Context: an optimization exercise on an open-source flow, tuned for small area, a short achievable clock period and few clock cycles per item. The choices shown serve that exercise and are no tape-out recipe. Where RTL was checked, it was by simulation tests only, not by an equivalence proof against the original. The series may have gaps, and a smaller design here may also do less where the tests do not look. No functional check of the RTL was part of runs 7 to 9.

`flow/design.v`:
```
module alu #(
    parameter INST_W = 4,
    parameter INT_W  = 6,
    parameter FRAC_W = 10,
    parameter DATA_W = INT_W + FRAC_W
)(
    input                      i_clk,
    input                      i_rst_n,
    input                      i_in_valid,
    output                     o_busy,
    input         [INST_W-1:0] i_inst,
    input  signed [DATA_W-1:0] i_data_a,
    input  signed [DATA_W-1:0] i_data_b,
    output                     o_out_valid,
    output        [DATA_W-1:0] o_data
);
localparam IDLE = 3'b000;
localparam INPUT = 3'b001;
localparam COMPUTE = 3'b010;
localparam TEMP = 3'b011; 
localparam OUTPUT = 3'b100;
reg o_busy_in ;
reg out_valid_in;
reg signed [DATA_W-1:0] i_A, i_B, nxt_i_A, nxt_i_B;
reg [INST_W-1:0] inst, nxt_inst;
reg signed [DATA_W-1:0] out1, nxt_out1;
reg [2:0] state, nxt_state;
reg       busy, nxt_busy;
reg       valid, nxt_valid;
reg signed [DATA_W:0] add, sub;
reg signed [2*DATA_W-1 :0] mul, nxt_mul;
reg signed [22:0] mul_part, sat_mul;
reg signed [22:0] round_mul;
reg signed  [2*DATA_W - 1:0] left, part_left;
reg [DATA_W - 1:0] revermatch; 
reg signed [DATA_W+3:0] data_acc [0:DATA_W-1], nxt_data_acc [0:DATA_W-1];
reg signed [20:0] temp_data_acc;
wire [3:0] index ;
reg flag ;
reg signed [15:0] mul_temp;
reg signed [45:0] soft_mul;
reg signed [15:0] soft_test;
reg signed [15:0] soft_neg; 
reg [15:0] val16;
reg [7:0] val8;
reg [3:0] val4;
reg [4:0] result;
assign o_data = out1;
assign index  = i_A[3:0];  
assign o_busy = o_busy_in;
assign o_out_valid = out_valid_in;
always @(*) begin
    if (state == COMPUTE) begin
        flag = 1'b1;
    end
    else flag = 1'b0;
end
always @(*) begin
    case (state)
        IDLE:begin
            nxt_state = INPUT;
        end 
        INPUT:begin
            if (i_in_valid) begin
                nxt_state = COMPUTE;
            end
            else nxt_state = state;
        end
        COMPUTE:begin
            nxt_state = TEMP;
        end
        TEMP:begin
            nxt_state = OUTPUT;
        end
        OUTPUT:begin
            nxt_state = IDLE;
        end
        default: nxt_state = state;
    endcase
end
always @(*) begin
    case (state)
        INPUT:begin
        if (i_in_valid) begin
            nxt_i_A = i_data_a;
            nxt_i_B = i_data_b;
            nxt_inst = i_inst;
        end
        else begin
            nxt_i_A = i_A;
            nxt_i_B = i_B;
            nxt_inst = inst;
        end
        end 
        default: begin
            nxt_i_A = i_A;
            nxt_i_B = i_B;
            nxt_inst = inst;
        end
    endcase
end
always @(*) begin
    if (state == OUTPUT) begin
        out_valid_in = 1'b1;  
    end
    else out_valid_in = 1'b0;  
end
always @(*) begin
    if (state == INPUT) begin
        o_busy_in = 1'b0;
    end
    else o_busy_in = 1'b1;
end
integer i;
always @(*) begin
    for(i=0;i<DATA_W;i=i+1)begin
    nxt_data_acc[i] = data_acc[i];
    end
    add = 0; sub = 0; mul = 0; mul_part = 0; round_mul = 0; sat_mul = 0;
    temp_data_acc = 0; soft_mul = 0; soft_test = 0; soft_neg = 0;
    left = 0; part_left = 0; result = 0; val16 = 0; val8 = 0; val4 = 0;
    case (inst)
        0: begin
            add = i_A + i_B;
            nxt_out1 = (!add[DATA_W] && add[DATA_W - 1]) ? 16'b0111_1111_1111_1111 :
                      (add[DATA_W] && !add[DATA_W - 1]) ? 16'b1000_0000_0000_0000 : add[DATA_W-1:0];
        end
        1:begin
            sub = i_A - i_B;
            nxt_out1 = (!sub[DATA_W] && sub[DATA_W - 1]) ?  16'b0111_1111_1111_1111 : 
                      (sub[DATA_W] && !sub[DATA_W - 1]) ?  16'b1000_0000_0000_0000 : sub[DATA_W-1:0];
        end
        2:begin
            mul = i_A*i_B;  
            mul_part = mul[2*DATA_W-1:9]; 
            if(mul_part[0] == 1'b1)begin
                round_mul = mul_part + 1'b1;
            end
            else begin
                round_mul = mul_part ;
            end
            sat_mul = (!round_mul[22] && (round_mul[21:11]> 11'b000_0001_1111)) ? 23'b011_1111_1111_1111_1111_1111 :  
                      (round_mul[22]  && (round_mul[21:11]< 11'b111_1110_0000)) ? 23'b100_0000_0000_0000_0000_0000 : round_mul;
            if ((sat_mul == 23'b011_1111_1111_1111_1111_1111) || (sat_mul == 23'b100_0000_0000_0000_0000_0000)) begin
                nxt_out1 = sat_mul[22:7];
            end
            else nxt_out1 = sat_mul[16:1];
        end
        3:begin
            if (flag == 1'b1) begin
            temp_data_acc = data_acc[index] + i_B;
            nxt_data_acc[index] = temp_data_acc[19:0]; 
            end
            else nxt_data_acc[index] = data_acc[index];
            nxt_out1 = (!data_acc[index][DATA_W+3] && (data_acc[index][19:10]>10'b00_0001_1111))? 16'b0111_1111_1111_1111 :
                       (data_acc[index][DATA_W+3]  && (data_acc[index][19:10]<10'b11_1110_0000)) ? 16'b1000_0000_0000_0000 : data_acc[index][DATA_W-1:0];
        end
        4:begin  
            if(!i_A[DATA_W-1] &&  i_A[14:10]>=5'b00010) soft_mul = {6'b0,i_A,24'b0};  
            else if (!i_A[DATA_W-1] && i_A[15:10]>=5'b0) begin   
                    soft_mul = ((i_A<<<1'b1) + 16'b0000_1000_0000_0000)*(30'b000000_01010101010101_0101_010101);
            end
            else if (i_A[15:10] == 6'b111111) begin    
                soft_test = i_A + 16'b0000_1000_0000_0000;
                soft_mul = (soft_test)*(30'b000000_01010101010101_0101_010101);
            end
            else if (i_A[15:10] == 6'b111110) begin
                soft_neg = (i_A<<<1'b1) + 16'b0001_0100_0000_0000;
                soft_mul = soft_neg*(30'b000000_000111000111000111_000111);
            end
            else if (i_A[15:10] == 6'b111101) begin
                soft_neg = (i_A + 16'b0000_1100_0000_0000);
                soft_mul = soft_neg*(30'b000000_000111000111000111_000111);
            end
            else soft_mul = 46'b0;
            nxt_out1 = ((soft_mul != 46'b01_1111_1111_1111_1111_1111_1111_1111_1111_1111_1111_1111) || (soft_mul != 46'b10_0000_0000_0000_0000_0000_0000_0000_0000_0000_0000_0000)) && (soft_mul[23] == 1'b1)?
                      soft_mul[DATA_W+23:24] + 1'b1:
                      ((soft_mul != 46'b01_1111_1111_1111_1111_1111_1111_1111_1111_1111_1111_1111) || (soft_mul != 46'b10_0000_0000_0000_0000_0000_0000_0000_0000_0000_0000_0000)) && (soft_mul[23] == 1'b0)?
                      soft_mul[DATA_W+23:24]:soft_mul[39:24];
        end
        5:begin   
            nxt_out1 = i_A ^ i_B;
        end
        6:begin   
            nxt_out1 = i_A >>> i_B;
        end
        7:begin   
            left = {i_A,i_A};
            part_left = left << i_B;
            nxt_out1 = part_left[2*DATA_W-1:DATA_W];
        end
        8:begin   
            result[4] = (i_A[15:0] == 16'b0) ? 1 : 0;
            val16     = (result[4]) ? 16'b1111_1111_1111_1111 : i_A;
            result[3] = (val16[15:8] == 8'b0) ? 1 : 0;
            val8      = (result[3]) ? val16[7:0] : val16[15:8];
            result[2] = (val8[7:4] == 4'b0) ? 1 : 0;
            val4      = (result[2]) ? val8[3:0] : val8[7:4];
            result[1] = (val4[3:2] == 2'b0) ? 1 : 0;
            result[0] = (result[1]) ? ~val4[1] : ~val4[3];
            nxt_out1 = {11'b0,result};
        end
        9:begin   
            nxt_out1[0] = (i_A[3:0] == i_B[15:12])  ? 1'b1 : 1'b0;
            nxt_out1[1] = (i_A[4:1] == i_B[14:11])  ? 1'b1 : 1'b0;
            nxt_out1[2] = (i_A[5:2] == i_B[13:10])  ? 1'b1 : 1'b0;
            nxt_out1[3] = (i_A[6:3] == i_B[12:9])   ? 1'b1 : 1'b0;
            nxt_out1[4] = (i_A[7:4] == i_B[11:8])   ? 1'b1 : 1'b0;
            nxt_out1[5] = (i_A[8:5] == i_B[10:7])   ? 1'b1 : 1'b0;
            nxt_out1[6] = (i_A[9:6] == i_B[9:6])    ? 1'b1 : 1'b0;
            nxt_out1[7] = (i_A[10:7] == i_B[8:5])   ? 1'b1 : 1'b0;
            nxt_out1[8] = (i_A[11:8] == i_B[7:4])   ? 1'b1 : 1'b0;
            nxt_out1[9] = (i_A[12:9] == i_B[6:3])   ? 1'b1 : 1'b0;
            nxt_out1[10] = (i_A[13:10] == i_B[5:2]) ? 1'b1 : 1'b0;
            nxt_out1[11] = (i_A[14:11] == i_B[4:1]) ? 1'b1 : 1'b0;
            nxt_out1[12] = (i_A[15:12] == i_B[3:0]) ? 1'b1 : 1'b0;
            nxt_out1[15:13] = 3'b000;
            end
        default: begin 
            nxt_out1 = out1;
        end
    endcase
end
    always @(posedge i_clk or negedge i_rst_n) begin
        if (!i_rst_n) begin
            out1 <= 0;
            i_A <= 0;
            i_B <= 0;
            state <= 0;
            inst <= 0;
            for ( i=0 ;i<DATA_W ;i=i+1) begin
                data_acc[i] <= 0;
            end
        end
        else begin
            out1 <= nxt_out1;
            i_A <= nxt_i_A;
            i_B <= nxt_i_B;
            state <= nxt_state;
            inst <= nxt_inst;
            for ( i=0 ;i<DATA_W ;i=i+1) begin
                data_acc[i] <= nxt_data_acc[i];
            end
        end
    end
endmodule
```
`flow/run.sh`:
```
#!/bin/bash
# synth_recipe.tcl (not shown) runs the flow's synth.tcl, then flattens the netlist and writes it again
# the make line also repeats each setting of config.mk as NAME=value (left out here)
make -C /OpenROAD-flow-scripts/flow DESIGN_CONFIG=/design/flow/config.mk WORK_HOME=/design/flow/orfs CLKGATE_MAP_FILE= SYNTH_SCRIPT=/design/flow/synth_recipe.tcl finish
```
`flow/config.mk`:
```
export PLATFORM = sky130hd
export DESIGN_NAME = alu
export DESIGN_NICKNAME = alu
export VERILOG_FILES = /design/flow/design.v
export SDC_FILE = /design/flow/constraint.sdc
export NUM_CORES = 4
export LEC_CHECK = 0
export CAP_MARGIN = 20
export CORE_MARGIN = 2
export CORE_UTILIZATION = 40
export SLEW_MARGIN = 20
```
`flow/constraint.sdc`:
```
create_clock -name core_clock -period 10.0 [get_ports {i_clk}]
set_input_delay 2.0000 -clock core_clock [delete_from_list [all_inputs] [get_ports {i_clk}]]
set_output_delay 2.0000 -clock core_clock [all_outputs]
set_load 0.01 [all_outputs]
```
### Routed clock nets over the placement, run 1

Bar = 100 µm.
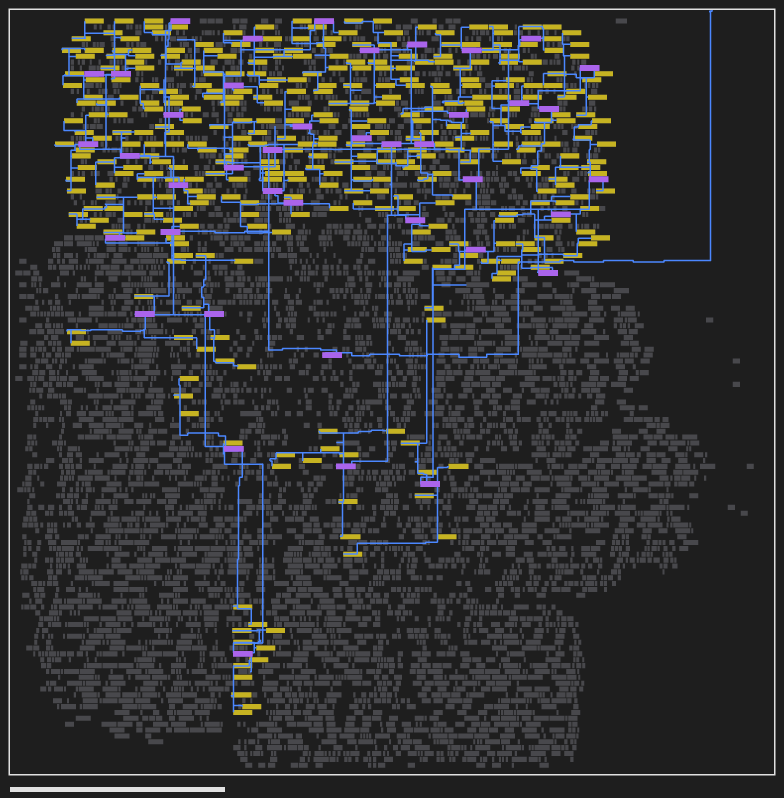
[flip-flops] yellow | count: 375
[clock wires] blue | length: 5,860 µm
[cells driving clock nets] purple | count: 41
routed clock nets: 42
worst skew pair latency: 0.64 ns
Clock Skew: 0.07080 ns

### Met2 routing, run 1

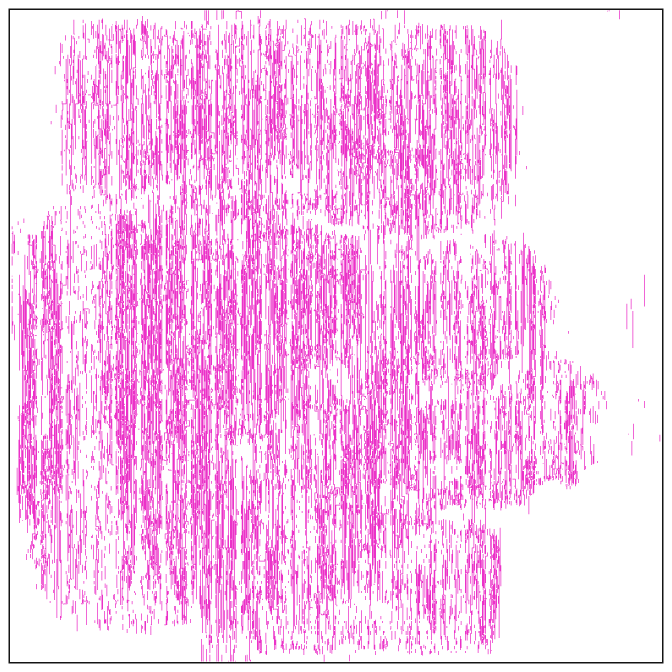
wire length on this layer: 77.6 mm
main direction: vertical
met2 Use GR: 0.4333
via count: 42.04k
final WL: 173,600 µm

### Signal routing as the flow saved it, run 1

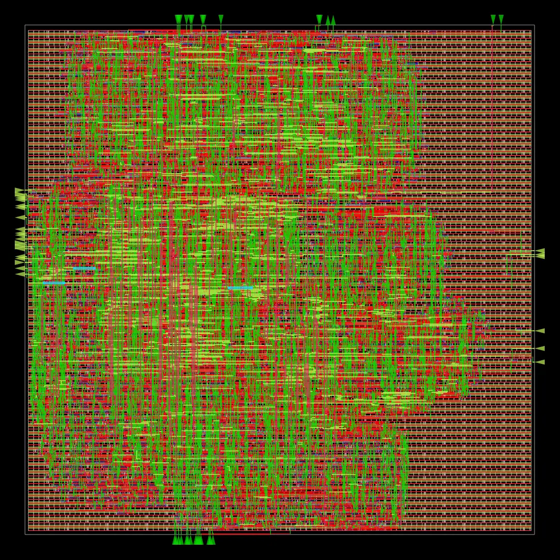
metal3 WL: 12,010 µm
post-DR wirelength/cell: 24.03 µm
GRT Total Usage: 0.2772

### Local utilization, run 1

35 x 35 tiles, from white (low) to dark blue (high), 0 to 100% covered.
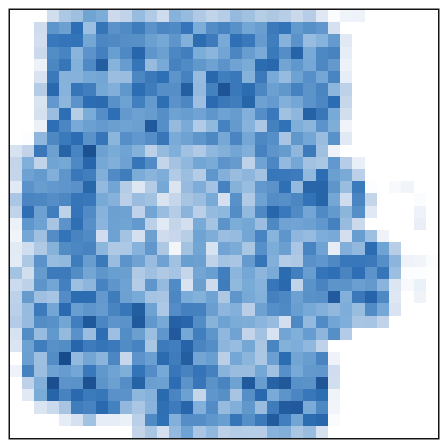
mean over tiles: 41%
fullest tile: 89%
nearly empty tiles: 20%
tiles over 75% full: 5.9%

==> impl_results.md, run 1 <==
- Reg clk slew, reported paths: 0.07 ns
- Sequential share of cell area: 0.1763
- Post-Syn Area: 0.04919 mm²
- Post-synthesis mux area share: 0.02063
- Seq cells: 375
- Simple-gate share of the synthesized area: 0.1348
- Diode count: 1
- Synth async-reset ratio: 1.000
- FILL cells: 12.02k
- Most frequent cell after synthesis: inv_1
- Top cells by area, synth: fa_1 (21%), dfrtp_1 (19%), ha_1 (16%), inv_1 (5.8%), nand2_1 (4.0%)
- Vias in the first global route: 42.40k
- Ys flop type: dfrtp_1
- # setup viols final: 0
- CTS tree: built
- DP Wirelength: 135,800 µm
- CP Capture Type: flip-flop
- Num CTS Buffers: 41
- Root buffer cell: clkbuf_16
- Final cell count without fillers: 7,227
- Adder-cell share of the synthesized area: 0.3747
- RSZ-0062 raised after global routing: no
- Crit path cell chain: buf_4 > nand2_1 > fa_1 > fa_1 > fa_1 > inv_1 > fa_1 > fa_1 > inv_1 > fa_1 > inv_1 > ha_1 > a21oi_1 > o21a_1 > a211oi_1 > a2111oi_0 > nor3_1 > or4b_1 > or2_1 > nor4_4 > xnor2_1 > and3_1 > a21oi_2 > a21oi_1
- Worst R2R End: out1[12]
- CP arrival: 9.89 ns
- Status: complete, no violations
- Yosys cell types: 93
- Core ar.: 0.1219 mm²
- Multi-input gate area: 0.03598 mm²
- Worst-margin pin slew: 1.091 ns
- Antenna violation net count after detailed routing: 0
- CP startpoint: i_A[14]
- Cell Rows: 128
- Min-delay worst type: reg -> reg
- Crit path to: out1[12]
- Data required, critical path: 10.52 ns
- Dpl ws: 0.7967 ns
- Min cycle time layout: 9.363 ns
- N_taps: 1,625
- Largest family of logic cells by synthesized area: adder cells
- CP Max Fanout: 25
- Max Root-Sink Buffers: 3
Testbench counts for the RTL of run 1, summed over its fixed seeds: cycles 15,992, items 3,200.
## Run 2: files that changed since run 1, shown whole
removed: flow/run.sh
==> flow/design.v <==
module alu #(
    parameter INST_W = 4,
    parameter INT_W  = 6,
    parameter FRAC_W = 10,
    parameter DATA_W = INT_W + FRAC_W
)(
    input                      i_clk,
    input                      i_rst_n,
    input                      i_in_valid,
    output                     o_busy,
    input         [INST_W-1:0] i_inst,
    input  signed [DATA_W-1:0] i_data_a,
    input  signed [DATA_W-1:0] i_data_b,
    output                     o_out_valid,
    output        [DATA_W-1:0] o_data
);
reg        busy_q;
reg        v1;
reg [3:0]  inst1;
reg [15:0] a1, b1;
wire sp_c1 = (i_data_a[15:11] == 5'b00000);             
wire sp_c5 = !i_data_a[15] && !sp_c1;                   
wire sp_c2 = (i_data_a[15:10] == 6'b111111);            
wire sp_c3 = (i_data_a[15:10] == 6'b111110);            
wire sp_c4 = (i_data_a[15:10] == 6'b111101);            
wire [15:0] sp_k = sp_c1 ? 16'd10922 :
                   sp_c2 ? 16'd5461  :
                   sp_c3 ? 16'd3641  :
                   sp_c4 ? 16'd1820  :
                   sp_c5 ? 16'd16384 : 16'd0;
wire [15:0] op_b = (i_inst == 4'd4) ? sp_k : i_data_b;
assign o_busy = busy_q;
always @(posedge i_clk or negedge i_rst_n) begin
    if (!i_rst_n) begin
        busy_q <= 1'b1;
        v1     <= 1'b0;
    end else begin
        busy_q <= 1'b0;
        v1     <= i_in_valid && !busy_q;
    end
end
always @(posedge i_clk) begin
    inst1 <= i_inst;
    a1    <= i_data_a;
    b1    <= op_b;
end
reg        v2;
reg [1:0]  kind2;      
reg [1:0]  icode2;     
reg [19:0] x2;         
reg [23:0] ph2;        
reg [19:0] acc [0:15];
reg [15:0] accw;
wire [3:0] idx = a1[3:0];
reg [19:0] acc_rd;
integer i;
always @(*) begin
    acc_rd = 20'd0;
    for (i = 0; i < 16; i = i + 1)
        if (idx == i) acc_rd = acc[i];
end
wire [19:0] acc_cur = accw[idx] ? acc_rd : 20'd0;
wire [19:0] acc_sum = acc_cur + {{4{b1[15]}}, b1};
wire        acc_we  = v1 && (inst1 == 4'd3);
always @(posedge i_clk) begin
    for (i = 0; i < 16; i = i + 1)
        if (acc_we && idx == i) acc[i] <= acc_sum;
end
always @(posedge i_clk or negedge i_rst_n) begin
    if (!i_rst_n) accw <= 16'd0;
    else if (acc_we) accw[idx] <= 1'b1;
end
wire signed [15:0] sa1 = a1;
wire signed [15:0] sb1 = b1;
wire signed [8:0]  blo = {1'b0, b1[7:0]};
wire signed [7:0]  bhi = b1[15:8];
wire signed [23:0] pl = sa1 * blo;
wire signed [23:0] ph = sa1 * bhi;
wire signed [16:0] add = sa1 + sb1;
wire signed [16:0] sub = sa1 - sb1;
wire [15:0] add_s = (!add[16] && add[15]) ? 16'h7fff : (add[16] && !add[15]) ? 16'h8000 : add[15:0];
wire [15:0] sub_s = (!sub[16] && sub[15]) ? 16'h7fff : (sub[16] && !sub[15]) ? 16'h8000 : sub[15:0];
wire [15:0] asr   = sa1 >>> b1;
wire [31:0] rot   = {a1, a1} << b1;
reg  [4:0]  clz;
always @(*) begin
    clz = 5'd16;
    for (i = 0; i < 16; i = i + 1)
        if (a1[i]) clz = 5'd15 - i[4:0];
end
reg [15:0] rmatch;
always @(*) begin
    rmatch = 16'd0;
    for (i = 0; i < 13; i = i + 1)
        rmatch[i] = (a1[i +: 4] == {b1[15-i], b1[14-i], b1[13-i], b1[12-i]});
end
reg [15:0] simple;
always @(*) begin
    case (inst1)
        4'd0:    simple = add_s;
        4'd1:    simple = sub_s;
        4'd5:    simple = a1 ^ b1;
        4'd6:    simple = asr;
        4'd7:    simple = rot[31:16];
        4'd8:    simple = {11'd0, clz};
        default: simple = rmatch;
    endcase
end
wire is_mul = (inst1 == 4'd2);
wire is_sp  = (inst1 == 4'd4);
wire is_acc = (inst1 == 4'd3);
always @(posedge i_clk or negedge i_rst_n) begin
    if (!i_rst_n) v2 <= 1'b0;
    else          v2 <= v1;
end
always @(posedge i_clk) begin
    kind2  <= is_acc ? 2'd1 : is_mul ? 2'd2 : is_sp ? 2'd3 : 2'd0;
    icode2 <= !is_sp ? 2'd0 :
              (a1[15:11] == 5'b00000 || a1[15:10] == 6'b111111) ? 2'd1 :
              (a1[15:10] == 6'b111110) ? 2'd2 :
              (a1[15:10] == 6'b111101) ? 2'd3 : 2'd0;
    x2     <= is_acc ? acc_sum : (is_mul || is_sp) ? {4'd0, pl[23:8]} : {4'd0, simple};
    ph2    <= ph;
end
reg        vo;
reg [15:0] out_q;
wire [23:0] icst = (icode2 == 2'd1) ? 24'd43720 :
                   (icode2 == 2'd2) ? 24'd36440 :
                   (icode2 == 2'd3) ? 24'd21872 : 24'd2;
wire [23:0] t = ph2 + {{8{x2[15]}}, x2[15:0]} + icst;
wire [15:0] mul_r = (t[23:17] == 7'h00 || t[23:17] == 7'h7f) ? t[17:2] :
                    t[23] ? 16'h8000 : 16'h7fff;
wire [15:0] acc_r = (x2[19:15] == 5'h00 || x2[19:15] == 5'h1f) ? x2[15:0] :
                    x2[19] ? 16'h8000 : 16'h7fff;
always @(posedge i_clk or negedge i_rst_n) begin
    if (!i_rst_n) vo <= 1'b0;
    else          vo <= v2;
end
always @(posedge i_clk) begin
    case (kind2)
        2'd1:    out_q <= acc_r;
        2'd2:    out_q <= mul_r;
        2'd3:    out_q <= t[21:6];
        default: out_q <= x2[15:0];
    endcase
end
assign o_out_valid = vo;
assign o_data      = out_q;
endmodule
==> flow/flow/run.sh <==
#!/bin/bash
cd "$(dirname "$0")/.."
echo "export SETUP_SLACK_MARGIN = 7" >> config.mk
bash standard.sh > standard.log 2>&1
==> flow/standard.sh <==
#!/bin/bash
# synth_recipe.tcl (not shown) runs the flow's synth.tcl, then flattens the netlist and writes it again
# the make line also repeats each setting of config.mk as NAME=value (left out here)
make -C /OpenROAD-flow-scripts/flow DESIGN_CONFIG=/design/flow/config.mk WORK_HOME=/design/flow/orfs CLKGATE_MAP_FILE= SYNTH_SCRIPT=/design/flow/synth_recipe.tcl "${@:-finish}"
==> flow/config.mk <==
export PLATFORM = sky130hd
export DESIGN_NAME = alu
export DESIGN_NICKNAME = alu
export VERILOG_FILES = /design/flow/design.v
export SDC_FILE = /design/flow/constraint.sdc
export NUM_CORES = 4
export LEC_CHECK = 0
export CAP_MARGIN = 20
export CORE_MARGIN = 2
export CORE_UTILIZATION = 40
export SLEW_MARGIN = 20
export SETUP_SLACK_MARGIN = 7
==> impl_results.md, run 2 <==
- Worst skew pair latency: 0.67 ns
- Post-Syn Area: 0.03137 mm²
- CP Capture Type: flip-flop
- Post-DR wirelength/cell: 24.82 µm
- Sequential share of cell area: 0.3037
- Adder-cell share of the synthesized area: 0.2317
- Final WL: 109,700 µm
- Final cell count without fillers: 4,421
- Top cells by area, synth: edfxtp_1 (31%), fa_1 (14%), ha_1 (9.1%), dfxtp_1 (6.4%), inv_1 (4.0%)
- Most frequent cell after synthesis: inv_1
- Final WS setup: 4.726 ns
- Yosys cell types: 96
- Metal3 WL: 8603 µm
- Largest family of logic cells by synthesized area: adder cells
- CP Max Fanout: 13
- Data required, critical path: 10.50 ns
- N_taps: 1,040
- CP arrival: 5.77 ns
- CTS tree: built
- Avg Cell Area, Syn: 10.21 µm²
- Root buffer cell: clkbuf_16
- Synth async-reset ratio: 0.04545
- RSZ-0062 raised after global routing: yes
- Diode count: 2
- Min cycle time layout: 5.274 ns
- Max Root-Sink Buffers: 3
- Antenna violation net count after detailed routing: 0
- Clock Skew: 0.08605 ns
- Simple-gate share of the synthesized area: 0.1226
- DP Wirelength: 73,850 µm
- Reg clk slew, reported paths: 0.07 ns
- Initial antenna violation count: 7
- Status: complete, no violations
- FILL cells: 6,820
- Multi-input gate area: 0.01973 mm²
- CP startpoint: a1[8]
- Post-synthesis mux area share: 0.01695
- Crit path cell chain: buf_12 > nand2_2 > fa_1 > inv_1 > fa_1 > inv_1 > fa_1 > inv_1 > fa_1 > ha_4 > a21o_1 > a211o_1 > a41oi_2 > o21ai_2 > a31oi_4 > o21ai_4 > a31oi_4 > o21ai_2 > xnor2_1 > nor2_2 > o32a_1
- Seq cells: 440
- Crit path to: x2[15]
- Dpl ws: 2.948 ns
- Min-delay worst type: reg -> reg
- Delay-heaviest family, CP: adder cells
- Met2 Use GR: 0.4321
- Ys flop type: edfxtp_1
- # setup viols final: 0
- Worst R2R End: x2[15]
- Worst-margin pin slew: 1.122 ns
- Vias in the first global route: 26.22k
- Num CTS Buffers: 50
Testbench counts for the RTL of run 2, summed over its fixed seeds: cycles 3,224, items 3,200.
### Met2 routing, run 2

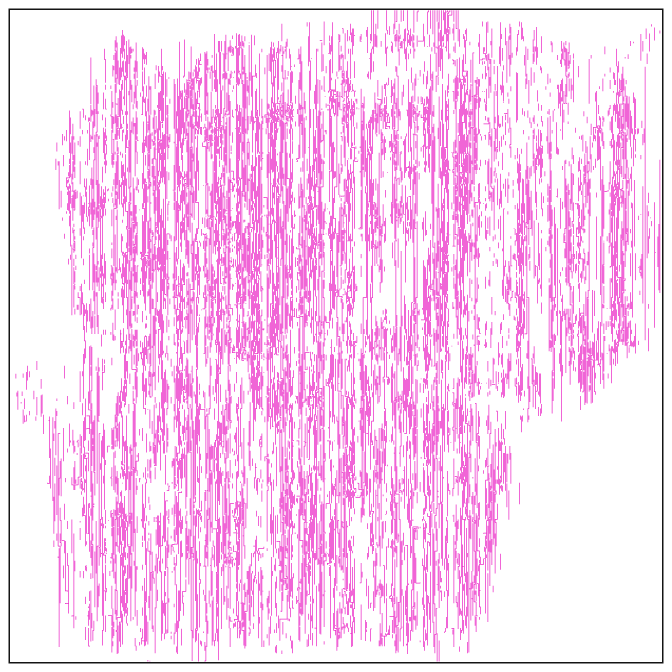
wire length on this layer: 50.5 mm
nets with wire on the layer: 3,279
main direction: vertical
longest straight run: 119 µm

### Routed clock nets over the placement, run 2

Bar = 100 µm.
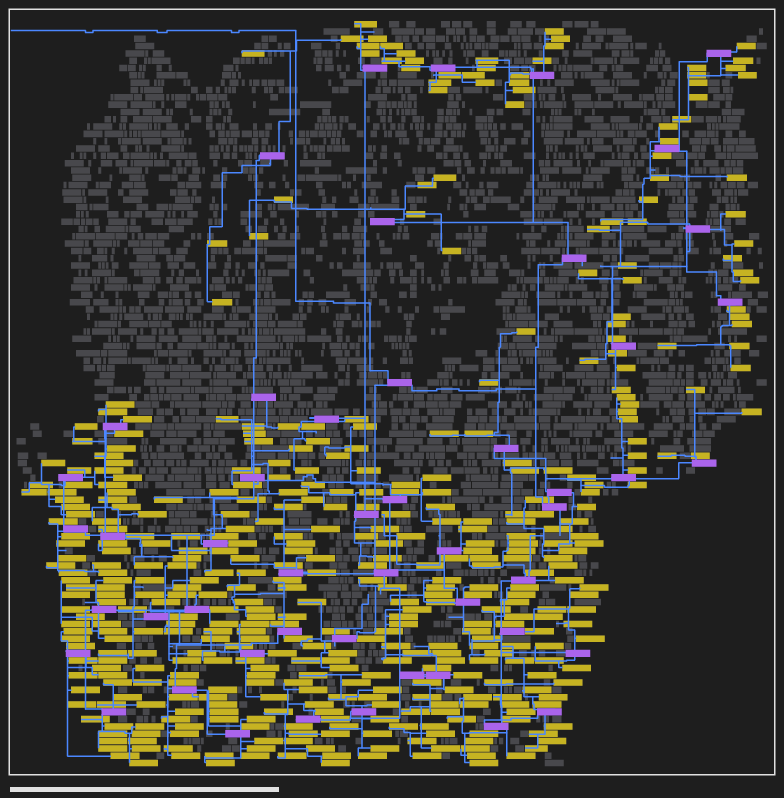
[clock wires] blue | length: 6,130 µm
[flip-flops] yellow | count: 440
[cells driving clock nets] purple | count: 50
flops lie: widely spread

==> inputs of run 3 (changes only) <==
==> flow/run.sh (new file) <==
#!/bin/bash
# synth_recipe.tcl (not shown) runs the flow's synth.tcl, then flattens the netlist and writes it again
# the make line also repeats each setting of config.mk as NAME=value (left out here)
make -C /OpenROAD-flow-scripts/flow DESIGN_CONFIG=/design/flow/config.mk WORK_HOME=/design/flow/orfs CLKGATE_MAP_FILE= SYNTH_SCRIPT=/design/flow/synth_recipe.tcl finish
--- a/flow/config.mk
+++ b/flow/config.mk
@@ -11,2 +11 @@
 export SLEW_MARGIN = 20
-export SETUP_SLACK_MARGIN = 7
removed: flow/flow/run.sh
removed: flow/standard.sh
==> impl_results.md, run 3 <==
- Number of non-clock inverters in the layout: 349
- Max_cap viols: 0
- Slowest Stage Delay on Critical Path: 0.79 ns
- Diode count: 2
- Yosys cell types: 96
- Initial antenna violation count: 2
- Number of DRC markers in iteration 0: 2,780
- Reg clk slew, reported paths: 0.06 ns
- HP Start: v2
- Seq cells: 440
- Rel. slew slack: 0.2704
- Dpl ws: 2.417 ns
- Vias/cell: 5.705
- Drt pass-1 iters: 6
- WP depth: 24
- R2r worst-path depth: 24
- Simple-gate share of the synthesized area: 0.1226
- Adder-cell share of the synthesized area: 0.2317
- Largest family of logic cells by synthesized area: adder cells
- Complex-gate fraction of the synthesized area: 0.1556
- Final cell count without fillers: 4,193
- Post-synth top cells: inv_1 (335), edfxtp_1 (320), nor2_1 (286), nand2_1 (245), ha_1 (229)
- Sequential share of cell area: 0.3460
- DP Wirelength: 68,410 µm
- Status: complete, no violations
- Synthesized Nets: 3,561
- CP arrival: 8.31 ns
- Met2 Use GR: 0.3518
- Met1 wire length: 42,030 µm
- Crit path to: x2[19]
- Post-synth EDFFs: 320
- FF/Latch Area: 0.01212 mm²
- Post-DR wirelength/cell: 22.29 µm
- Placed Cells: 4,102
- Worst-margin pin slew: 1.094 ns
- Final WS setup: 2.162 ns
- Die W: 284.1 µm
- Crit path kind: reg -> reg
- Num CTS Buffers: 48
- # setup viols final: 0
- CP max-delay cell: and2_1
- Placed standard-cell area: 0.03334 mm²
- Biggest register: acc
- Clk sink count: 440
- M1 GR Usage: 0.3355
- Commonest cells after routing, fill and taps aside: inv_1 (335), edfxtp_1 (320), nor2_1 (276)
- Delay-heaviest family, CP: compound AO/OA/AOI/OAI gates
- N_taps: 1,040
- Synth async-reset ratio: 0.04545
- Root buffer cell: clkbuf_16
- Avg Cell Area, Syn: 10.21 µm²
- Critical Path Source Type: flip-flop
- Worst R2R End: x2[19]
- Worst hold path depth: 0
- Post-synthesis mux area share: 0.01695
- Most frequent cell after synthesis: inv_1
- Core ar.: 0.07759 mm²
- Min cycle time layout: 7.838 ns
- Multi-input gate area: 0.01746 mm²
- Max Root-Sink Buffers: 3
- RR Startpoint: a1[1]
- CP startpoint: a1[1]
- CTS tree: built
- Synthesized flop and latch total: 440
- Setup Fix Bufs, Post-CTS: 0
- FILL cells: 7,409
- Post-layout util: 0.4514
- Post-Syn Area: 0.03137 mm²
- CP Max Fanout: 22
- Data required, critical path: 10.47 ns
- Crit path cell chain: inv_1 > ha_1 > and2_1 > a221oi_1 > nor3_1 > a221oi_1 > o211ai_1 > o211ai_1 > a311oi_1 > a21oi_1 > a211o_1 > inv_1 > ha_1 > a21o_1 > a21oi_1 > o21bai_1 > a21boi_1 > o21bai_1 > a21o_1 > a2111oi_0 > o31ai_1 > o41ai_1 > xnor2_2 > and2_1
- Clock Skew: 0.05883 ns
- Area share of the largest cell type after synthesis: 0.3063
- Vias in the first global route: 23.67k
- Worst Hold End: vo
- Min-delay worst type: reg -> reg
- Warnings from Yosys: 2
- RSZ-0062 raised after global routing: no
- Die area: 0.08069 mm²
- Post-CTS sizing: 0
- Antenna violation net count after detailed routing: 0
- Synth area leader: edfxtp_1
- Final-layout non-clock buffer area share: 0.03365
- Synth-to-Final Area Change: 11.63%
- Layout cells sized above 1: 0.06918
- Top cells by area, synth: edfxtp_1 (31%), fa_1 (14%), ha_1 (9.1%), dfxtp_1 (6.4%), inv_1 (4.0%)
- Hold Vio Cnt, Final: 0
- Ys flop type: edfxtp_1
- Cell Rows: 102
- Initial Utilization: 0.4043
- Worst skew pair latency: 0.63 ns
- CP Capture Type: flip-flop
### Signal routing as the flow saved it, run 3

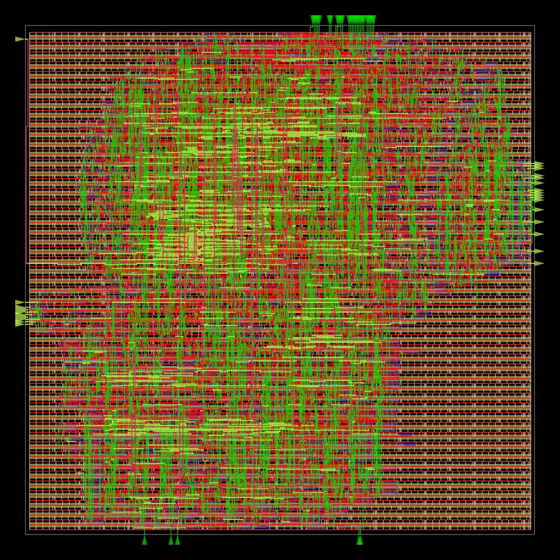
final WL: 93,480 µm
GRT Total Usage: 0.2310
metal3 WL: 7365 µm
via count: 23.92k
Detail Route met2 WL: 40,840 µm

### Routed clock nets over the placement, run 3

Bar = 100 µm.
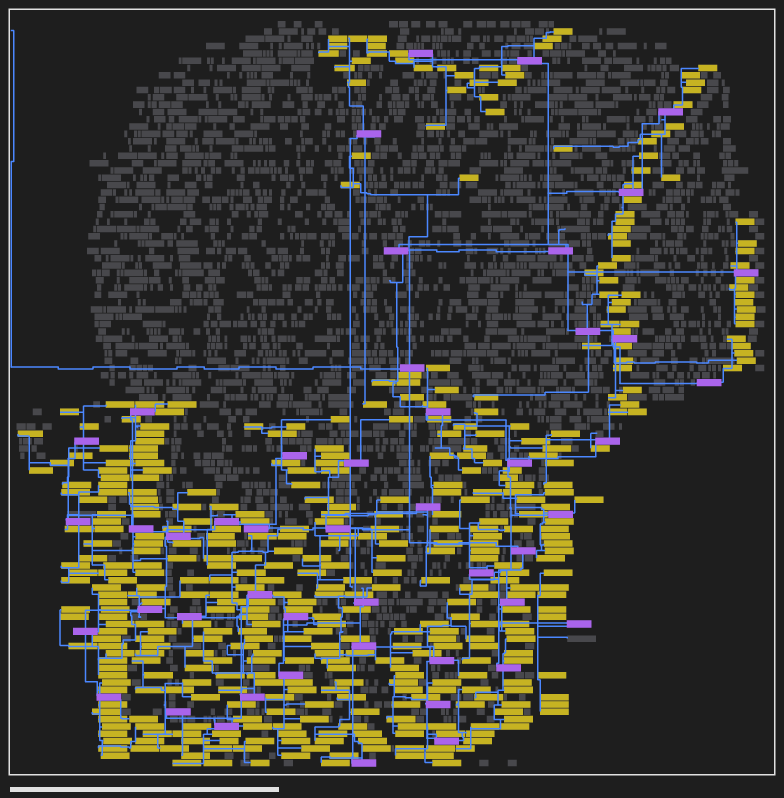
[clock wires] blue | length: 5,900 µm
[flip-flops] yellow | count: 440
[cells driving clock nets] purple | count: 48
routed clock nets: 49

==> inputs of run 4 (changes only) <==
--- a/flow/config.mk
+++ b/flow/config.mk
@@ -7,2 +7,3 @@
 export LEC_CHECK = 0
+export ABC_CLOCK_PERIOD_IN_PS = 2500
 export CAP_MARGIN = 20
@@ -10,2 +11,3 @@
 export CORE_UTILIZATION = 40
+export SETUP_SLACK_MARGIN = 5
 export SLEW_MARGIN = 20
==> impl_results.md, run 4 <==
- Status: complete, no violations
- RSZ-0062 raised after global routing: yes
- WP depth: 21
- Biggest register: acc
- Met1 wire length: 43,210 µm
- Ys flop type: edfxtp_1
- Clock Skew: 0.03734 ns
- Commonest cells after routing, fill and taps aside: edfxtp_1 (320), inv_1 (318), nor2_1 (262)
- Synthesized Nets: 3,561
- Detail Route met2 WL: 44,960 µm
- GRT Total Usage: 0.2475
- DP Wirelength: 68,850 µm
- Xor/xnor share of the synthesized area: 0.02652
- Multi-input gates: 2,136
- CP startpoint: b1[4]
- Cell Rows: 102
- Layout cells sized above 1: 0.1697
- Leading cell kind: multi-input gates
- Drt pass-1 iters: 6
- Delay-heaviest family, CP: adder cells
- Number of non-clock inverters in the layout: 350
- CP Capture Type: flip-flop
- FF-to-FF setup slack: 4.80 ns
- Crit path kind: reg -> reg
- Warnings from Yosys: 2
- CP arrival: 5.65 ns
- Initial Utilization: 0.4043
- Met2 Use GR: 0.3800
- Post-DR wirelength/cell: 23.28 µm
- Final cell count without fillers: 4,370
- Core ar.: 0.07759 mm²
- Max_cap viols: 0
- Vias/cell: 5.759
- Worst R2R End: x2[10]
- Worst hold path depth: 0
- Worst-margin pin slew: 1.080 ns
- Gr busiest metal: met2
- Seq cells: 440
- Reg clk slew, reported paths: 0.07 ns
- Die W: 284.1 µm
- Post-synthesis mux area share: 0.01695
- CP max-delay cell: fa_1
- Most frequent cell after synthesis: inv_1
- Post-synth EDFFs: 320
- Multi-input gate area: 0.01835 mm²
- Min cycle time layout: 5.197 ns
- Number of DRC markers in iteration 0: 2,659
- FF/Latch Area: 0.01217 mm²
- Post-layout util: 0.4918
- Largest family of logic cells by synthesized area: adder cells
- Placed Cells: 4,105
- Top cells by area, synth: edfxtp_1 (31%), fa_1 (14%), ha_1 (9.1%), dfxtp_1 (6.4%), inv_1 (4.0%)
- Synth async-reset ratio: 0.04545
- Complex-gate fraction of the synthesized area: 0.1556
- Slowest Stage Delay on Critical Path: 0.56 ns
- Worst Hold End: vo
- Critical Path Source Type: flip-flop
- Min-delay worst type: reg -> reg
- Crit path cell chain: buf_12 > clkinvlp_4 > nor2_4 > fa_1 > fa_1 > inv_2 > fa_1 > inv_2 > fa_1 > ha_4 > a21o_1 > a211o_1 > a41oi_2 > o21ai_2 > a31oi_4 > nor2b_1 > nor2_1 > nor2b_1 > or3_1 > a32oi_1 > o211ai_1
- # setup viols final: 0
- CP Max Fanout: 4
- Diode count: 1
- Dpl ws: 3.247 ns
- Placed standard-cell area: 0.03353 mm²
- Root buffer cell: clkbuf_16
- Adder-cell share of the synthesized area: 0.2317
- Avg Cell Area, Syn: 10.21 µm²
- Yosys cell types: 96
- Data required, critical path: 10.45 ns
- Vias in the first global route: 24.67k
- Max Root-Sink Buffers: 3
- Post-CTS sizing: 201
- Post-Syn Area: 0.03137 mm²
- Synth area leader: edfxtp_1
- Clk sink count: 440
- Worst skew pair latency: 0.62 ns
- R2r worst-path depth: 21
- Post-synth top cells: inv_1 (335), edfxtp_1 (320), nor2_1 (286), nand2_1 (245), ha_1 (229)
- Initial antenna violation count: 5
- Synth-to-Final Area Change: 21.64%
- Final WS setup: 4.803 ns
- Final WL: 101,700 µm
- Num CTS Buffers: 48
- Grt met3 use: 0.05875
- Setup Fix Bufs, Post-CTS: 100
- Final-layout non-clock buffer area share: 0.08639
- Area share of the largest cell type after synthesis: 0.3063
- HP Start: v2
- Synthesized flop and latch total: 440
- Sequential share of cell area: 0.3189
- Max FFs per register: 320
- Antenna violation net count after detailed routing: 0
- Hold Vio Cnt, Final: 0
- CTS tree: built
- Simple-gate share of the synthesized area: 0.1226
- N_taps: 1,040
- Cell mode on critical path: fa_1
- Rel. slew slack: 0.2731
- M1 GR Usage: 0.3424
### Signal routing as the flow saved it, run 4

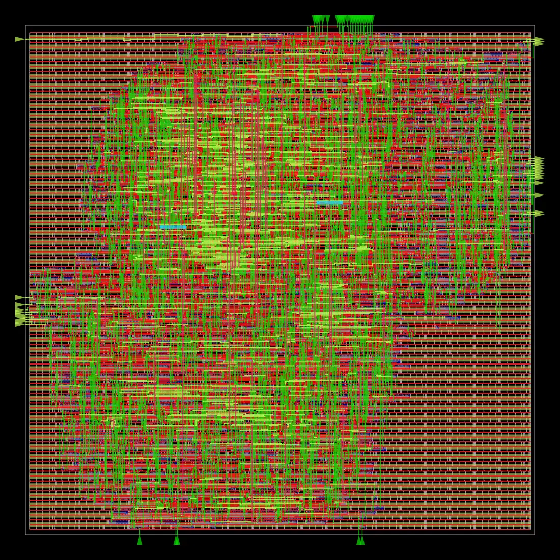
Top Metal Used: met5
via count: 25.17k
metal3 WL: 9785 µm

### Gate families picked out, run 4

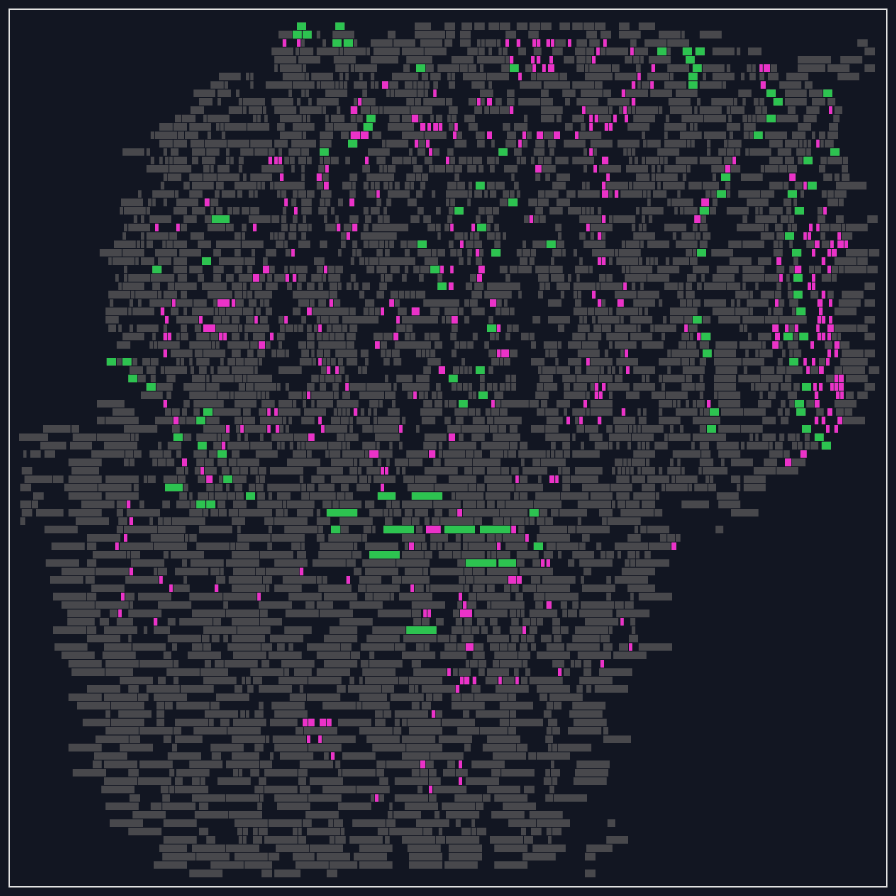
[NAND gates] magenta | cells: 329 | most used: nand2_1
[XOR/XNOR gates] green | cells: 97 | most used: xnor2_1

==> run 5: a larger rewrite; changed files in full <==
removed: flow/run.sh
==> flow/design.v <==
module alu #(
    parameter INST_W = 4,
    parameter INT_W  = 6,
    parameter FRAC_W = 10,
    parameter DATA_W = INT_W + FRAC_W
)(
    input                      i_clk,
    input                      i_rst_n,
    input                      i_in_valid,
    output                     o_busy,
    input         [INST_W-1:0] i_inst,
    input  signed [DATA_W-1:0] i_data_a,
    input  signed [DATA_W-1:0] i_data_b,
    output                     o_out_valid,
    output        [DATA_W-1:0] o_data
);
reg        busy_q;
reg        v1;
reg [3:0]  inst1;
reg [15:0] a1, b1;
wire sp_c1 = (i_data_a[15:11] == 5'b00000);             
wire sp_c5 = !i_data_a[15] && !sp_c1;                   
wire sp_c2 = (i_data_a[15:10] == 6'b111111);            
wire sp_c3 = (i_data_a[15:10] == 6'b111110);            
wire sp_c4 = (i_data_a[15:10] == 6'b111101);            
wire [15:0] sp_k = sp_c1 ? 16'd10922 :
                   sp_c2 ? 16'd5461  :
                   sp_c3 ? 16'd3641  :
                   sp_c4 ? 16'd1820  :
                   sp_c5 ? 16'd16384 : 16'd0;
wire [15:0] op_b = (i_inst == 4'd4) ? sp_k : i_data_b;
assign o_busy = busy_q;
always @(posedge i_clk or negedge i_rst_n) begin
    if (!i_rst_n) begin
        busy_q <= 1'b1;
        v1     <= 1'b0;
    end else begin
        busy_q <= 1'b0;
        v1     <= i_in_valid && !busy_q;
    end
end
always @(posedge i_clk) begin
    inst1 <= i_inst;
    a1    <= i_data_a;
    b1    <= op_b;
end
reg        v2;
reg [1:0]  kind2;      
reg [19:0] x2;         
reg [23:0] m0, m1;     
reg        mc;         
reg [19:0] acc [0:15];
reg [15:0] accw;
wire [3:0] idx = a1[3:0];
reg [19:0] acc_rd;
integer i;
always @(*) begin
    acc_rd = 20'd0;
    for (i = 0; i < 16; i = i + 1)
        if (idx == i) acc_rd = acc[i];
end
wire [19:0] acc_cur = accw[idx] ? acc_rd : 20'd0;
wire [19:0] acc_sum = acc_cur + {{4{b1[15]}}, b1};
wire        acc_we  = v1 && (inst1 == 4'd3);
always @(posedge i_clk) begin
    for (i = 0; i < 16; i = i + 1)
        if (acc_we && idx == i) acc[i] <= acc_sum;
end
always @(posedge i_clk or negedge i_rst_n) begin
    if (!i_rst_n) accw <= 16'd0;
    else if (acc_we) accw[idx] <= 1'b1;
end
wire is_mul = (inst1 == 4'd2);
wire is_sp  = (inst1 == 4'd4);
wire is_acc = (inst1 == 4'd3);
wire [1:0] icode = !is_sp ? 2'd0 :
                   (a1[15:11] == 5'b00000 || a1[15:10] == 6'b111111) ? 2'd1 :
                   (a1[15:10] == 6'b111110) ? 2'd2 :
                   (a1[15:10] == 6'b111101) ? 2'd3 : 2'd0;
wire bo0 = b1[0] ^ 1'b0;
wire bt0 = (b1[1] & ~b1[0] & ~1'b0) | (~b1[1] & b1[0] & 1'b0);
wire bn0 = b1[1];
wire pp0_0 = ((bo0 & a1[0]) | (bt0 & 1'b0)) ^ bn0;
wire pp0_1 = ((bo0 & a1[1]) | (bt0 & a1[0])) ^ bn0;
wire pp0_2 = ((bo0 & a1[2]) | (bt0 & a1[1])) ^ bn0;
wire pp0_3 = ((bo0 & a1[3]) | (bt0 & a1[2])) ^ bn0;
wire pp0_4 = ((bo0 & a1[4]) | (bt0 & a1[3])) ^ bn0;
wire pp0_5 = ((bo0 & a1[5]) | (bt0 & a1[4])) ^ bn0;
wire pp0_6 = ((bo0 & a1[6]) | (bt0 & a1[5])) ^ bn0;
wire pp0_7 = ((bo0 & a1[7]) | (bt0 & a1[6])) ^ bn0;
wire pp0_8 = ((bo0 & a1[8]) | (bt0 & a1[7])) ^ bn0;
wire pp0_9 = ((bo0 & a1[9]) | (bt0 & a1[8])) ^ bn0;
wire pp0_10 = ((bo0 & a1[10]) | (bt0 & a1[9])) ^ bn0;
wire pp0_11 = ((bo0 & a1[11]) | (bt0 & a1[10])) ^ bn0;
wire pp0_12 = ((bo0 & a1[12]) | (bt0 & a1[11])) ^ bn0;
wire pp0_13 = ((bo0 & a1[13]) | (bt0 & a1[12])) ^ bn0;
wire pp0_14 = ((bo0 & a1[14]) | (bt0 & a1[13])) ^ bn0;
wire pp0_15 = ((bo0 & a1[15]) | (bt0 & a1[14])) ^ bn0;
wire pp0_16 = ~(((bo0 & a1[15]) | (bt0 & a1[15])) ^ bn0);
wire bo1 = b1[2] ^ b1[1];
wire bt1 = (b1[3] & ~b1[2] & ~b1[1]) | (~b1[3] & b1[2] & b1[1]);
wire bn1 = b1[3];
wire pp1_0 = ((bo1 & a1[0]) | (bt1 & 1'b0)) ^ bn1;
wire pp1_1 = ((bo1 & a1[1]) | (bt1 & a1[0])) ^ bn1;
wire pp1_2 = ((bo1 & a1[2]) | (bt1 & a1[1])) ^ bn1;
wire pp1_3 = ((bo1 & a1[3]) | (bt1 & a1[2])) ^ bn1;
wire pp1_4 = ((bo1 & a1[4]) | (bt1 & a1[3])) ^ bn1;
wire pp1_5 = ((bo1 & a1[5]) | (bt1 & a1[4])) ^ bn1;
wire pp1_6 = ((bo1 & a1[6]) | (bt1 & a1[5])) ^ bn1;
wire pp1_7 = ((bo1 & a1[7]) | (bt1 & a1[6])) ^ bn1;
wire pp1_8 = ((bo1 & a1[8]) | (bt1 & a1[7])) ^ bn1;
wire pp1_9 = ((bo1 & a1[9]) | (bt1 & a1[8])) ^ bn1;
wire pp1_10 = ((bo1 & a1[10]) | (bt1 & a1[9])) ^ bn1;
wire pp1_11 = ((bo1 & a1[11]) | (bt1 & a1[10])) ^ bn1;
wire pp1_12 = ((bo1 & a1[12]) | (bt1 & a1[11])) ^ bn1;
wire pp1_13 = ((bo1 & a1[13]) | (bt1 & a1[12])) ^ bn1;
wire pp1_14 = ((bo1 & a1[14]) | (bt1 & a1[13])) ^ bn1;
wire pp1_15 = ((bo1 & a1[15]) | (bt1 & a1[14])) ^ bn1;
wire pp1_16 = ~(((bo1 & a1[15]) | (bt1 & a1[15])) ^ bn1);
wire bo2 = b1[4] ^ b1[3];
wire bt2 = (b1[5] & ~b1[4] & ~b1[3]) | (~b1[5] & b1[4] & b1[3]);
wire bn2 = b1[5];
wire pp2_0 = ((bo2 & a1[0]) | (bt2 & 1'b0)) ^ bn2;
wire pp2_1 = ((bo2 & a1[1]) | (bt2 & a1[0])) ^ bn2;
wire pp2_2 = ((bo2 & a1[2]) | (bt2 & a1[1])) ^ bn2;
wire pp2_3 = ((bo2 & a1[3]) | (bt2 & a1[2])) ^ bn2;
wire pp2_4 = ((bo2 & a1[4]) | (bt2 & a1[3])) ^ bn2;
wire pp2_5 = ((bo2 & a1[5]) | (bt2 & a1[4])) ^ bn2;
wire pp2_6 = ((bo2 & a1[6]) | (bt2 & a1[5])) ^ bn2;
wire pp2_7 = ((bo2 & a1[7]) | (bt2 & a1[6])) ^ bn2;
wire pp2_8 = ((bo2 & a1[8]) | (bt2 & a1[7])) ^ bn2;
wire pp2_9 = ((bo2 & a1[9]) | (bt2 & a1[8])) ^ bn2;
wire pp2_10 = ((bo2 & a1[10]) | (bt2 & a1[9])) ^ bn2;
wire pp2_11 = ((bo2 & a1[11]) | (bt2 & a1[10])) ^ bn2;
wire pp2_12 = ((bo2 & a1[12]) | (bt2 & a1[11])) ^ bn2;
wire pp2_13 = ((bo2 & a1[13]) | (bt2 & a1[12])) ^ bn2;
wire pp2_14 = ((bo2 & a1[14]) | (bt2 & a1[13])) ^ bn2;
wire pp2_15 = ((bo2 & a1[15]) | (bt2 & a1[14])) ^ bn2;
wire pp2_16 = ~(((bo2 & a1[15]) | (bt2 & a1[15])) ^ bn2);
wire bo3 = b1[6] ^ b1[5];
wire bt3 = (b1[7] & ~b1[6] & ~b1[5]) | (~b1[7] & b1[6] & b1[5]);
wire bn3 = b1[7];
wire pp3_0 = ((bo3 & a1[0]) | (bt3 & 1'b0)) ^ bn3;
wire pp3_1 = ((bo3 & a1[1]) | (bt3 & a1[0])) ^ bn3;
wire pp3_2 = ((bo3 & a1[2]) | (bt3 & a1[1])) ^ bn3;
wire pp3_3 = ((bo3 & a1[3]) | (bt3 & a1[2])) ^ bn3;
wire pp3_4 = ((bo3 & a1[4]) | (bt3 & a1[3])) ^ bn3;
wire pp3_5 = ((bo3 & a1[5]) | (bt3 & a1[4])) ^ bn3;
wire pp3_6 = ((bo3 & a1[6]) | (bt3 & a1[5])) ^ bn3;
wire pp3_7 = ((bo3 & a1[7]) | (bt3 & a1[6])) ^ bn3;
wire pp3_8 = ((bo3 & a1[8]) | (bt3 & a1[7])) ^ bn3;
wire pp3_9 = ((bo3 & a1[9]) | (bt3 & a1[8])) ^ bn3;
wire pp3_10 = ((bo3 & a1[10]) | (bt3 & a1[9])) ^ bn3;
wire pp3_11 = ((bo3 & a1[11]) | (bt3 & a1[10])) ^ bn3;
wire pp3_12 = ((bo3 & a1[12]) | (bt3 & a1[11])) ^ bn3;
wire pp3_13 = ((bo3 & a1[13]) | (bt3 & a1[12])) ^ bn3;
wire pp3_14 = ((bo3 & a1[14]) | (bt3 & a1[13])) ^ bn3;
wire pp3_15 = ((bo3 & a1[15]) | (bt3 & a1[14])) ^ bn3;
wire pp3_16 = ~(((bo3 & a1[15]) | (bt3 & a1[15])) ^ bn3);
wire bo4 = b1[8] ^ b1[7];
wire bt4 = (b1[9] & ~b1[8] & ~b1[7]) | (~b1[9] & b1[8] & b1[7]);
wire bn4 = b1[9];
wire pp4_0 = ((bo4 & a1[0]) | (bt4 & 1'b0)) ^ bn4;
wire pp4_1 = ((bo4 & a1[1]) | (bt4 & a1[0])) ^ bn4;
wire pp4_2 = ((bo4 & a1[2]) | (bt4 & a1[1])) ^ bn4;
wire pp4_3 = ((bo4 & a1[3]) | (bt4 & a1[2])) ^ bn4;
wire pp4_4 = ((bo4 & a1[4]) | (bt4 & a1[3])) ^ bn4;
wire pp4_5 = ((bo4 & a1[5]) | (bt4 & a1[4])) ^ bn4;
wire pp4_6 = ((bo4 & a1[6]) | (bt4 & a1[5])) ^ bn4;
wire pp4_7 = ((bo4 & a1[7]) | (bt4 & a1[6])) ^ bn4;
wire pp4_8 = ((bo4 & a1[8]) | (bt4 & a1[7])) ^ bn4;
wire pp4_9 = ((bo4 & a1[9]) | (bt4 & a1[8])) ^ bn4;
wire pp4_10 = ((bo4 & a1[10]) | (bt4 & a1[9])) ^ bn4;
wire pp4_11 = ((bo4 & a1[11]) | (bt4 & a1[10])) ^ bn4;
wire pp4_12 = ((bo4 & a1[12]) | (bt4 & a1[11])) ^ bn4;
wire pp4_13 = ((bo4 & a1[13]) | (bt4 & a1[12])) ^ bn4;
wire pp4_14 = ((bo4 & a1[14]) | (bt4 & a1[13])) ^ bn4;
wire pp4_15 = ((bo4 & a1[15]) | (bt4 & a1[14])) ^ bn4;
wire pp4_16 = ~(((bo4 & a1[15]) | (bt4 & a1[15])) ^ bn4);
wire bo5 = b1[10] ^ b1[9];
wire bt5 = (b1[11] & ~b1[10] & ~b1[9]) | (~b1[11] & b1[10] & b1[9]);
wire bn5 = b1[11];
wire pp5_0 = ((bo5 & a1[0]) | (bt5 & 1'b0)) ^ bn5;
wire pp5_1 = ((bo5 & a1[1]) | (bt5 & a1[0])) ^ bn5;
wire pp5_2 = ((bo5 & a1[2]) | (bt5 & a1[1])) ^ bn5;
wire pp5_3 = ((bo5 & a1[3]) | (bt5 & a1[2])) ^ bn5;
wire pp5_4 = ((bo5 & a1[4]) | (bt5 & a1[3])) ^ bn5;
wire pp5_5 = ((bo5 & a1[5]) | (bt5 & a1[4])) ^ bn5;
wire pp5_6 = ((bo5 & a1[6]) | (bt5 & a1[5])) ^ bn5;
wire pp5_7 = ((bo5 & a1[7]) | (bt5 & a1[6])) ^ bn5;
wire pp5_8 = ((bo5 & a1[8]) | (bt5 & a1[7])) ^ bn5;
wire pp5_9 = ((bo5 & a1[9]) | (bt5 & a1[8])) ^ bn5;
wire pp5_10 = ((bo5 & a1[10]) | (bt5 & a1[9])) ^ bn5;
wire pp5_11 = ((bo5 & a1[11]) | (bt5 & a1[10])) ^ bn5;
wire pp5_12 = ((bo5 & a1[12]) | (bt5 & a1[11])) ^ bn5;
wire pp5_13 = ((bo5 & a1[13]) | (bt5 & a1[12])) ^ bn5;
wire pp5_14 = ((bo5 & a1[14]) | (bt5 & a1[13])) ^ bn5;
wire pp5_15 = ((bo5 & a1[15]) | (bt5 & a1[14])) ^ bn5;
wire pp5_16 = ~(((bo5 & a1[15]) | (bt5 & a1[15])) ^ bn5);
wire bo6 = b1[12] ^ b1[11];
wire bt6 = (b1[13] & ~b1[12] & ~b1[11]) | (~b1[13] & b1[12] & b1[11]);
wire bn6 = b1[13];
wire pp6_0 = ((bo6 & a1[0]) | (bt6 & 1'b0)) ^ bn6;
wire pp6_1 = ((bo6 & a1[1]) | (bt6 & a1[0])) ^ bn6;
wire pp6_2 = ((bo6 & a1[2]) | (bt6 & a1[1])) ^ bn6;
wire pp6_3 = ((bo6 & a1[3]) | (bt6 & a1[2])) ^ bn6;
wire pp6_4 = ((bo6 & a1[4]) | (bt6 & a1[3])) ^ bn6;
wire pp6_5 = ((bo6 & a1[5]) | (bt6 & a1[4])) ^ bn6;
wire pp6_6 = ((bo6 & a1[6]) | (bt6 & a1[5])) ^ bn6;
wire pp6_7 = ((bo6 & a1[7]) | (bt6 & a1[6])) ^ bn6;
wire pp6_8 = ((bo6 & a1[8]) | (bt6 & a1[7])) ^ bn6;
wire pp6_9 = ((bo6 & a1[9]) | (bt6 & a1[8])) ^ bn6;
wire pp6_10 = ((bo6 & a1[10]) | (bt6 & a1[9])) ^ bn6;
wire pp6_11 = ((bo6 & a1[11]) | (bt6 & a1[10])) ^ bn6;
wire pp6_12 = ((bo6 & a1[12]) | (bt6 & a1[11])) ^ bn6;
wire pp6_13 = ((bo6 & a1[13]) | (bt6 & a1[12])) ^ bn6;
wire pp6_14 = ((bo6 & a1[14]) | (bt6 & a1[13])) ^ bn6;
wire pp6_15 = ((bo6 & a1[15]) | (bt6 & a1[14])) ^ bn6;
wire pp6_16 = ~(((bo6 & a1[15]) | (bt6 & a1[15])) ^ bn6);
wire bo7 = b1[14] ^ b1[13];
wire bt7 = (b1[15] & ~b1[14] & ~b1[13]) | (~b1[15] & b1[14] & b1[13]);
wire bn7 = b1[15];
wire pp7_0 = ((bo7 & a1[0]) | (bt7 & 1'b0)) ^ bn7;
wire pp7_1 = ((bo7 & a1[1]) | (bt7 & a1[0])) ^ bn7;
wire pp7_2 = ((bo7 & a1[2]) | (bt7 & a1[1])) ^ bn7;
wire pp7_3 = ((bo7 & a1[3]) | (bt7 & a1[2])) ^ bn7;
wire pp7_4 = ((bo7 & a1[4]) | (bt7 & a1[3])) ^ bn7;
wire pp7_5 = ((bo7 & a1[5]) | (bt7 & a1[4])) ^ bn7;
wire pp7_6 = ((bo7 & a1[6]) | (bt7 & a1[5])) ^ bn7;
wire pp7_7 = ((bo7 & a1[7]) | (bt7 & a1[6])) ^ bn7;
wire pp7_8 = ((bo7 & a1[8]) | (bt7 & a1[7])) ^ bn7;
wire pp7_9 = ((bo7 & a1[9]) | (bt7 & a1[8])) ^ bn7;
wire pp7_10 = ((bo7 & a1[10]) | (bt7 & a1[9])) ^ bn7;
wire pp7_11 = ((bo7 & a1[11]) | (bt7 & a1[10])) ^ bn7;
wire pp7_12 = ((bo7 & a1[12]) | (bt7 & a1[11])) ^ bn7;
wire pp7_13 = ((bo7 & a1[13]) | (bt7 & a1[12])) ^ bn7;
wire pp7_14 = ((bo7 & a1[14]) | (bt7 & a1[13])) ^ bn7;
wire pp7_15 = ((bo7 & a1[15]) | (bt7 & a1[14])) ^ bn7;
wire pp7_16 = ~(((bo7 & a1[15]) | (bt7 & a1[15])) ^ bn7);
wire kc9 = (icode == 2'd0);
wire kc11 = (icode == 2'd1) | (icode == 2'd2);
wire kc12 = (icode == 2'd2) | (icode == 2'd3);
wire kc13 = (icode == 2'd3);
wire kc14 = (icode == 2'd1) | (icode == 2'd2) | (icode == 2'd3);
wire kc15 = (icode == 2'd1);
wire kc16 = (icode == 2'd0) | (icode == 2'd1) | (icode == 2'd2);
wire kc17 = (icode == 2'd0);
wire kc18 = (icode == 2'd1);
wire kc19 = (icode == 2'd0) | (icode == 2'd2);
wire kc20 = (icode == 2'd1) | (icode == 2'd2);
wire kc21 = (icode == 2'd0) | (icode == 2'd2);
wire kc22 = (icode == 2'd1);
wire kc23 = (icode == 2'd0);
wire kc24 = (icode == 2'd1) | (icode == 2'd2) | (icode == 2'd3);
wire fs0 = bn1 ^ pp0_2 ^ pp1_0;
wire fc0 = (bn1 & pp0_2) | (bn1 & pp1_0) | (pp0_2 & pp1_0);
wire fs1 = pp0_3 ^ pp1_1 ^ fc0;
wire fc1 = (pp0_3 & pp1_1) | (pp0_3 & fc0) | (pp1_1 & fc0);
wire fs2 = bn2 ^ pp0_4 ^ pp1_2;
wire fc2 = (bn2 & pp0_4) | (bn2 & pp1_2) | (pp0_4 & pp1_2);
wire fs3 = pp2_0 ^ fs2 ^ fc1;
wire fc3 = (pp2_0 & fs2) | (pp2_0 & fc1) | (fs2 & fc1);
wire fs4 = pp0_5 ^ pp1_3 ^ pp2_1;
wire fc4 = (pp0_5 & pp1_3) | (pp0_5 & pp2_1) | (pp1_3 & pp2_1);
wire fs5 = fc2 ^ fs4 ^ fc3;
wire fc5 = (fc2 & fs4) | (fc2 & fc3) | (fs4 & fc3);
wire fs6 = bn3 ^ pp0_6 ^ pp1_4;
wire fc6 = (bn3 & pp0_6) | (bn3 & pp1_4) | (pp0_6 & pp1_4);
wire fs7 = pp2_2 ^ pp3_0 ^ fc4;
wire fc7 = (pp2_2 & pp3_0) | (pp2_2 & fc4) | (pp3_0 & fc4);
wire fs8 = fs6 ^ fs7 ^ fc5;
wire fc8 = (fs6 & fs7) | (fs6 & fc5) | (fs7 & fc5);
wire fs9 = pp0_7 ^ pp1_5 ^ pp2_3;
wire fc9 = (pp0_7 & pp1_5) | (pp0_7 & pp2_3) | (pp1_5 & pp2_3);
wire fs10 = pp3_1 ^ fc6 ^ fs9;
wire fc10 = (pp3_1 & fc6) | (pp3_1 & fs9) | (fc6 & fs9);
wire fs11 = fc7 ^ fs10 ^ fc8;
wire fc11 = (fc7 & fs10) | (fc7 & fc8) | (fs10 & fc8);
wire fs12 = bn4 ^ pp0_8 ^ pp1_6;
wire fc12 = (bn4 & pp0_8) | (bn4 & pp1_6) | (pp0_8 & pp1_6);
wire fs13 = pp2_4 ^ pp3_2 ^ pp4_0;
wire fc13 = (pp2_4 & pp3_2) | (pp2_4 & pp4_0) | (pp3_2 & pp4_0);
wire fs14 = fc9 ^ fs12 ^ fs13;
wire fc14 = (fc9 & fs12) | (fc9 & fs13) | (fs12 & fs13);
wire fs15 = fc10 ^ fs14 ^ fc11;
wire fc15 = (fc10 & fs14) | (fc10 & fc11) | (fs14 & fc11);
wire fs16 = kc9 ^ pp0_9 ^ pp1_7;
wire fc16 = (kc9 & pp0_9) | (kc9 & pp1_7) | (pp0_9 & pp1_7);
wire fs17 = pp2_5 ^ pp3_3 ^ pp4_1;
wire fc17 = (pp2_5 & pp3_3) | (pp2_5 & pp4_1) | (pp3_3 & pp4_1);
wire fs18 = fc12 ^ fc13 ^ fs16;
wire fc18 = (fc12 & fc13) | (fc12 & fs16) | (fc13 & fs16);
wire fs19 = fs17 ^ fc14 ^ fs18;
wire fc19 = (fs17 & fc14) | (fs17 & fs18) | (fc14 & fs18);
wire fs20 = bn5 ^ pp0_10 ^ pp1_8;
wire fc20 = (bn5 & pp0_10) | (bn5 & pp1_8) | (pp0_10 & pp1_8);
wire fs21 = pp2_6 ^ pp3_4 ^ pp4_2;
wire fc21 = (pp2_6 & pp3_4) | (pp2_6 & pp4_2) | (pp3_4 & pp4_2);
wire fs22 = pp5_0 ^ fc16 ^ fc17;
wire fc22 = (pp5_0 & fc16) | (pp5_0 & fc17) | (fc16 & fc17);
wire fs23 = fs20 ^ fs21 ^ fc18;
wire fc23 = (fs20 & fs21) | (fs20 & fc18) | (fs21 & fc18);
wire fs24 = fs22 ^ fc19 ^ fs23;
wire fc24 = (fs22 & fc19) | (fs22 & fs23) | (fc19 & fs23);
wire fs25 = kc11 ^ pp0_11 ^ pp1_9;
wire fc25 = (kc11 & pp0_11) | (kc11 & pp1_9) | (pp0_11 & pp1_9);
wire fs26 = pp2_7 ^ pp3_5 ^ pp4_3;
wire fc26 = (pp2_7 & pp3_5) | (pp2_7 & pp4_3) | (pp3_5 & pp4_3);
wire fs27 = pp5_1 ^ fc20 ^ fc21;
wire fc27 = (pp5_1 & fc20) | (pp5_1 & fc21) | (fc20 & fc21);
wire fs28 = fs25 ^ fs26 ^ fc22;
wire fc28 = (fs25 & fs26) | (fs25 & fc22) | (fs26 & fc22);
wire fs29 = fs27 ^ fc23 ^ fs28;
wire fc29 = (fs27 & fc23) | (fs27 & fs28) | (fc23 & fs28);
wire fs30 = bn6 ^ kc12 ^ pp0_12;
wire fc30 = (bn6 & kc12) | (bn6 & pp0_12) | (kc12 & pp0_12);
wire fs31 = pp1_10 ^ pp2_8 ^ pp3_6;
wire fc31 = (pp1_10 & pp2_8) | (pp1_10 & pp3_6) | (pp2_8 & pp3_6);
wire fs32 = pp4_4 ^ pp5_2 ^ pp6_0;
wire fc32 = (pp4_4 & pp5_2) | (pp4_4 & pp6_0) | (pp5_2 & pp6_0);
wire fs33 = fc25 ^ fc26 ^ fs30;
wire fc33 = (fc25 & fc26) | (fc25 & fs30) | (fc26 & fs30);
wire fs34 = fs31 ^ fs32 ^ fc27;
wire fc34 = (fs31 & fs32) | (fs31 & fc27) | (fs32 & fc27);
wire fs35 = fs33 ^ fc28 ^ fs34;
wire fc35 = (fs33 & fc28) | (fs33 & fs34) | (fc28 & fs34);
wire fs36 = kc13 ^ pp0_13 ^ pp1_11;
wire fc36 = (kc13 & pp0_13) | (kc13 & pp1_11) | (pp0_13 & pp1_11);
wire fs37 = pp2_9 ^ pp3_7 ^ pp4_5;
wire fc37 = (pp2_9 & pp3_7) | (pp2_9 & pp4_5) | (pp3_7 & pp4_5);
wire fs38 = pp5_3 ^ pp6_1 ^ fc30;
wire fc38 = (pp5_3 & pp6_1) | (pp5_3 & fc30) | (pp6_1 & fc30);
wire fs39 = fc31 ^ fc32 ^ fs36;
wire fc39 = (fc31 & fc32) | (fc31 & fs36) | (fc32 & fs36);
wire fs40 = fs37 ^ fc33 ^ fs38;
wire fc40 = (fs37 & fc33) | (fs37 & fs38) | (fc33 & fs38);
wire fs41 = fs39 ^ fc34 ^ fs40;
wire fc41 = (fs39 & fc34) | (fs39 & fs40) | (fc34 & fs40);
wire fs42 = bn7 ^ kc14 ^ pp0_14;
wire fc42 = (bn7 & kc14) | (bn7 & pp0_14) | (kc14 & pp0_14);
wire fs43 = pp1_12 ^ pp2_10 ^ pp3_8;
wire fc43 = (pp1_12 & pp2_10) | (pp1_12 & pp3_8) | (pp2_10 & pp3_8);
wire fs44 = pp4_6 ^ pp5_4 ^ pp6_2;
wire fc44 = (pp4_6 & pp5_4) | (pp4_6 & pp6_2) | (pp5_4 & pp6_2);
wire fs45 = pp7_0 ^ fc36 ^ fc37;
wire fc45 = (pp7_0 & fc36) | (pp7_0 & fc37) | (fc36 & fc37);
wire fs46 = fs42 ^ fs43 ^ fs44;
wire fc46 = (fs42 & fs43) | (fs42 & fs44) | (fs43 & fs44);
wire fs47 = fc38 ^ fc39 ^ fs45;
wire fc47 = (fc38 & fc39) | (fc38 & fs45) | (fc39 & fs45);
wire fs48 = fs46 ^ fc40 ^ fs47;
wire fc48 = (fs46 & fc40) | (fs46 & fs47) | (fc40 & fs47);
wire fs49 = kc15 ^ pp0_15 ^ pp1_13;
wire fc49 = (kc15 & pp0_15) | (kc15 & pp1_13) | (pp0_15 & pp1_13);
wire fs50 = pp2_11 ^ pp3_9 ^ pp4_7;
wire fc50 = (pp2_11 & pp3_9) | (pp2_11 & pp4_7) | (pp3_9 & pp4_7);
wire fs51 = pp5_5 ^ pp6_3 ^ pp7_1;
wire fc51 = (pp5_5 & pp6_3) | (pp5_5 & pp7_1) | (pp6_3 & pp7_1);
wire fs52 = fc42 ^ fc43 ^ fc44;
wire fc52 = (fc42 & fc43) | (fc42 & fc44) | (fc43 & fc44);
wire fs53 = fs49 ^ fs50 ^ fs51;
wire fc53 = (fs49 & fs50) | (fs49 & fs51) | (fs50 & fs51);
wire fs54 = fc45 ^ fc46 ^ fs52;
wire fc54 = (fc45 & fc46) | (fc45 & fs52) | (fc46 & fs52);
wire fs55 = fs53 ^ fc47 ^ fs54;
wire fc55 = (fs53 & fc47) | (fs53 & fs54) | (fc47 & fs54);
wire fs56 = kc16 ^ pp0_16 ^ pp1_14;
wire fc56 = (kc16 & pp0_16) | (kc16 & pp1_14) | (pp0_16 & pp1_14);
wire fs57 = pp2_12 ^ pp3_10 ^ pp4_8;
wire fc57 = (pp2_12 & pp3_10) | (pp2_12 & pp4_8) | (pp3_10 & pp4_8);
wire fs58 = pp5_6 ^ pp6_4 ^ pp7_2;
wire fc58 = (pp5_6 & pp6_4) | (pp5_6 & pp7_2) | (pp6_4 & pp7_2);
wire fs59 = fc49 ^ fc50 ^ fc51;
wire fc59 = (fc49 & fc50) | (fc49 & fc51) | (fc50 & fc51);
wire fs60 = fs56 ^ fs57 ^ fs58;
wire fc60 = (fs56 & fs57) | (fs56 & fs58) | (fs57 & fs58);
wire fs61 = fc52 ^ fc53 ^ fs59;
wire fc61 = (fc52 & fc53) | (fc52 & fs59) | (fc53 & fs59);
wire fs62 = fs60 ^ fc54 ^ fs61;
wire fc62 = (fs60 & fc54) | (fs60 & fs61) | (fc54 & fs61);
wire fs63 = kc17 ^ pp1_15 ^ pp2_13;
wire fc63 = (kc17 & pp1_15) | (kc17 & pp2_13) | (pp1_15 & pp2_13);
wire fs64 = pp3_11 ^ pp4_9 ^ pp5_7;
wire fc64 = (pp3_11 & pp4_9) | (pp3_11 & pp5_7) | (pp4_9 & pp5_7);
wire fs65 = pp6_5 ^ pp7_3 ^ fc56;
wire fc65 = (pp6_5 & pp7_3) | (pp6_5 & fc56) | (pp7_3 & fc56);
wire fs66 = fc57 ^ fc58 ^ fs63;
wire fc66 = (fc57 & fc58) | (fc57 & fs63) | (fc58 & fs63);
wire fs67 = fs64 ^ fc59 ^ fc60;
wire fc67 = (fs64 & fc59) | (fs64 & fc60) | (fc59 & fc60);
wire fs68 = fs65 ^ fs66 ^ fc61;
wire fc68 = (fs65 & fs66) | (fs65 & fc61) | (fs66 & fc61);
wire fs69 = fs67 ^ fc62 ^ fs68;
wire fc69 = (fs67 & fc62) | (fs67 & fs68) | (fc62 & fs68);
wire fs70 = kc18 ^ pp1_16 ^ pp2_14;
wire fc70 = (kc18 & pp1_16) | (kc18 & pp2_14) | (pp1_16 & pp2_14);
wire fs71 = pp3_12 ^ pp4_10 ^ pp5_8;
wire fc71 = (pp3_12 & pp4_10) | (pp3_12 & pp5_8) | (pp4_10 & pp5_8);
wire fs72 = pp6_6 ^ pp7_4 ^ fc63;
wire fc72 = (pp6_6 & pp7_4) | (pp6_6 & fc63) | (pp7_4 & fc63);
wire fs73 = fc64 ^ fs70 ^ fs71;
wire fc73 = (fc64 & fs70) | (fc64 & fs71) | (fs70 & fs71);
wire fs74 = fc65 ^ fc66 ^ fs72;
wire fc74 = (fc65 & fc66) | (fc65 & fs72) | (fc66 & fs72);
wire fs75 = fs73 ^ fc67 ^ fs74;
wire fc75 = (fs73 & fc67) | (fs73 & fs74) | (fc67 & fs74);
wire fs76 = fc68 ^ fs75 ^ fc69;
wire fc76 = (fc68 & fs75) | (fc68 & fc69) | (fs75 & fc69);
wire fs77 = kc19 ^ pp2_15 ^ pp3_13;
wire fc77 = (kc19 & pp2_15) | (kc19 & pp3_13) | (pp2_15 & pp3_13);
wire fs78 = pp4_11 ^ pp5_9 ^ pp6_7;
wire fc78 = (pp4_11 & pp5_9) | (pp4_11 & pp6_7) | (pp5_9 & pp6_7);
wire fs79 = pp7_5 ^ fc70 ^ fc71;
wire fc79 = (pp7_5 & fc70) | (pp7_5 & fc71) | (fc70 & fc71);
wire fs80 = fs77 ^ fs78 ^ fc72;
wire fc80 = (fs77 & fs78) | (fs77 & fc72) | (fs78 & fc72);
wire fs81 = fc73 ^ fs79 ^ fc74;
wire fc81 = (fc73 & fs79) | (fc73 & fc74) | (fs79 & fc74);
wire fs82 = fs80 ^ fc75 ^ fs81;
wire fc82 = (fs80 & fc75) | (fs80 & fs81) | (fc75 & fs81);
wire fs83 = kc20 ^ pp2_16 ^ pp3_14;
wire fc83 = (kc20 & pp2_16) | (kc20 & pp3_14) | (pp2_16 & pp3_14);
wire fs84 = pp4_12 ^ pp5_10 ^ pp6_8;
wire fc84 = (pp4_12 & pp5_10) | (pp4_12 & pp6_8) | (pp5_10 & pp6_8);
wire fs85 = pp7_6 ^ fc77 ^ fc78;
wire fc85 = (pp7_6 & fc77) | (pp7_6 & fc78) | (fc77 & fc78);
wire fs86 = fs83 ^ fs84 ^ fc79;
wire fc86 = (fs83 & fs84) | (fs83 & fc79) | (fs84 & fc79);
wire fs87 = fs85 ^ fc80 ^ fs86;
wire fc87 = (fs85 & fc80) | (fs85 & fs86) | (fc80 & fs86);
wire fs88 = fc81 ^ fs87 ^ fc82;
wire fc88 = (fc81 & fs87) | (fc81 & fc82) | (fs87 & fc82);
wire fs89 = kc21 ^ pp3_15 ^ pp4_13;
wire fc89 = (kc21 & pp3_15) | (kc21 & pp4_13) | (pp3_15 & pp4_13);
wire fs90 = pp5_11 ^ pp6_9 ^ pp7_7;
wire fc90 = (pp5_11 & pp6_9) | (pp5_11 & pp7_7) | (pp6_9 & pp7_7);
wire fs91 = fc83 ^ fc84 ^ fs89;
wire fc91 = (fc83 & fc84) | (fc83 & fs89) | (fc84 & fs89);
wire fs92 = fs90 ^ fc85 ^ fs91;
wire fc92 = (fs90 & fc85) | (fs90 & fs91) | (fc85 & fs91);
wire fs93 = fc86 ^ fs92 ^ fc87;
wire fc93 = (fc86 & fs92) | (fc86 & fc87) | (fs92 & fc87);
wire fs94 = kc22 ^ pp3_16 ^ pp4_14;
wire fc94 = (kc22 & pp3_16) | (kc22 & pp4_14) | (pp3_16 & pp4_14);
wire fs95 = pp5_12 ^ pp6_10 ^ pp7_8;
wire fc95 = (pp5_12 & pp6_10) | (pp5_12 & pp7_8) | (pp6_10 & pp7_8);
wire fs96 = fc89 ^ fc90 ^ fs94;
wire fc96 = (fc89 & fc90) | (fc89 & fs94) | (fc90 & fs94);
wire fs97 = fs95 ^ fc91 ^ fs96;
wire fc97 = (fs95 & fc91) | (fs95 & fs96) | (fc91 & fs96);
wire fs98 = fc92 ^ fs97 ^ fc93;
wire fc98 = (fc92 & fs97) | (fc92 & fc93) | (fs97 & fc93);
wire fs99 = kc23 ^ pp4_15 ^ pp5_13;
wire fc99 = (kc23 & pp4_15) | (kc23 & pp5_13) | (pp4_15 & pp5_13);
wire fs100 = pp6_11 ^ pp7_9 ^ fc94;
wire fc100 = (pp6_11 & pp7_9) | (pp6_11 & fc94) | (pp7_9 & fc94);
wire fs101 = fc95 ^ fs99 ^ fc96;
wire fc101 = (fc95 & fs99) | (fc95 & fc96) | (fs99 & fc96);
wire fs102 = fs100 ^ fc97 ^ fs101;
wire fc102 = (fs100 & fc97) | (fs100 & fs101) | (fc97 & fs101);
wire fs103 = kc24 ^ pp4_16 ^ pp5_14;
wire fc103 = (kc24 & pp4_16) | (kc24 & pp5_14) | (pp4_16 & pp5_14);
wire fs104 = pp6_12 ^ pp7_10 ^ fc99;
wire fc104 = (pp6_12 & pp7_10) | (pp6_12 & fc99) | (pp7_10 & fc99);
wire fs105 = fs103 ^ fc100 ^ fs104;
wire fc105 = (fs103 & fc100) | (fs103 & fs104) | (fc100 & fs104);
wire fs106 = fc101 ^ fs105 ^ fc102;
wire fc106 = (fc101 & fs105) | (fc101 & fc102) | (fs105 & fc102);
wire fs107 = 1'b1 ^ pp5_15 ^ pp6_13;
wire fc107 = (1'b1 & pp5_15) | (1'b1 & pp6_13) | (pp5_15 & pp6_13);
wire fs108 = pp7_11 ^ fc103 ^ fs107;
wire fc108 = (pp7_11 & fc103) | (pp7_11 & fs107) | (fc103 & fs107);
wire fs109 = fc104 ^ fs108 ^ fc105;
wire fc109 = (fc104 & fs108) | (fc104 & fc105) | (fs108 & fc105);
wire fs110 = pp5_16 ^ pp6_14 ^ pp7_12;
wire fc110 = (pp5_16 & pp6_14) | (pp5_16 & pp7_12) | (pp6_14 & pp7_12);
wire fs111 = fc107 ^ fs110 ^ fc108;
wire fc111 = (fc107 & fs110) | (fc107 & fc108) | (fs110 & fc108);
wire fs112 = 1'b1 ^ pp6_15 ^ pp7_13;
wire fc112 = (1'b1 & pp6_15) | (1'b1 & pp7_13) | (pp6_15 & pp7_13);
wire fs113 = fc110 ^ fs112 ^ fc111;
wire fc113 = (fc110 & fs112) | (fc110 & fc111) | (fs112 & fc111);
wire fs114 = pp6_16 ^ pp7_14 ^ fc112;
wire fc114 = (pp6_16 & pp7_14) | (pp6_16 & fc112) | (pp7_14 & fc112);
wire fs115 = 1'b1 ^ pp7_15 ^ fc114;
wire fc115 = (1'b1 & pp7_15) | (1'b1 & fc114) | (pp7_15 & fc114);
wire [31:0] mr0 = {1'b1, pp7_16, fs115, fc113, fs113, fc109, fc106, fs106, fc98, fs98, fc88, fs88, fc76, fs76, fs69, fc55, fc48, fc41, fc35, fc29, fc24, fs24, fc15, fs15, fs11, fs8, fs5, fs3, fs1, fs0, pp0_1, pp0_0};
wire [31:0] mr1 = {1'b0, fc115, 1'b0, fs114, 1'b0, fs111, fs109, 1'b0, fs102, 1'b0, fs93, 1'b0, fs82, 1'b0, 1'b0, fs62, fs55, fs48, fs41, fs35, fs29, 1'b0, fs19, 1'b0, 1'b0, 1'b0, 1'b0, 1'b0, 1'b0, 1'b0, 1'b0, bn0};
wire [8:0] mlow = {1'b0, mr0[7:0]} + {1'b0, mr1[7:0]};
wire        sub  = inst1[0];
wire [15:0] bx   = b1 ^ {16{sub}};
wire [16:0] as   = {a1[15], a1} + {bx[15], bx} + {16'd0, sub};
wire [15:0] as_s = (as[16] == as[15]) ? as[15:0] : as[16] ? 16'h8000 : 16'h7fff;
wire        is_rot = inst1[0];
wire [3:0]  sh   = is_rot ? (4'd0 - b1[3:0]) : b1[3:0];
wire [15:0] rr   = ({a1, a1} >> sh);
reg  [15:0] therm;                        
always @(*) begin
    for (i = 0; i < 16; i = i + 1)
        therm[i] = (b1[3:0] > i);
end
reg  [15:0] shf;
always @(*) begin
    for (i = 0; i < 16; i = i + 1) begin
        if (is_rot)
            shf[i] = (b1[15:5] != 11'd0 || (b1[4] && therm[i])) ? 1'b0 : rr[i];
        else
            shf[i] = (b1[15:4] != 12'd0 || therm[15-i]) ? a1[15] : rr[i];
    end
end
reg  [4:0]  clz;
always @(*) begin
    clz = 5'd16;
    for (i = 0; i < 16; i = i + 1)
        if (a1[i]) clz = 5'd15 - i;
end
reg [15:0] rmatch;
always @(*) begin
    rmatch = 16'd0;
    for (i = 0; i < 13; i = i + 1)
        rmatch[i] = (a1[i +: 4] == {b1[15-i], b1[14-i], b1[13-i], b1[12-i]});
end
reg [15:0] simple;
always @(*) begin
    case (inst1)
        4'd0, 4'd1: simple = as_s;
        4'd5:       simple = a1 ^ b1;
        4'd6, 4'd7: simple = shf;
        4'd8:       simple = {11'd0, clz};
        default:    simple = rmatch;
    endcase
end
always @(posedge i_clk or negedge i_rst_n) begin
    if (!i_rst_n) v2 <= 1'b0;
    else          v2 <= v1;
end
always @(posedge i_clk) begin
    kind2 <= is_acc ? 2'd1 : is_mul ? 2'd2 : is_sp ? 2'd3 : 2'd0;
    x2    <= is_acc ? acc_sum : {4'd0, simple};
    m0    <= mr0[31:8];
    m1    <= mr1[31:8];
    mc    <= mlow[8];
end
reg        vo;
reg [15:0] out_q;
wire [23:0] t = m0 + m1 + {23'd0, mc};
wire [15:0] mul_r = (t[23:17] == 7'h00 || t[23:17] == 7'h7f) ? t[17:2] :
                    t[23] ? 16'h8000 : 16'h7fff;
wire [15:0] acc_r = (x2[19:15] == 5'h00 || x2[19:15] == 5'h1f) ? x2[15:0] :
                    x2[19] ? 16'h8000 : 16'h7fff;
always @(posedge i_clk or negedge i_rst_n) begin
    if (!i_rst_n) vo <= 1'b0;
    else          vo <= v2;
end
always @(posedge i_clk) begin
    case (kind2)
        2'd1:    out_q <= acc_r;
        2'd2:    out_q <= mul_r;
        2'd3:    out_q <= t[21:6];
        default: out_q <= x2[15:0];
    endcase
end
assign o_out_valid = vo;
assign o_data      = out_q;
endmodule
==> flow/flow/run.sh <==
#!/bin/bash
# The standard layout, with two setting changes: no full/half adder cells
# in synthesis (abc maps all logic), and repair_timing aiming for more slack.
cd "$(dirname "$0")/.."
echo "export SETUP_SLACK_MARGIN = 7" >> config.mk
bash standard.sh ADDER_MAP_FILE= finish > standard.log 2>&1
==> flow/standard.sh <==
#!/bin/bash
# synth_recipe.tcl (not shown) runs the flow's synth.tcl, then flattens the netlist and writes it again
# the make line also repeats each setting of config.mk as NAME=value (left out here)
make -C /OpenROAD-flow-scripts/flow DESIGN_CONFIG=/design/flow/config.mk WORK_HOME=/design/flow/orfs CLKGATE_MAP_FILE= SYNTH_SCRIPT=/design/flow/synth_recipe.tcl "${@:-finish}"
==> flow/config.mk <==
export PLATFORM = sky130hd
export DESIGN_NAME = alu
export DESIGN_NICKNAME = alu
export VERILOG_FILES = /design/flow/design.v
export SDC_FILE = /design/flow/constraint.sdc
export NUM_CORES = 4
export LEC_CHECK = 0
export CAP_MARGIN = 20
export CORE_MARGIN = 2
export CORE_UTILIZATION = 40
export SLEW_MARGIN = 20
export SETUP_SLACK_MARGIN = 7
==> impl_results.md, run 5 <==
- Max FFs per register: 320
- Antenna violation net count after detailed routing: 0
- Post-synth top cells: a21oi_1 (336), edfxtp_1 (320), nor2_1 (303), xnor2_1 (269), nand2_1 (239)
- Worst R2R End: acc[0][16]
- Commonest cells after routing, fill and taps aside: edfxtp_1 (320), a21oi_1 (281), nor2_1 (265)
- Multi-input gates: 2,634
- Multi-input gate area: 0.02037 mm²
- Data required, critical path: 10.36 ns
- Clk sink count: 452
- Synthesized Nets: 3,502
- CP Max Fanout: 8
- Drt pass-1 iters: 7
- Post-Syn Area: 0.03125 mm²
- Post-synth EDFFs: 320
- Num CTS Buffers: 50
- Warnings from Yosys: 2
- Ys flop type: edfxtp_1
- Vias in the first global route: 28.13k
- Non-clk bufs: 492
- Worst-margin pin slew: 1.007 ns
- Largest family of logic cells by synthesized area: compound AO/OA/AOI/OAI gates
- Worst hold path depth: 0
- Crit path to: acc[0][16]
- Complex-gate fraction of the synthesized area: 0.2323
- Root buffer cell: clkbuf_16
- FF/Latch Area: 0.01248 mm²
- Post-DR wirelength/cell: 28.85 µm
- Post-synthesis mux area share: 0.04452
- Yosys cell types: 96
- Max Root-Sink Buffers: 3
- Xor/xnor share of the synthesized area: 0.1137
- Grt met3 use: 0.07291
- Max_cap viols: 0
- Slowest Stage Delay on Critical Path: 0.44 ns
- Synth area leader: edfxtp_1
- N_taps: 1,040
- Avg Cell Area, Syn: 9.024 µm²
- RSZ-0062 raised after global routing: yes
- R2r worst-path depth: 17
- FILL cells: 6,605
- Seq cells: 452
- Synthesized flop and latch total: 452
- Biggest register: acc
- Area share of the largest cell type after synthesis: 0.3075
- Final WS setup: 5.642 ns
- Gr busiest metal: met2
- Status: complete, no violations
- HP Start: v2
- Number of non-clock inverters in the layout: 68
- Number of DRC markers in iteration 0: 4,856
- # setup viols final: 0
- Final-layout non-clock buffer area share: 0.1472
- M1 GR Usage: 0.3831
- Simple-gate share of the synthesized area: 0.1294
- Setup Fix Bufs, Post-CTS: 205
- Critical Path Source Type: flip-flop
- Placed Cells: 4,321
- Rel. slew slack: 0.3214
- RR Startpoint: a1[3]
- CP max-delay cell: dfxtp_4
- Metal3 WL: 16,600 µm
- Placed standard-cell area: 0.03339 mm²
- Synth-to-Final Area Change: 35.65%
- Crit path cell chain: buf_12 > buf_4 > nand3b_1 > buf_4 > nor2_2 > a221o_1 > a32oi_2 > nor3_4 > a211oi_2 > a41oi_4 > a41oi_4 > a311o_1 > a221oi_4 > buf_4 > or3b_4 > a21o_1 > and2_4
- Met1 wire length: 48,740 µm
- Adder-cell share of the synthesized area: 0.03247
- Initial antenna violation count: 3
- Delay-heaviest family, CP: compound AO/OA/AOI/OAI gates
- CP Capture Type: flip-flop
- Min-delay worst type: reg -> reg
- Final cell count without fillers: 4,779
- Detail Route met2 WL: 60,080 µm
- DP Wirelength: 72,430 µm
- Vias/cell: 6.503
- Sequential share of cell area: 0.2944
- Cell mode on critical path: buf_4
- Dpl ws: 3.977 ns
- Most frequent cell after synthesis: a21oi_1
- Die area: 0.08038 mm²
Testbench counts for the RTL of run 5, summed over its fixed seeds: cycles 3,224, items 3,200.
### Local utilization, run 5

28 x 28 tiles, from white (low) to dark blue (high), 0 to 100% covered.
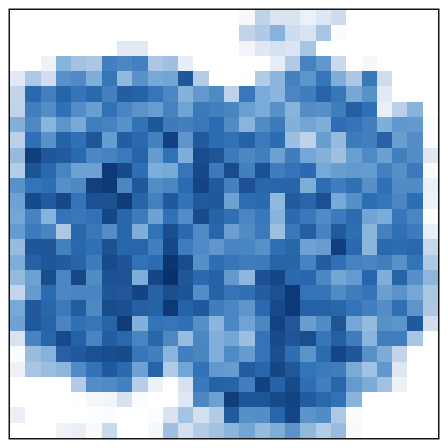
mean over tiles: 51%
nearly empty tiles: 17%
fullest tile: 99%
tiles over 75% full: 25%
emptiest ninth of the die: upper right
post-layout util: 0.5481
Initial Utilization: 0.4041
Core ar.: 0.07734 mm²

### Met2 routing, run 5

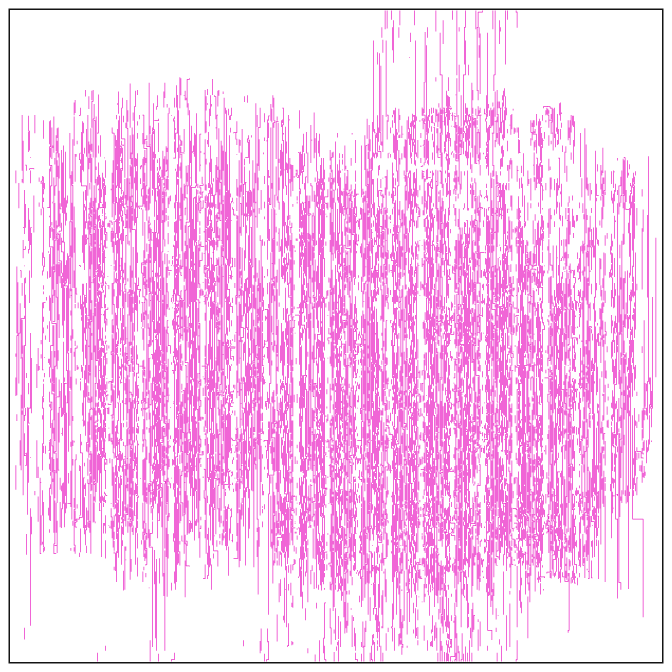
wire length on this layer: 60.1 mm
main direction: vertical
share of all routed wire: 44%
longest straight run: 100 µm
via count: 31.08k
met2 Use GR: 0.4871
final WL: 137,900 µm

==> inputs of run 6 (changes only) <==
==> flow/run.sh (new file) <==
#!/bin/bash
# synth_recipe.tcl (not shown) runs the flow's synth.tcl, then flattens the netlist and writes it again
# the make line also repeats each setting of config.mk as NAME=value (left out here)
make -C /OpenROAD-flow-scripts/flow DESIGN_CONFIG=/design/flow/config.mk WORK_HOME=/design/flow/orfs CLKGATE_MAP_FILE= SYNTH_SCRIPT=/design/flow/synth_recipe.tcl finish
--- a/flow/config.mk
+++ b/flow/config.mk
@@ -10,3 +10,3 @@
 export CORE_UTILIZATION = 40
+export SETUP_SLACK_MARGIN = 5
 export SLEW_MARGIN = 20
-export SETUP_SLACK_MARGIN = 7
removed: flow/flow/run.sh
removed: flow/standard.sh
==> impl_results.md, run 6 <==
- Worst R2R End: acc[9][18]
- Slowest Stage Delay on Critical Path: 0.43 ns
- Biggest register: acc
- Setup Fix Bufs, Post-CTS: 21
- Top Metal Used: met4
- Crit path to: acc[9][18]
- Min cycle time layout: 4.997 ns
- # setup viols final: 0
- Non-clk bufs: 218
- Final WS setup: 5.003 ns
- Worst Hold End: vo
- Cell Rows: 95
- Delay-heaviest family, CP: compound AO/OA/AOI/OAI gates
- Seq cells: 452
- Dpl ws: 3.674 ns
- Post-CTS sizing: 43
- Sequential share of cell area: 0.3883
- FF/Latch Area: 0.01237 mm²
- Root buffer cell: clkbuf_16
- Synthesized flop and latch total: 452
- Avg Cell Area, Syn: 10.73 µm²
- Placed Cells: 3,368
- Clk sink count: 452
- CTS tree: built
- WP depth: 25
- Synthesized Nets: 2,779
- Synth-to-Final Area Change: 16.33%
- FILL cells: 6,107
- Gr busiest metal: met2
- Leading cell kind: multi-input gates
- Yosys cell types: 94
- Simple-gate share of the synthesized area: 0.08725
- Top cells by area, synth: edfxtp_1 (35%), fa_1 (8.3%), dfxtp_1 (8.2%), xnor2_1 (5.4%), a22oi_1 (3.3%)
- Warnings from Yosys: 2
- HP Start: v2
- Complex-gate fraction of the synthesized area: 0.1857
- Multi-input gates: 1,739
- Rel. slew slack: 0.3458
- Initial Utilization: 0.4057
- Most frequent cell after synthesis: edfxtp_1
- Drt pass-1 iters: 6
- CP max-delay cell: a2111oi_4
- Post-synth top cells: edfxtp_1 (320), xnor2_1 (169), nor2_1 (167), inv_1 (155), clkbuf_1 (147)
- CP Max Fanout: 8
- Vias in the first global route: 20.97k
- CP arrival: 5.48 ns
- Status: complete, no violations
- Critical Path Source Type: flip-flop
- Ys flop type: edfxtp_1
- Multi-input gate area: 0.01409 mm²
- Commonest cells after routing, fill and taps aside: edfxtp_1 (320), xnor2_1 (165), nor2_1 (163)
- Worst skew pair latency: 0.62 ns
- Met2 Use GR: 0.3870
- Met1 wire length: 37,070 µm
- Min-delay worst type: reg -> reg
- Antenna violation net count after detailed routing: 0
- Final WL: 88,560 µm
- Crit path kind: reg -> reg
- Data required, critical path: 10.48 ns
- FF-to-FF setup slack: 5.00 ns
- Post-synth EDFFs: 320
- M1 GR Usage: 0.3321
- Post-Syn Area: 0.02739 mm²
- Detail Route met2 WL: 41,090 µm
- Largest family of logic cells by synthesized area: compound AO/OA/AOI/OAI gates
- DP Wirelength: 58,020 µm
- Final cell count without fillers: 3,536
- Die area: 0.07058 mm²
- CP Capture Type: flip-flop
- Max FFs per register: 320
- Number of DRC markers in iteration 0: 2,536
- Clock Skew: 0.02957 ns
- Max_cap viols: 0
- Diode count: 0
- Adder-cell share of the synthesized area: 0.1167
- R2r worst-path depth: 25
- Layout cells sized above 1: 0.1389
- Die W: 265.7 µm
- Metal3 WL: 7012 µm
- Synth area leader: edfxtp_1
- RR Startpoint: a1[1]
- Area share of the largest cell type after synthesis: 0.3508
- Reg clk slew, reported paths: 0.06 ns
- Xor/xnor share of the synthesized area: 0.07962
- Num CTS Buffers: 49
- Worst-margin pin slew: 0.9782 ns
- Vias/cell: 6.098
- N_taps: 873
- CP bufs+invs: 5
- Grt met3 use: 0.03777
- Number of non-clock inverters in the layout: 163
### Local utilization, run 6

27 x 27 tiles, from white (low) to dark blue (high), 0 to 100% covered.
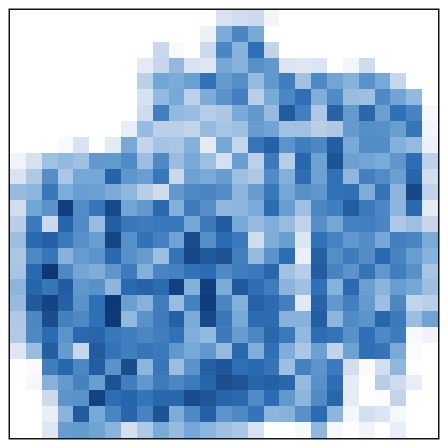
fullest tile: 97%
tiles over 75% full: 14%
mean over tiles: 44%
nearly empty tiles: 20%
emptiest ninth of the die: upper left
Core ar.: 0.06751 mm²
post-layout util: 0.4719

### Signal routing as the flow saved it, run 6

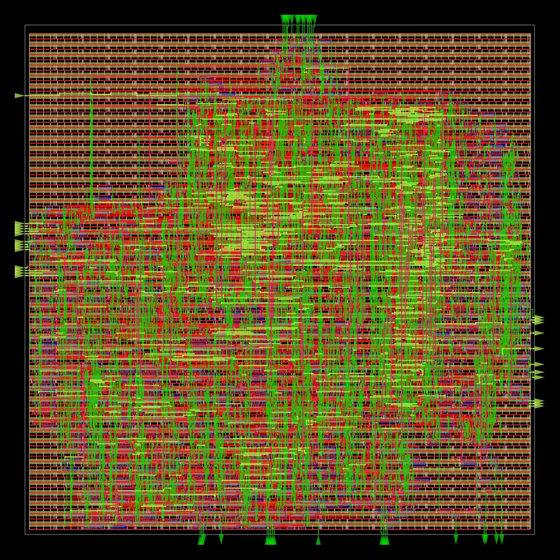
post-DR wirelength/cell: 25.05 µm
via count: 21.56k

==> inputs of run 7 (changes only) <==
--- a/flow/design.v
+++ b/flow/design.v
@@ -20,2 +20,3 @@
 reg [15:0] a1, b1;
+reg [15:0] asel1;      
 wire sp_c1 = (i_data_a[15:11] == 5'b00000);             
@@ -32,2 +33,3 @@
 assign o_busy = busy_q;
+integer i;
 always @(posedge i_clk or negedge i_rst_n) begin
@@ -36,2 +38,3 @@
         v1     <= 1'b0;
+        asel1  <= 16'd0;
     end else begin
@@ -39,2 +42,4 @@
         v1     <= i_in_valid && !busy_q;
+        for (i = 0; i < 16; i = i + 1)
+            asel1[i] <= i_in_valid && !busy_q && (i_inst == 4'd3) && (i_data_a[3:0] == i);
     end
@@ -53,16 +58,12 @@
 reg [15:0] accw;
-wire [3:0] idx = a1[3:0];
-reg [19:0] acc_rd;
-integer i;
+reg [19:0] acc_cur;
 always @(*) begin
-    acc_rd = 20'd0;
+    acc_cur = 20'd0;
     for (i = 0; i < 16; i = i + 1)
-        if (idx == i) acc_rd = acc[i];
+        acc_cur = acc_cur | ({20{asel1[i] & accw[i]}} & acc[i]);
 end
-wire [19:0] acc_cur = accw[idx] ? acc_rd : 20'd0;
 wire [19:0] acc_sum = acc_cur + {{4{b1[15]}}, b1};
-wire        acc_we  = v1 && (inst1 == 4'd3);
 always @(posedge i_clk) begin
     for (i = 0; i < 16; i = i + 1)
-        if (acc_we && idx == i) acc[i] <= acc_sum;
+        if (asel1[i]) acc[i] <= acc_sum;
 end
@@ -70,3 +71,3 @@
     if (!i_rst_n) accw <= 16'd0;
-    else if (acc_we) accw[idx] <= 1'b1;
+    else          accw <= accw | asel1;
 end
==> flow/flow/run.sh (new file) <==
#!/bin/bash
cd "$(dirname "$0")/.."
echo "export SETUP_SLACK_MARGIN = 7" >> config.mk
bash standard.sh > standard.log 2>&1
==> flow/standard.sh (new file) <==
#!/bin/bash
# synth_recipe.tcl (not shown) runs the flow's synth.tcl, then flattens the netlist and writes it again
# the make line also repeats each setting of config.mk as NAME=value (left out here)
make -C /OpenROAD-flow-scripts/flow DESIGN_CONFIG=/design/flow/config.mk WORK_HOME=/design/flow/orfs CLKGATE_MAP_FILE= SYNTH_SCRIPT=/design/flow/synth_recipe.tcl "${@:-finish}"
--- a/flow/config.mk
+++ b/flow/config.mk
@@ -10,3 +10,3 @@
 export CORE_UTILIZATION = 40
-export SETUP_SLACK_MARGIN = 5
 export SLEW_MARGIN = 20
+export SETUP_SLACK_MARGIN = 7
removed: flow/run.sh
==> impl_results.md, run 7 <==
- Delay-heaviest family, CP: compound AO/OA/AOI/OAI gates
- Ys flop type: edfxtp_1
- CP Capture Type: flip-flop
- Worst hold path depth: 0
- Placed standard-cell area: 0.02900 mm²
- DP Wirelength: 52,190 µm
- Dpl ws: 4.885 ns
- Antenna violation net count after detailed routing: 0
- Drt pass-1 iters: 6
- Die W: 263.8 µm
- Min-delay worst type: reg -> reg
- Worst R2R End: acc[7][18]
- RSZ-0062 raised after global routing: yes
- Number of non-clock inverters in the layout: 154
- Die area: 0.06960 mm²
- Initial antenna violation count: 10
- CP arrival: 4.52 ns
- Initial Utilization: 0.4028
- M1 GR Usage: 0.3971
- Xor/xnor share of the synthesized area: 0.07970
- FILL cells: 5,401
- Min cycle time layout: 4.036 ns
- Crit path cell chain: and2_4 > buf_12 > buf_4 > a22o_1 > a221oi_2 > nand4_1 > ha_4 > nand4_1 > a2111oi_4 > o31a_1 > o21a_1 > o21ai_4 > and4b_2 > nor3_4 > buf_12
- Data required, critical path: 10.48 ns
- Diode count: 9
- Crit path to: acc[7][18]
- Sequential share of cell area: 0.3517
- Synthesized flop and latch total: 468
- Post-Syn Area: 0.02700 mm²
- Number of DRC markers in iteration 0: 2,888
- Num CTS Buffers: 49
- Hold Vio Cnt, Final: 0
- Layout cells sized above 1: 0.3622
- FF-to-FF setup slack: 5.96 ns
- CP Max Fanout: 8
- Synth area leader: edfxtp_1
- Status: complete, no violations
- Post-synth EDFFs: 320
- Multi-input gate area: 0.01528 mm²
- Biggest register: acc
- Reg clk slew, reported paths: 0.06 ns
- Final-layout non-clock buffer area share: 0.1348
- Clk sink count: 468
- WP depth: 15
- Post-synthesis mux area share: 0.03276
- Seq cells: 468
- Slowest Stage Delay on Critical Path: 0.50 ns
- Rel. slew slack: 0.2631
- Met1 wire length: 40,280 µm
- HP Start: v2
- Top cells by area, synth: edfxtp_1 (36%), fa_1 (8.5%), dfxtp_1 (8.3%), xnor2_1 (5.1%), a22oi_1 (3.4%)
- Cell Rows: 95
- Synth-to-Final Area Change: 35.84%
- Most frequent cell after synthesis: edfxtp_1
### Signal routing as the flow saved it, run 7

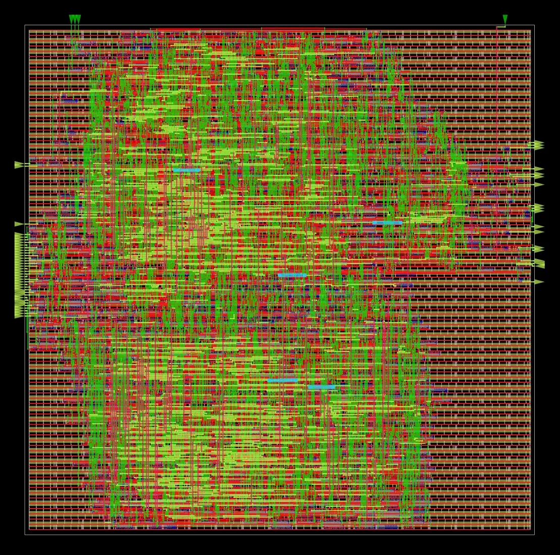
post-DR wirelength/cell: 28.47 µm
final WL: 102,800 µm
via count: 22.55k

### Cell outlines without signal wires, run 7

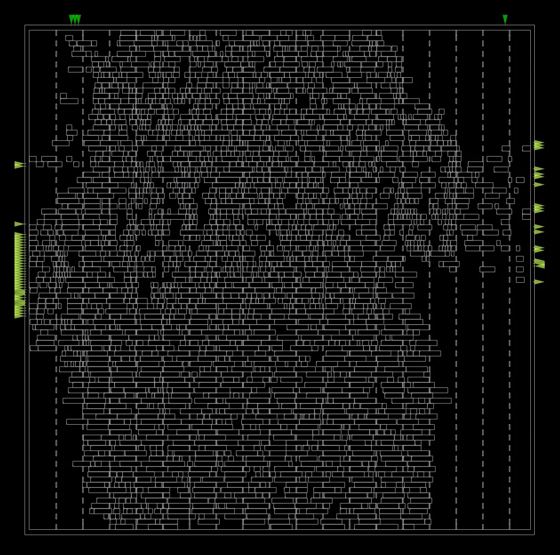
n_taps: 873
post-layout util: 0.5471

==> inputs of run 8 (changes only) <==
--- a/flow/design.v
+++ b/flow/design.v
@@ -16,2 +16,3 @@
 );
+integer i;
 reg        busy_q;
@@ -21,2 +22,3 @@
 reg [15:0] asel1;      
+reg [7:0]  enc_one, enc_two, enc_neg;
 wire sp_c1 = (i_data_a[15:11] == 5'b00000);             
@@ -32,4 +34,5 @@
 wire [15:0] op_b = (i_inst == 4'd4) ? sp_k : i_data_b;
+wire [16:0] op_bx = {op_b, 1'b0};
+wire        take = i_in_valid && !busy_q;
 assign o_busy = busy_q;
-integer i;
 always @(posedge i_clk or negedge i_rst_n) begin
@@ -38,8 +41,5 @@
         v1     <= 1'b0;
-        asel1  <= 16'd0;
     end else begin
         busy_q <= 1'b0;
-        v1     <= i_in_valid && !busy_q;
-        for (i = 0; i < 16; i = i + 1)
-            asel1[i] <= i_in_valid && !busy_q && (i_inst == 4'd3) && (i_data_a[3:0] == i);
+        v1     <= take;
     end
@@ -50,2 +50,9 @@
     b1    <= op_b;
+    for (i = 0; i < 16; i = i + 1)
+        asel1[i] <= take && (i_inst == 4'd3) && (i_data_a[3:0] == i);
+    for (i = 0; i < 8; i = i + 1) begin
+        enc_one[i] <= op_bx[2*i+1] ^ op_bx[2*i];
+        enc_two[i] <= (op_bx[2*i+2] & ~op_bx[2*i+1] & ~op_bx[2*i]) | (~op_bx[2*i+2] & op_bx[2*i+1] & op_bx[2*i]);
+        enc_neg[i] <= op_bx[2*i+2];
+    end
 end
@@ -53,17 +60,26 @@
 reg [1:0]  kind2;      
-reg [19:0] x2;         
+reg [15:0] x2;         
 reg [23:0] m0, m1;     
 reg        mc;         
-reg [19:0] acc [0:15];
+reg [15:0] asel2;
+reg        aw2;        
+reg        ac2;        
+reg [5:0]  bh2;        
+reg [9:0]  acc_lo [0:15];
+reg [9:0]  acc_hi [0:15];
 reg [15:0] accw;
-reg [19:0] acc_cur;
+reg [9:0]  lo_cur;
+reg        aw1;
 always @(*) begin
-    acc_cur = 20'd0;
-    for (i = 0; i < 16; i = i + 1)
-        acc_cur = acc_cur | ({20{asel1[i] & accw[i]}} & acc[i]);
+    lo_cur = 10'd0;
+    aw1    = 1'b0;
+    for (i = 0; i < 16; i = i + 1) begin
+        lo_cur = lo_cur | ({10{asel1[i] & accw[i]}} & acc_lo[i]);
+        aw1    = aw1 | (asel1[i] & accw[i]);
+    end
 end
-wire [19:0] acc_sum = acc_cur + {{4{b1[15]}}, b1};
+wire [10:0] lo_sum = {1'b0, lo_cur} + {1'b0, b1[9:0]};
 always @(posedge i_clk) begin
     for (i = 0; i < 16; i = i + 1)
-        if (asel1[i]) acc[i] <= acc_sum;
+        if (asel1[i]) acc_lo[i] <= lo_sum[9:0];
 end
@@ -80,5 +96,5 @@
                    (a1[15:10] == 6'b111101) ? 2'd3 : 2'd0;
-wire bo0 = b1[0] ^ 1'b0;
-wire bt0 = (b1[1] & ~b1[0] & ~1'b0) | (~b1[1] & b1[0] & 1'b0);
-wire bn0 = b1[1];
+wire bo0 = enc_one[0];
+wire bt0 = enc_two[0];
+wire bn0 = enc_neg[0];
 wire pp0_0 = ((bo0 & a1[0]) | (bt0 & 1'b0)) ^ bn0;
@@ -100,5 +116,5 @@
 wire pp0_16 = ~(((bo0 & a1[15]) | (bt0 & a1[15])) ^ bn0);
-wire bo1 = b1[2] ^ b1[1];
-wire bt1 = (b1[3] & ~b1[2] & ~b1[1]) | (~b1[3] & b1[2] & b1[1]);
-wire bn1 = b1[3];
+wire bo1 = enc_one[1];
+wire bt1 = enc_two[1];
+wire bn1 = enc_neg[1];
 wire pp1_0 = ((bo1 & a1[0]) | (bt1 & 1'b0)) ^ bn1;
@@ -120,5 +136,5 @@
 wire pp1_16 = ~(((bo1 & a1[15]) | (bt1 & a1[15])) ^ bn1);
-wire bo2 = b1[4] ^ b1[3];
-wire bt2 = (b1[5] & ~b1[4] & ~b1[3]) | (~b1[5] & b1[4] & b1[3]);
-wire bn2 = b1[5];
+wire bo2 = enc_one[2];
+wire bt2 = enc_two[2];
+wire bn2 = enc_neg[2];
 wire pp2_0 = ((bo2 & a1[0]) | (bt2 & 1'b0)) ^ bn2;
@@ -140,5 +156,5 @@
 wire pp2_16 = ~(((bo2 & a1[15]) | (bt2 & a1[15])) ^ bn2);
-wire bo3 = b1[6] ^ b1[5];
-wire bt3 = (b1[7] & ~b1[6] & ~b1[5]) | (~b1[7] & b1[6] & b1[5]);
-wire bn3 = b1[7];
+wire bo3 = enc_one[3];
+wire bt3 = enc_two[3];
+wire bn3 = enc_neg[3];
 wire pp3_0 = ((bo3 & a1[0]) | (bt3 & 1'b0)) ^ bn3;
@@ -160,5 +176,5 @@
 wire pp3_16 = ~(((bo3 & a1[15]) | (bt3 & a1[15])) ^ bn3);
-wire bo4 = b1[8] ^ b1[7];
-wire bt4 = (b1[9] & ~b1[8] & ~b1[7]) | (~b1[9] & b1[8] & b1[7]);
-wire bn4 = b1[9];
+wire bo4 = enc_one[4];
+wire bt4 = enc_two[4];
+wire bn4 = enc_neg[4];
 wire pp4_0 = ((bo4 & a1[0]) | (bt4 & 1'b0)) ^ bn4;
@@ -180,5 +196,5 @@
 wire pp4_16 = ~(((bo4 & a1[15]) | (bt4 & a1[15])) ^ bn4);
-wire bo5 = b1[10] ^ b1[9];
-wire bt5 = (b1[11] & ~b1[10] & ~b1[9]) | (~b1[11] & b1[10] & b1[9]);
-wire bn5 = b1[11];
+wire bo5 = enc_one[5];
+wire bt5 = enc_two[5];
+wire bn5 = enc_neg[5];
 wire pp5_0 = ((bo5 & a1[0]) | (bt5 & 1'b0)) ^ bn5;
@@ -200,5 +216,5 @@
 wire pp5_16 = ~(((bo5 & a1[15]) | (bt5 & a1[15])) ^ bn5);
-wire bo6 = b1[12] ^ b1[11];
-wire bt6 = (b1[13] & ~b1[12] & ~b1[11]) | (~b1[13] & b1[12] & b1[11]);
-wire bn6 = b1[13];
+wire bo6 = enc_one[6];
+wire bt6 = enc_two[6];
+wire bn6 = enc_neg[6];
 wire pp6_0 = ((bo6 & a1[0]) | (bt6 & 1'b0)) ^ bn6;
@@ -220,5 +236,5 @@
 wire pp6_16 = ~(((bo6 & a1[15]) | (bt6 & a1[15])) ^ bn6);
-wire bo7 = b1[14] ^ b1[13];
-wire bt7 = (b1[15] & ~b1[14] & ~b1[13]) | (~b1[15] & b1[14] & b1[13]);
-wire bn7 = b1[15];
+wire bo7 = enc_one[7];
+wire bt7 = enc_two[7];
+wire bn7 = enc_neg[7];
 wire pp7_0 = ((bo7 & a1[0]) | (bt7 & 1'b0)) ^ bn7;
@@ -539,3 +555,3 @@
     kind2 <= is_acc ? 2'd1 : is_mul ? 2'd2 : is_sp ? 2'd3 : 2'd0;
-    x2    <= is_acc ? acc_sum : {4'd0, simple};
+    x2    <= is_acc ? {6'd0, lo_sum[9:0]} : simple;
     m0    <= mr0[31:8];
@@ -543,2 +559,6 @@
     mc    <= mlow[8];
+    asel2 <= asel1;
+    aw2   <= aw1;
+    ac2   <= lo_sum[10];
+    bh2   <= b1[15:10];
 end
@@ -546,2 +566,14 @@
 reg [15:0] out_q;
+reg [9:0] hi_rd;
+always @(*) begin
+    hi_rd = 10'd0;
+    for (i = 0; i < 16; i = i + 1)
+        hi_rd = hi_rd | ({10{asel2[i]}} & acc_hi[i]);
+end
+wire [9:0] hi_cur = aw2 ? hi_rd : 10'd0;
+wire [9:0] hi_sum = hi_cur + {{4{bh2[5]}}, bh2} + {9'd0, ac2};
+always @(posedge i_clk) begin
+    for (i = 0; i < 16; i = i + 1)
+        if (asel2[i]) acc_hi[i] <= hi_sum;
+end
 wire [23:0] t = m0 + m1 + {23'd0, mc};
@@ -549,4 +581,4 @@
                     t[23] ? 16'h8000 : 16'h7fff;
-wire [15:0] acc_r = (x2[19:15] == 5'h00 || x2[19:15] == 5'h1f) ? x2[15:0] :
-                    x2[19] ? 16'h8000 : 16'h7fff;
+wire [15:0] acc_r = (hi_sum[9:5] == 5'h00 || hi_sum[9:5] == 5'h1f) ? {hi_sum[5:0], x2[9:0]} :
+                    hi_sum[9] ? 16'h8000 : 16'h7fff;
 always @(posedge i_clk or negedge i_rst_n) begin
@@ -560,3 +592,3 @@
         2'd3:    out_q <= t[21:6];
-        default: out_q <= x2[15:0];
+        default: out_q <= x2;
     endcase
==> impl_results.md, run 8 <==
- Status: complete, no violations
- Clk sink count: 503
- Top cells by area, synth: edfxtp_1 (36%), dfxtp_1 (12%), fa_1 (8.6%), xnor2_1 (4.3%), xor2_1 (4.2%)
- Commonest cells after routing, fill and taps aside: edfxtp_1 (320), buf_4 (141), a22oi_1 (140)
- Drt pass-1 iters: 5
- Post-CTS sizing: 423
- Grt met3 use: 0.04409
- Via count: 20.01k
- Vias/cell: 5.902
- Synthesized flop and latch total: 503
- Post-synth top cells: edfxtp_1 (320), dfxtp_1 (163), a22oi_1 (144), inv_1 (144), xnor2_1 (133)
- Placed Cells: 3,102
- Root buffer cell: clkbuf_16
- Slowest Stage Delay on Critical Path: 0.56 ns
- # setup viols final: 0
- Worst hold path depth: 0
- Crit path kind: reg -> reg
- CP startpoint: a1[11]
- Min-delay worst type: reg -> reg
- Multi-input gate area: 0.01382 mm²
- Ys flop type: edfxtp_1
- Synth area leader: edfxtp_1
- Diode count: 1
- CP arrival: 4.67 ns
- Number of non-clock inverters in the layout: 146
- Cell Rows: 95
- Dpl ws: 5.222 ns
- CP Capture Type: flip-flop
- Post-synth EDFFs: 320
- FF-to-FF setup slack: 5.83 ns
- Area share of the largest cell type after synthesis: 0.3553
- Gr busiest metal: met2
- CP bufs+invs: 8
- Multi-input gates: 1,475
- Die W: 264.0 µm
- Antenna violation net count after detailed routing: 0
- Initial Utilization: 0.4035
- Crit path cell chain: buf_12 > buf_4 > buf_6 > xor2_1 > and3_4 > or2_4 > buf_4 > buf_6 > buf_6 > fa_2 > fa_2 > fa_1 > inv_2 > fa_2 > inv_2 > fa_2 > fa_2
- CP max-delay cell: fa_1
- Critical Path Source Type: flip-flop
- Met2 Use GR: 0.3834
- Xor/xnor share of the synthesized area: 0.08484
- Crit path to: m0[10]
- Synth async-reset ratio: 0.03976
- GRT Total Usage: 0.2421
- Post-Syn Area: 0.02705 mm²
- Clock Skew: 0.05634 ns
- Metal3 WL: 6853 µm
- Post-layout util: 0.5061
### Routed clock nets over the placement, run 8

Bar = 100 µm.
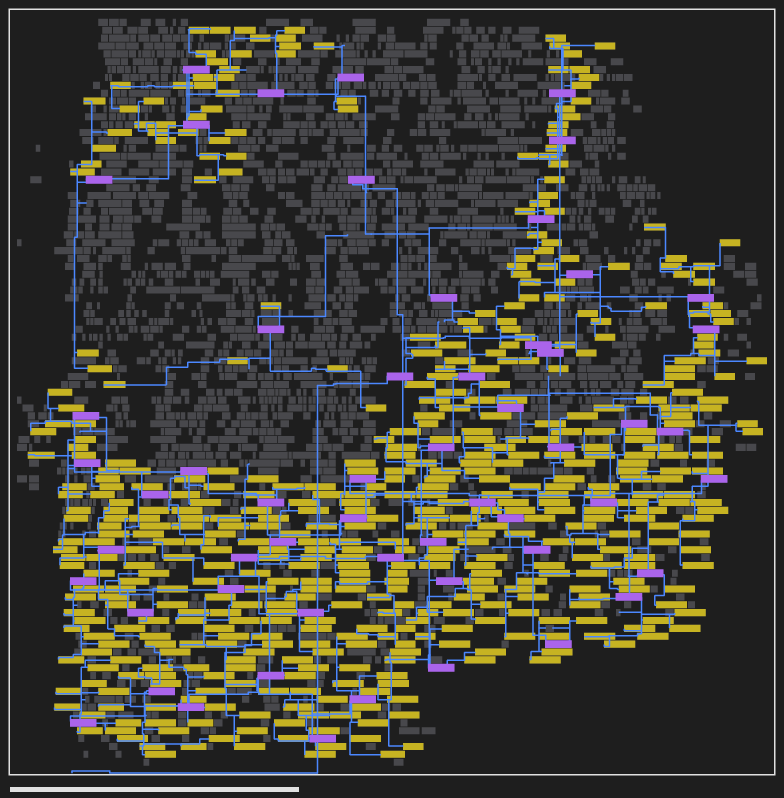
[cells driving clock nets] purple | count: 55
[clock wires] blue | length: 6,290 µm
[flip-flops] yellow | count: 503
flops lie: widely spread
worst skew pair latency: 0.65 ns

### Local utilization, run 8

26 x 26 tiles, from white (low) to dark blue (high), 0 to 100% covered.
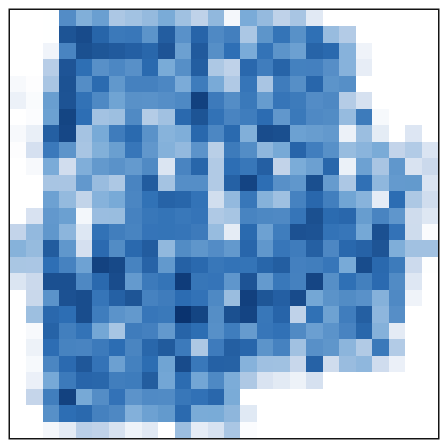
fullest tile: 99%
mean over tiles: 47%
emptiest ninth of the die: lower right
nearly empty tiles: 18%

==> inputs of run 9 (changes only) <==
==> flow/flow/run.sh (replaced) <==
#!/bin/bash
cd "$(dirname "$0")/.."
echo "export SETUP_SLACK_MARGIN = 7" >> config.mk
echo "export TNS_END_PERCENT = 10" >> config.mk
bash standard.sh > standard.log 2>&1
--- a/flow/config.mk
+++ b/flow/config.mk
@@ -12 +12,2 @@
 export SETUP_SLACK_MARGIN = 7
+export TNS_END_PERCENT = 10
==> impl_results.md, run 9 <==
- Antenna violation net count after detailed routing: 0
- Min-delay worst type: reg -> reg
- Non-clk bufs: 214
- Cell mode on critical path: buf_4
- Status: complete, no violations
- CP startpoint: asel2[12]
- Via count: 19.79k
- Placed standard-cell area: 0.02860 mm²
- FF/Latch Area: 0.01349 mm²
- Met2 Use GR: 0.3759
- Clk sink count: 503
- Post-DR wirelength/cell: 25.69 µm
- Min cycle time layout: 4.112 ns
- Seq cells: 503
- Warnings from Yosys: 3
- Critical Path Source Type: flip-flop
- Cell Rows: 95
- CTS tree: built
- Worst hold path depth: 0
- CP Max Fanout: 8
- Final-layout non-clock buffer area share: 0.07558
- RSZ-0062 raised after global routing: yes
- R2r worst-path depth: 15
- Die area: 0.06972 mm²
- Post-CTS sizing: 222
- CP arrival: 4.57 ns
- Xor/xnor share of the synthesized area: 0.08484
- Crit path to: out_q[9]
- Largest family of logic cells by synthesized area: compound AO/OA/AOI/OAI gates
- Ys flop type: edfxtp_1
- WP depth: 15
- Gr busiest metal: met2
- Max Root-Sink Buffers: 3
- Crit path cell chain: buf_12 > buf_4 > buf_4 > a22o_1 > a221oi_1 > a31oi_1 > ha_1 > and3_4 > a221oi_2 > xor2_1 > inv_2 > or4_4 > o21a_4 > a222oi_1 > o211ai_1
- Area share of the largest cell type after synthesis: 0.3553
- Post-synth EDFFs: 320
- Most frequent cell after synthesis: edfxtp_1
- Die W: 264.0 µm
- Avg Cell Area, Syn: 11.81 µm²
- Number of non-clock inverters in the layout: 146
- Yosys cell types: 88
- Clock Skew: 0.05444 ns
- GRT Total Usage: 0.2398
- Multi-input gates: 1,476
- Post-synth top cells: edfxtp_1 (320), dfxtp_1 (163), a22oi_1 (144), inv_1 (144), xnor2_1 (133)
- Hold Vio Cnt, Final: 0
- Worst R2R End: out_q[9]
- Layout cells sized above 1: 0.2065
- Commonest cells after routing, fill and taps aside: edfxtp_1 (320), a22oi_1 (138), inv_1 (130)
- N_taps: 873
- Metal3 WL: 7430 µm
- Post-synthesis mux area share: 0.03039
- Delay-heaviest family, CP: compound AO/OA/AOI/OAI gates
- Adder-cell share of the synthesized area: 0.1113
- Vias in the first global route: 19.85k
- Num CTS Buffers: 54
- CP Capture Type: flip-flop
- FF-to-FF setup slack: 5.89 ns
- Sequential share of cell area: 0.4114
- RR Startpoint: asel2[12]
- CP bufs+invs: 4
- M1 GR Usage: 0.3309
- Synth-to-Final Area Change: 21.19%
- Crit path kind: reg -> reg
- Post-Syn Area: 0.02705 mm²
- Setup Fix Bufs, Post-CTS: 68
- Multi-input gate area: 0.01330 mm²
- Max_cap viols: 0
- Root buffer cell: clkbuf_16
- Rel. slew slack: 0.3728
- Detail Route met2 WL: 38,450 µm
- Worst Hold End: v2
- Vias/cell: 5.970
- Met1 wire length: 35,740 µm
- Simple-gate share of the synthesized area: 0.07633
- Slowest Stage Delay on Critical Path: 0.48 ns
- Complex-gate fraction of the synthesized area: 0.1575
- Top cells by area, synth: edfxtp_1 (36%), dfxtp_1 (12%), fa_1 (8.6%), xnor2_1 (4.3%), xor2_1 (4.2%)
- Synthesized flop and latch total: 503
### Gate families picked out, run 9

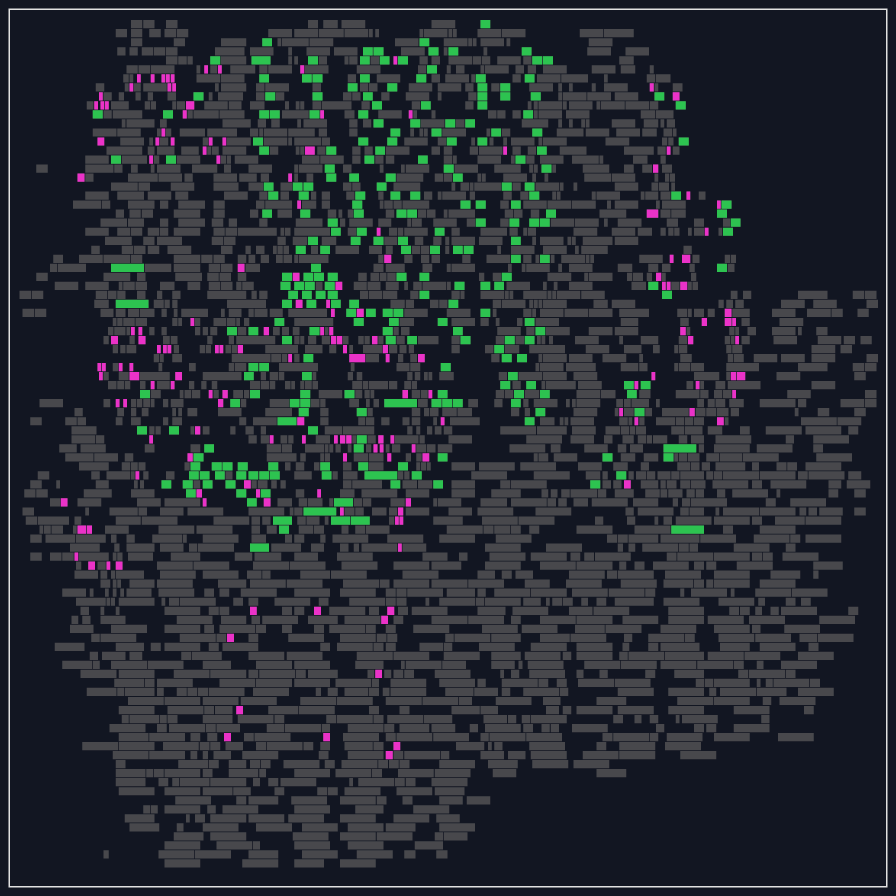
[NAND gates] magenta | cells: 163 | most used: nand2_1
[XOR/XNOR gates] green | cells: 262 | most used: xnor2_1
final cell count without fillers: 3,314
commonest non-fill, non-tap cell in the layout: edfxtp_1
fraction of area in multi-input gates: 0.4057

### Local utilization, run 9

26 x 26 tiles, from white (low) to dark blue (high), 0 to 100% covered.
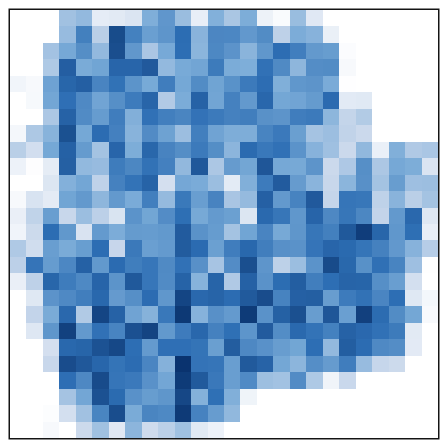
emptiest ninth of the die: upper right
tiles over 75% full: 16%
mean over tiles: 46%
fullest tile: 99%
nearly empty tiles: 18%
Core ar.: 0.06704 mm²
Initial Utilization: 0.4035
post-layout util: 0.4890


## Gallery

Gate families picked out.
image #1
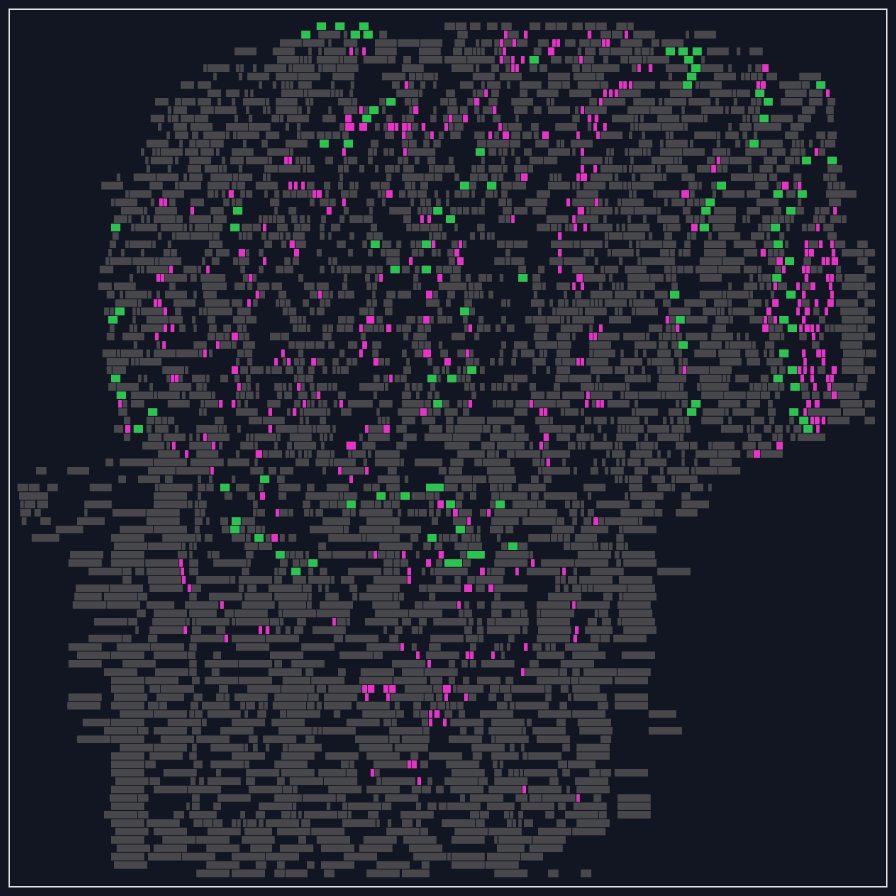
image #2
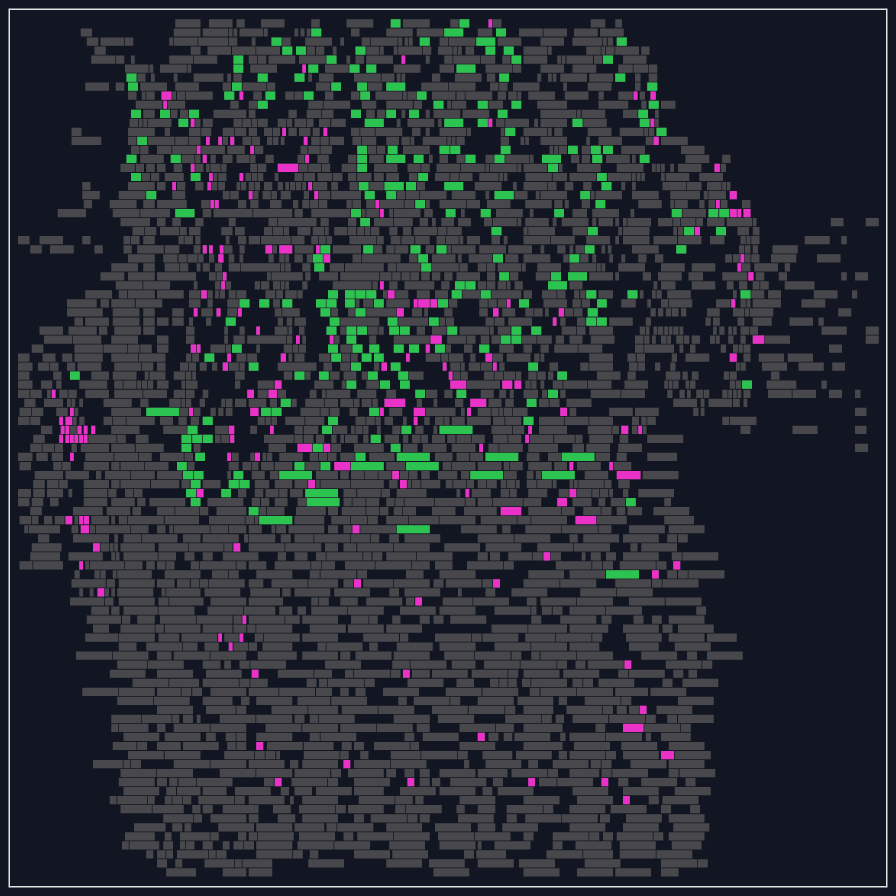
image #3
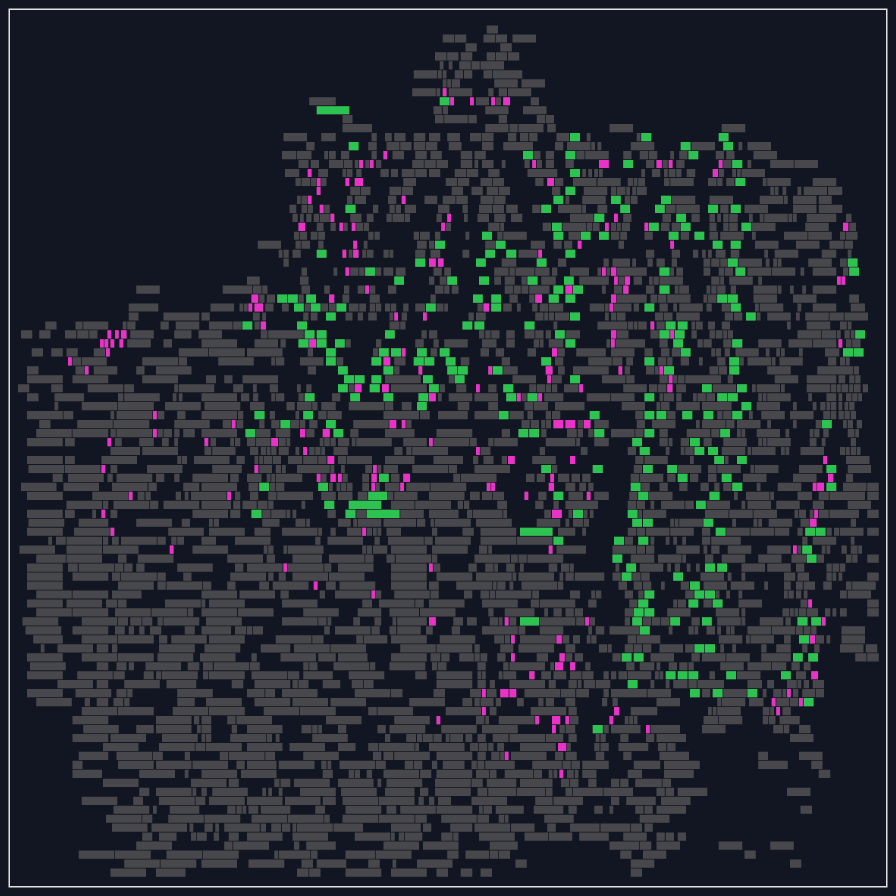
image #4
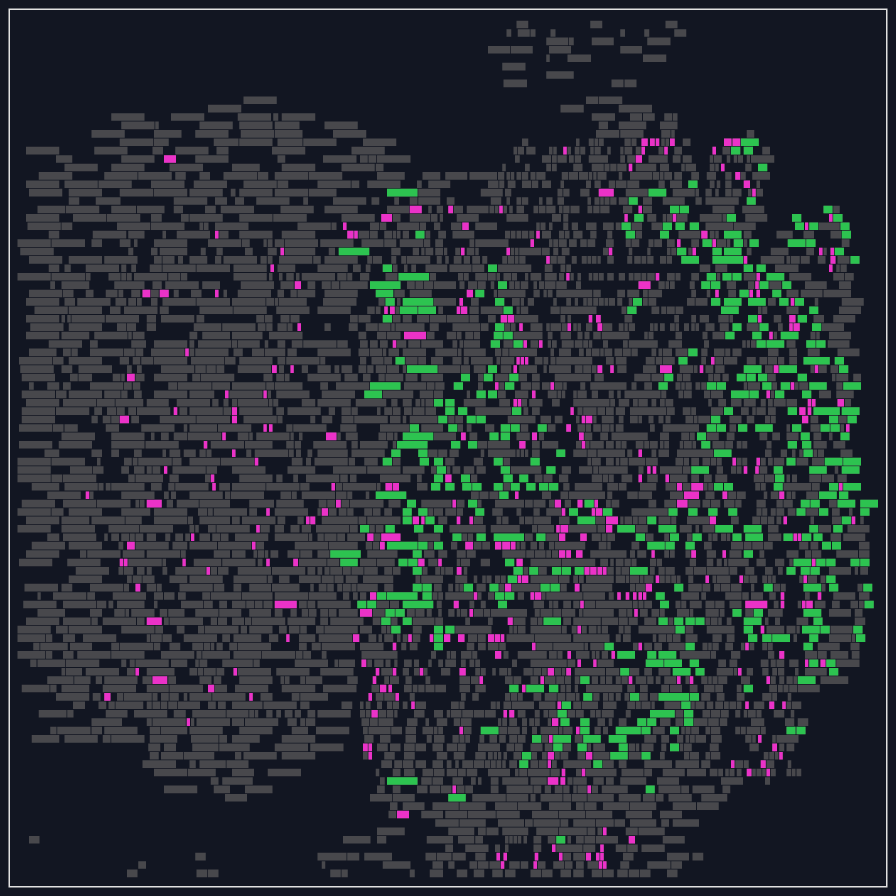
Run 7 is image #2.
Run 6 is image #3.
Run 5 is image #4.
Run 3 is image #1.

-- static timing again, ports no longer ideal --
The flow's constraints put no driver on any port. The routed layouts listed below were extracted and timed again, unchanged, in two steps. Step 1, drivers: a clkbuf_16 drives i_clk and a buf_2 each remaining input, both assumed. Step 2 moves the port delays by t, midway between the first and last clock arrival at a register: inputs arrive t later, outputs are due t later. That takes back most of the time a late clock gives input paths. Three values: ideal ports, drivers, drivers and shift; two values: the first two.
| run | t (ns) | slack for setup (ns) | clock arrival spread, ns | pins driven straight from the clock port |
|---|---|---|---|---|
| run 1 | 0.678 | 0.637 / 0.637 / 0.637 | 0.071 / 0.071 | 1 |
| run 2 | 0.691 | 4.726 / 4.726 / 4.726 | 0.087 / 0.086 | 1 |
| run 3 | 0.663 | 2.162 / 2.162 / 2.162 | 0.059 / 0.059 | 1 |
| run 4 | 0.671 | 4.803 / 4.803 / 4.803 | 0.037 / 0.037 | 1 |
| run 5 | 0.694 | 5.642 / 5.642 / 5.642 | 0.029 / 0.029 | 1 |
| run 6 | 0.663 | 5.003 / 5.003 / 5.003 | 0.032 / 0.033 | 1 |
| run 7 | 0.671 | 5.964 / 5.964 / 5.964 | 0.020 / 0.019 | 1 |
| run 8 | 0.684 | 5.828 / 5.828 / 5.828 | 0.059 / 0.059 | 1 |
| run 9 | 0.678 | 5.888 / 5.888 / 5.469 | 0.055 / 0.056 | 1 |
After both steps setup and hold are still met in every run listed. The setup slack of run 9, which loses most, moves by 0.000 ns with the drivers and by -0.419 ns with both steps.
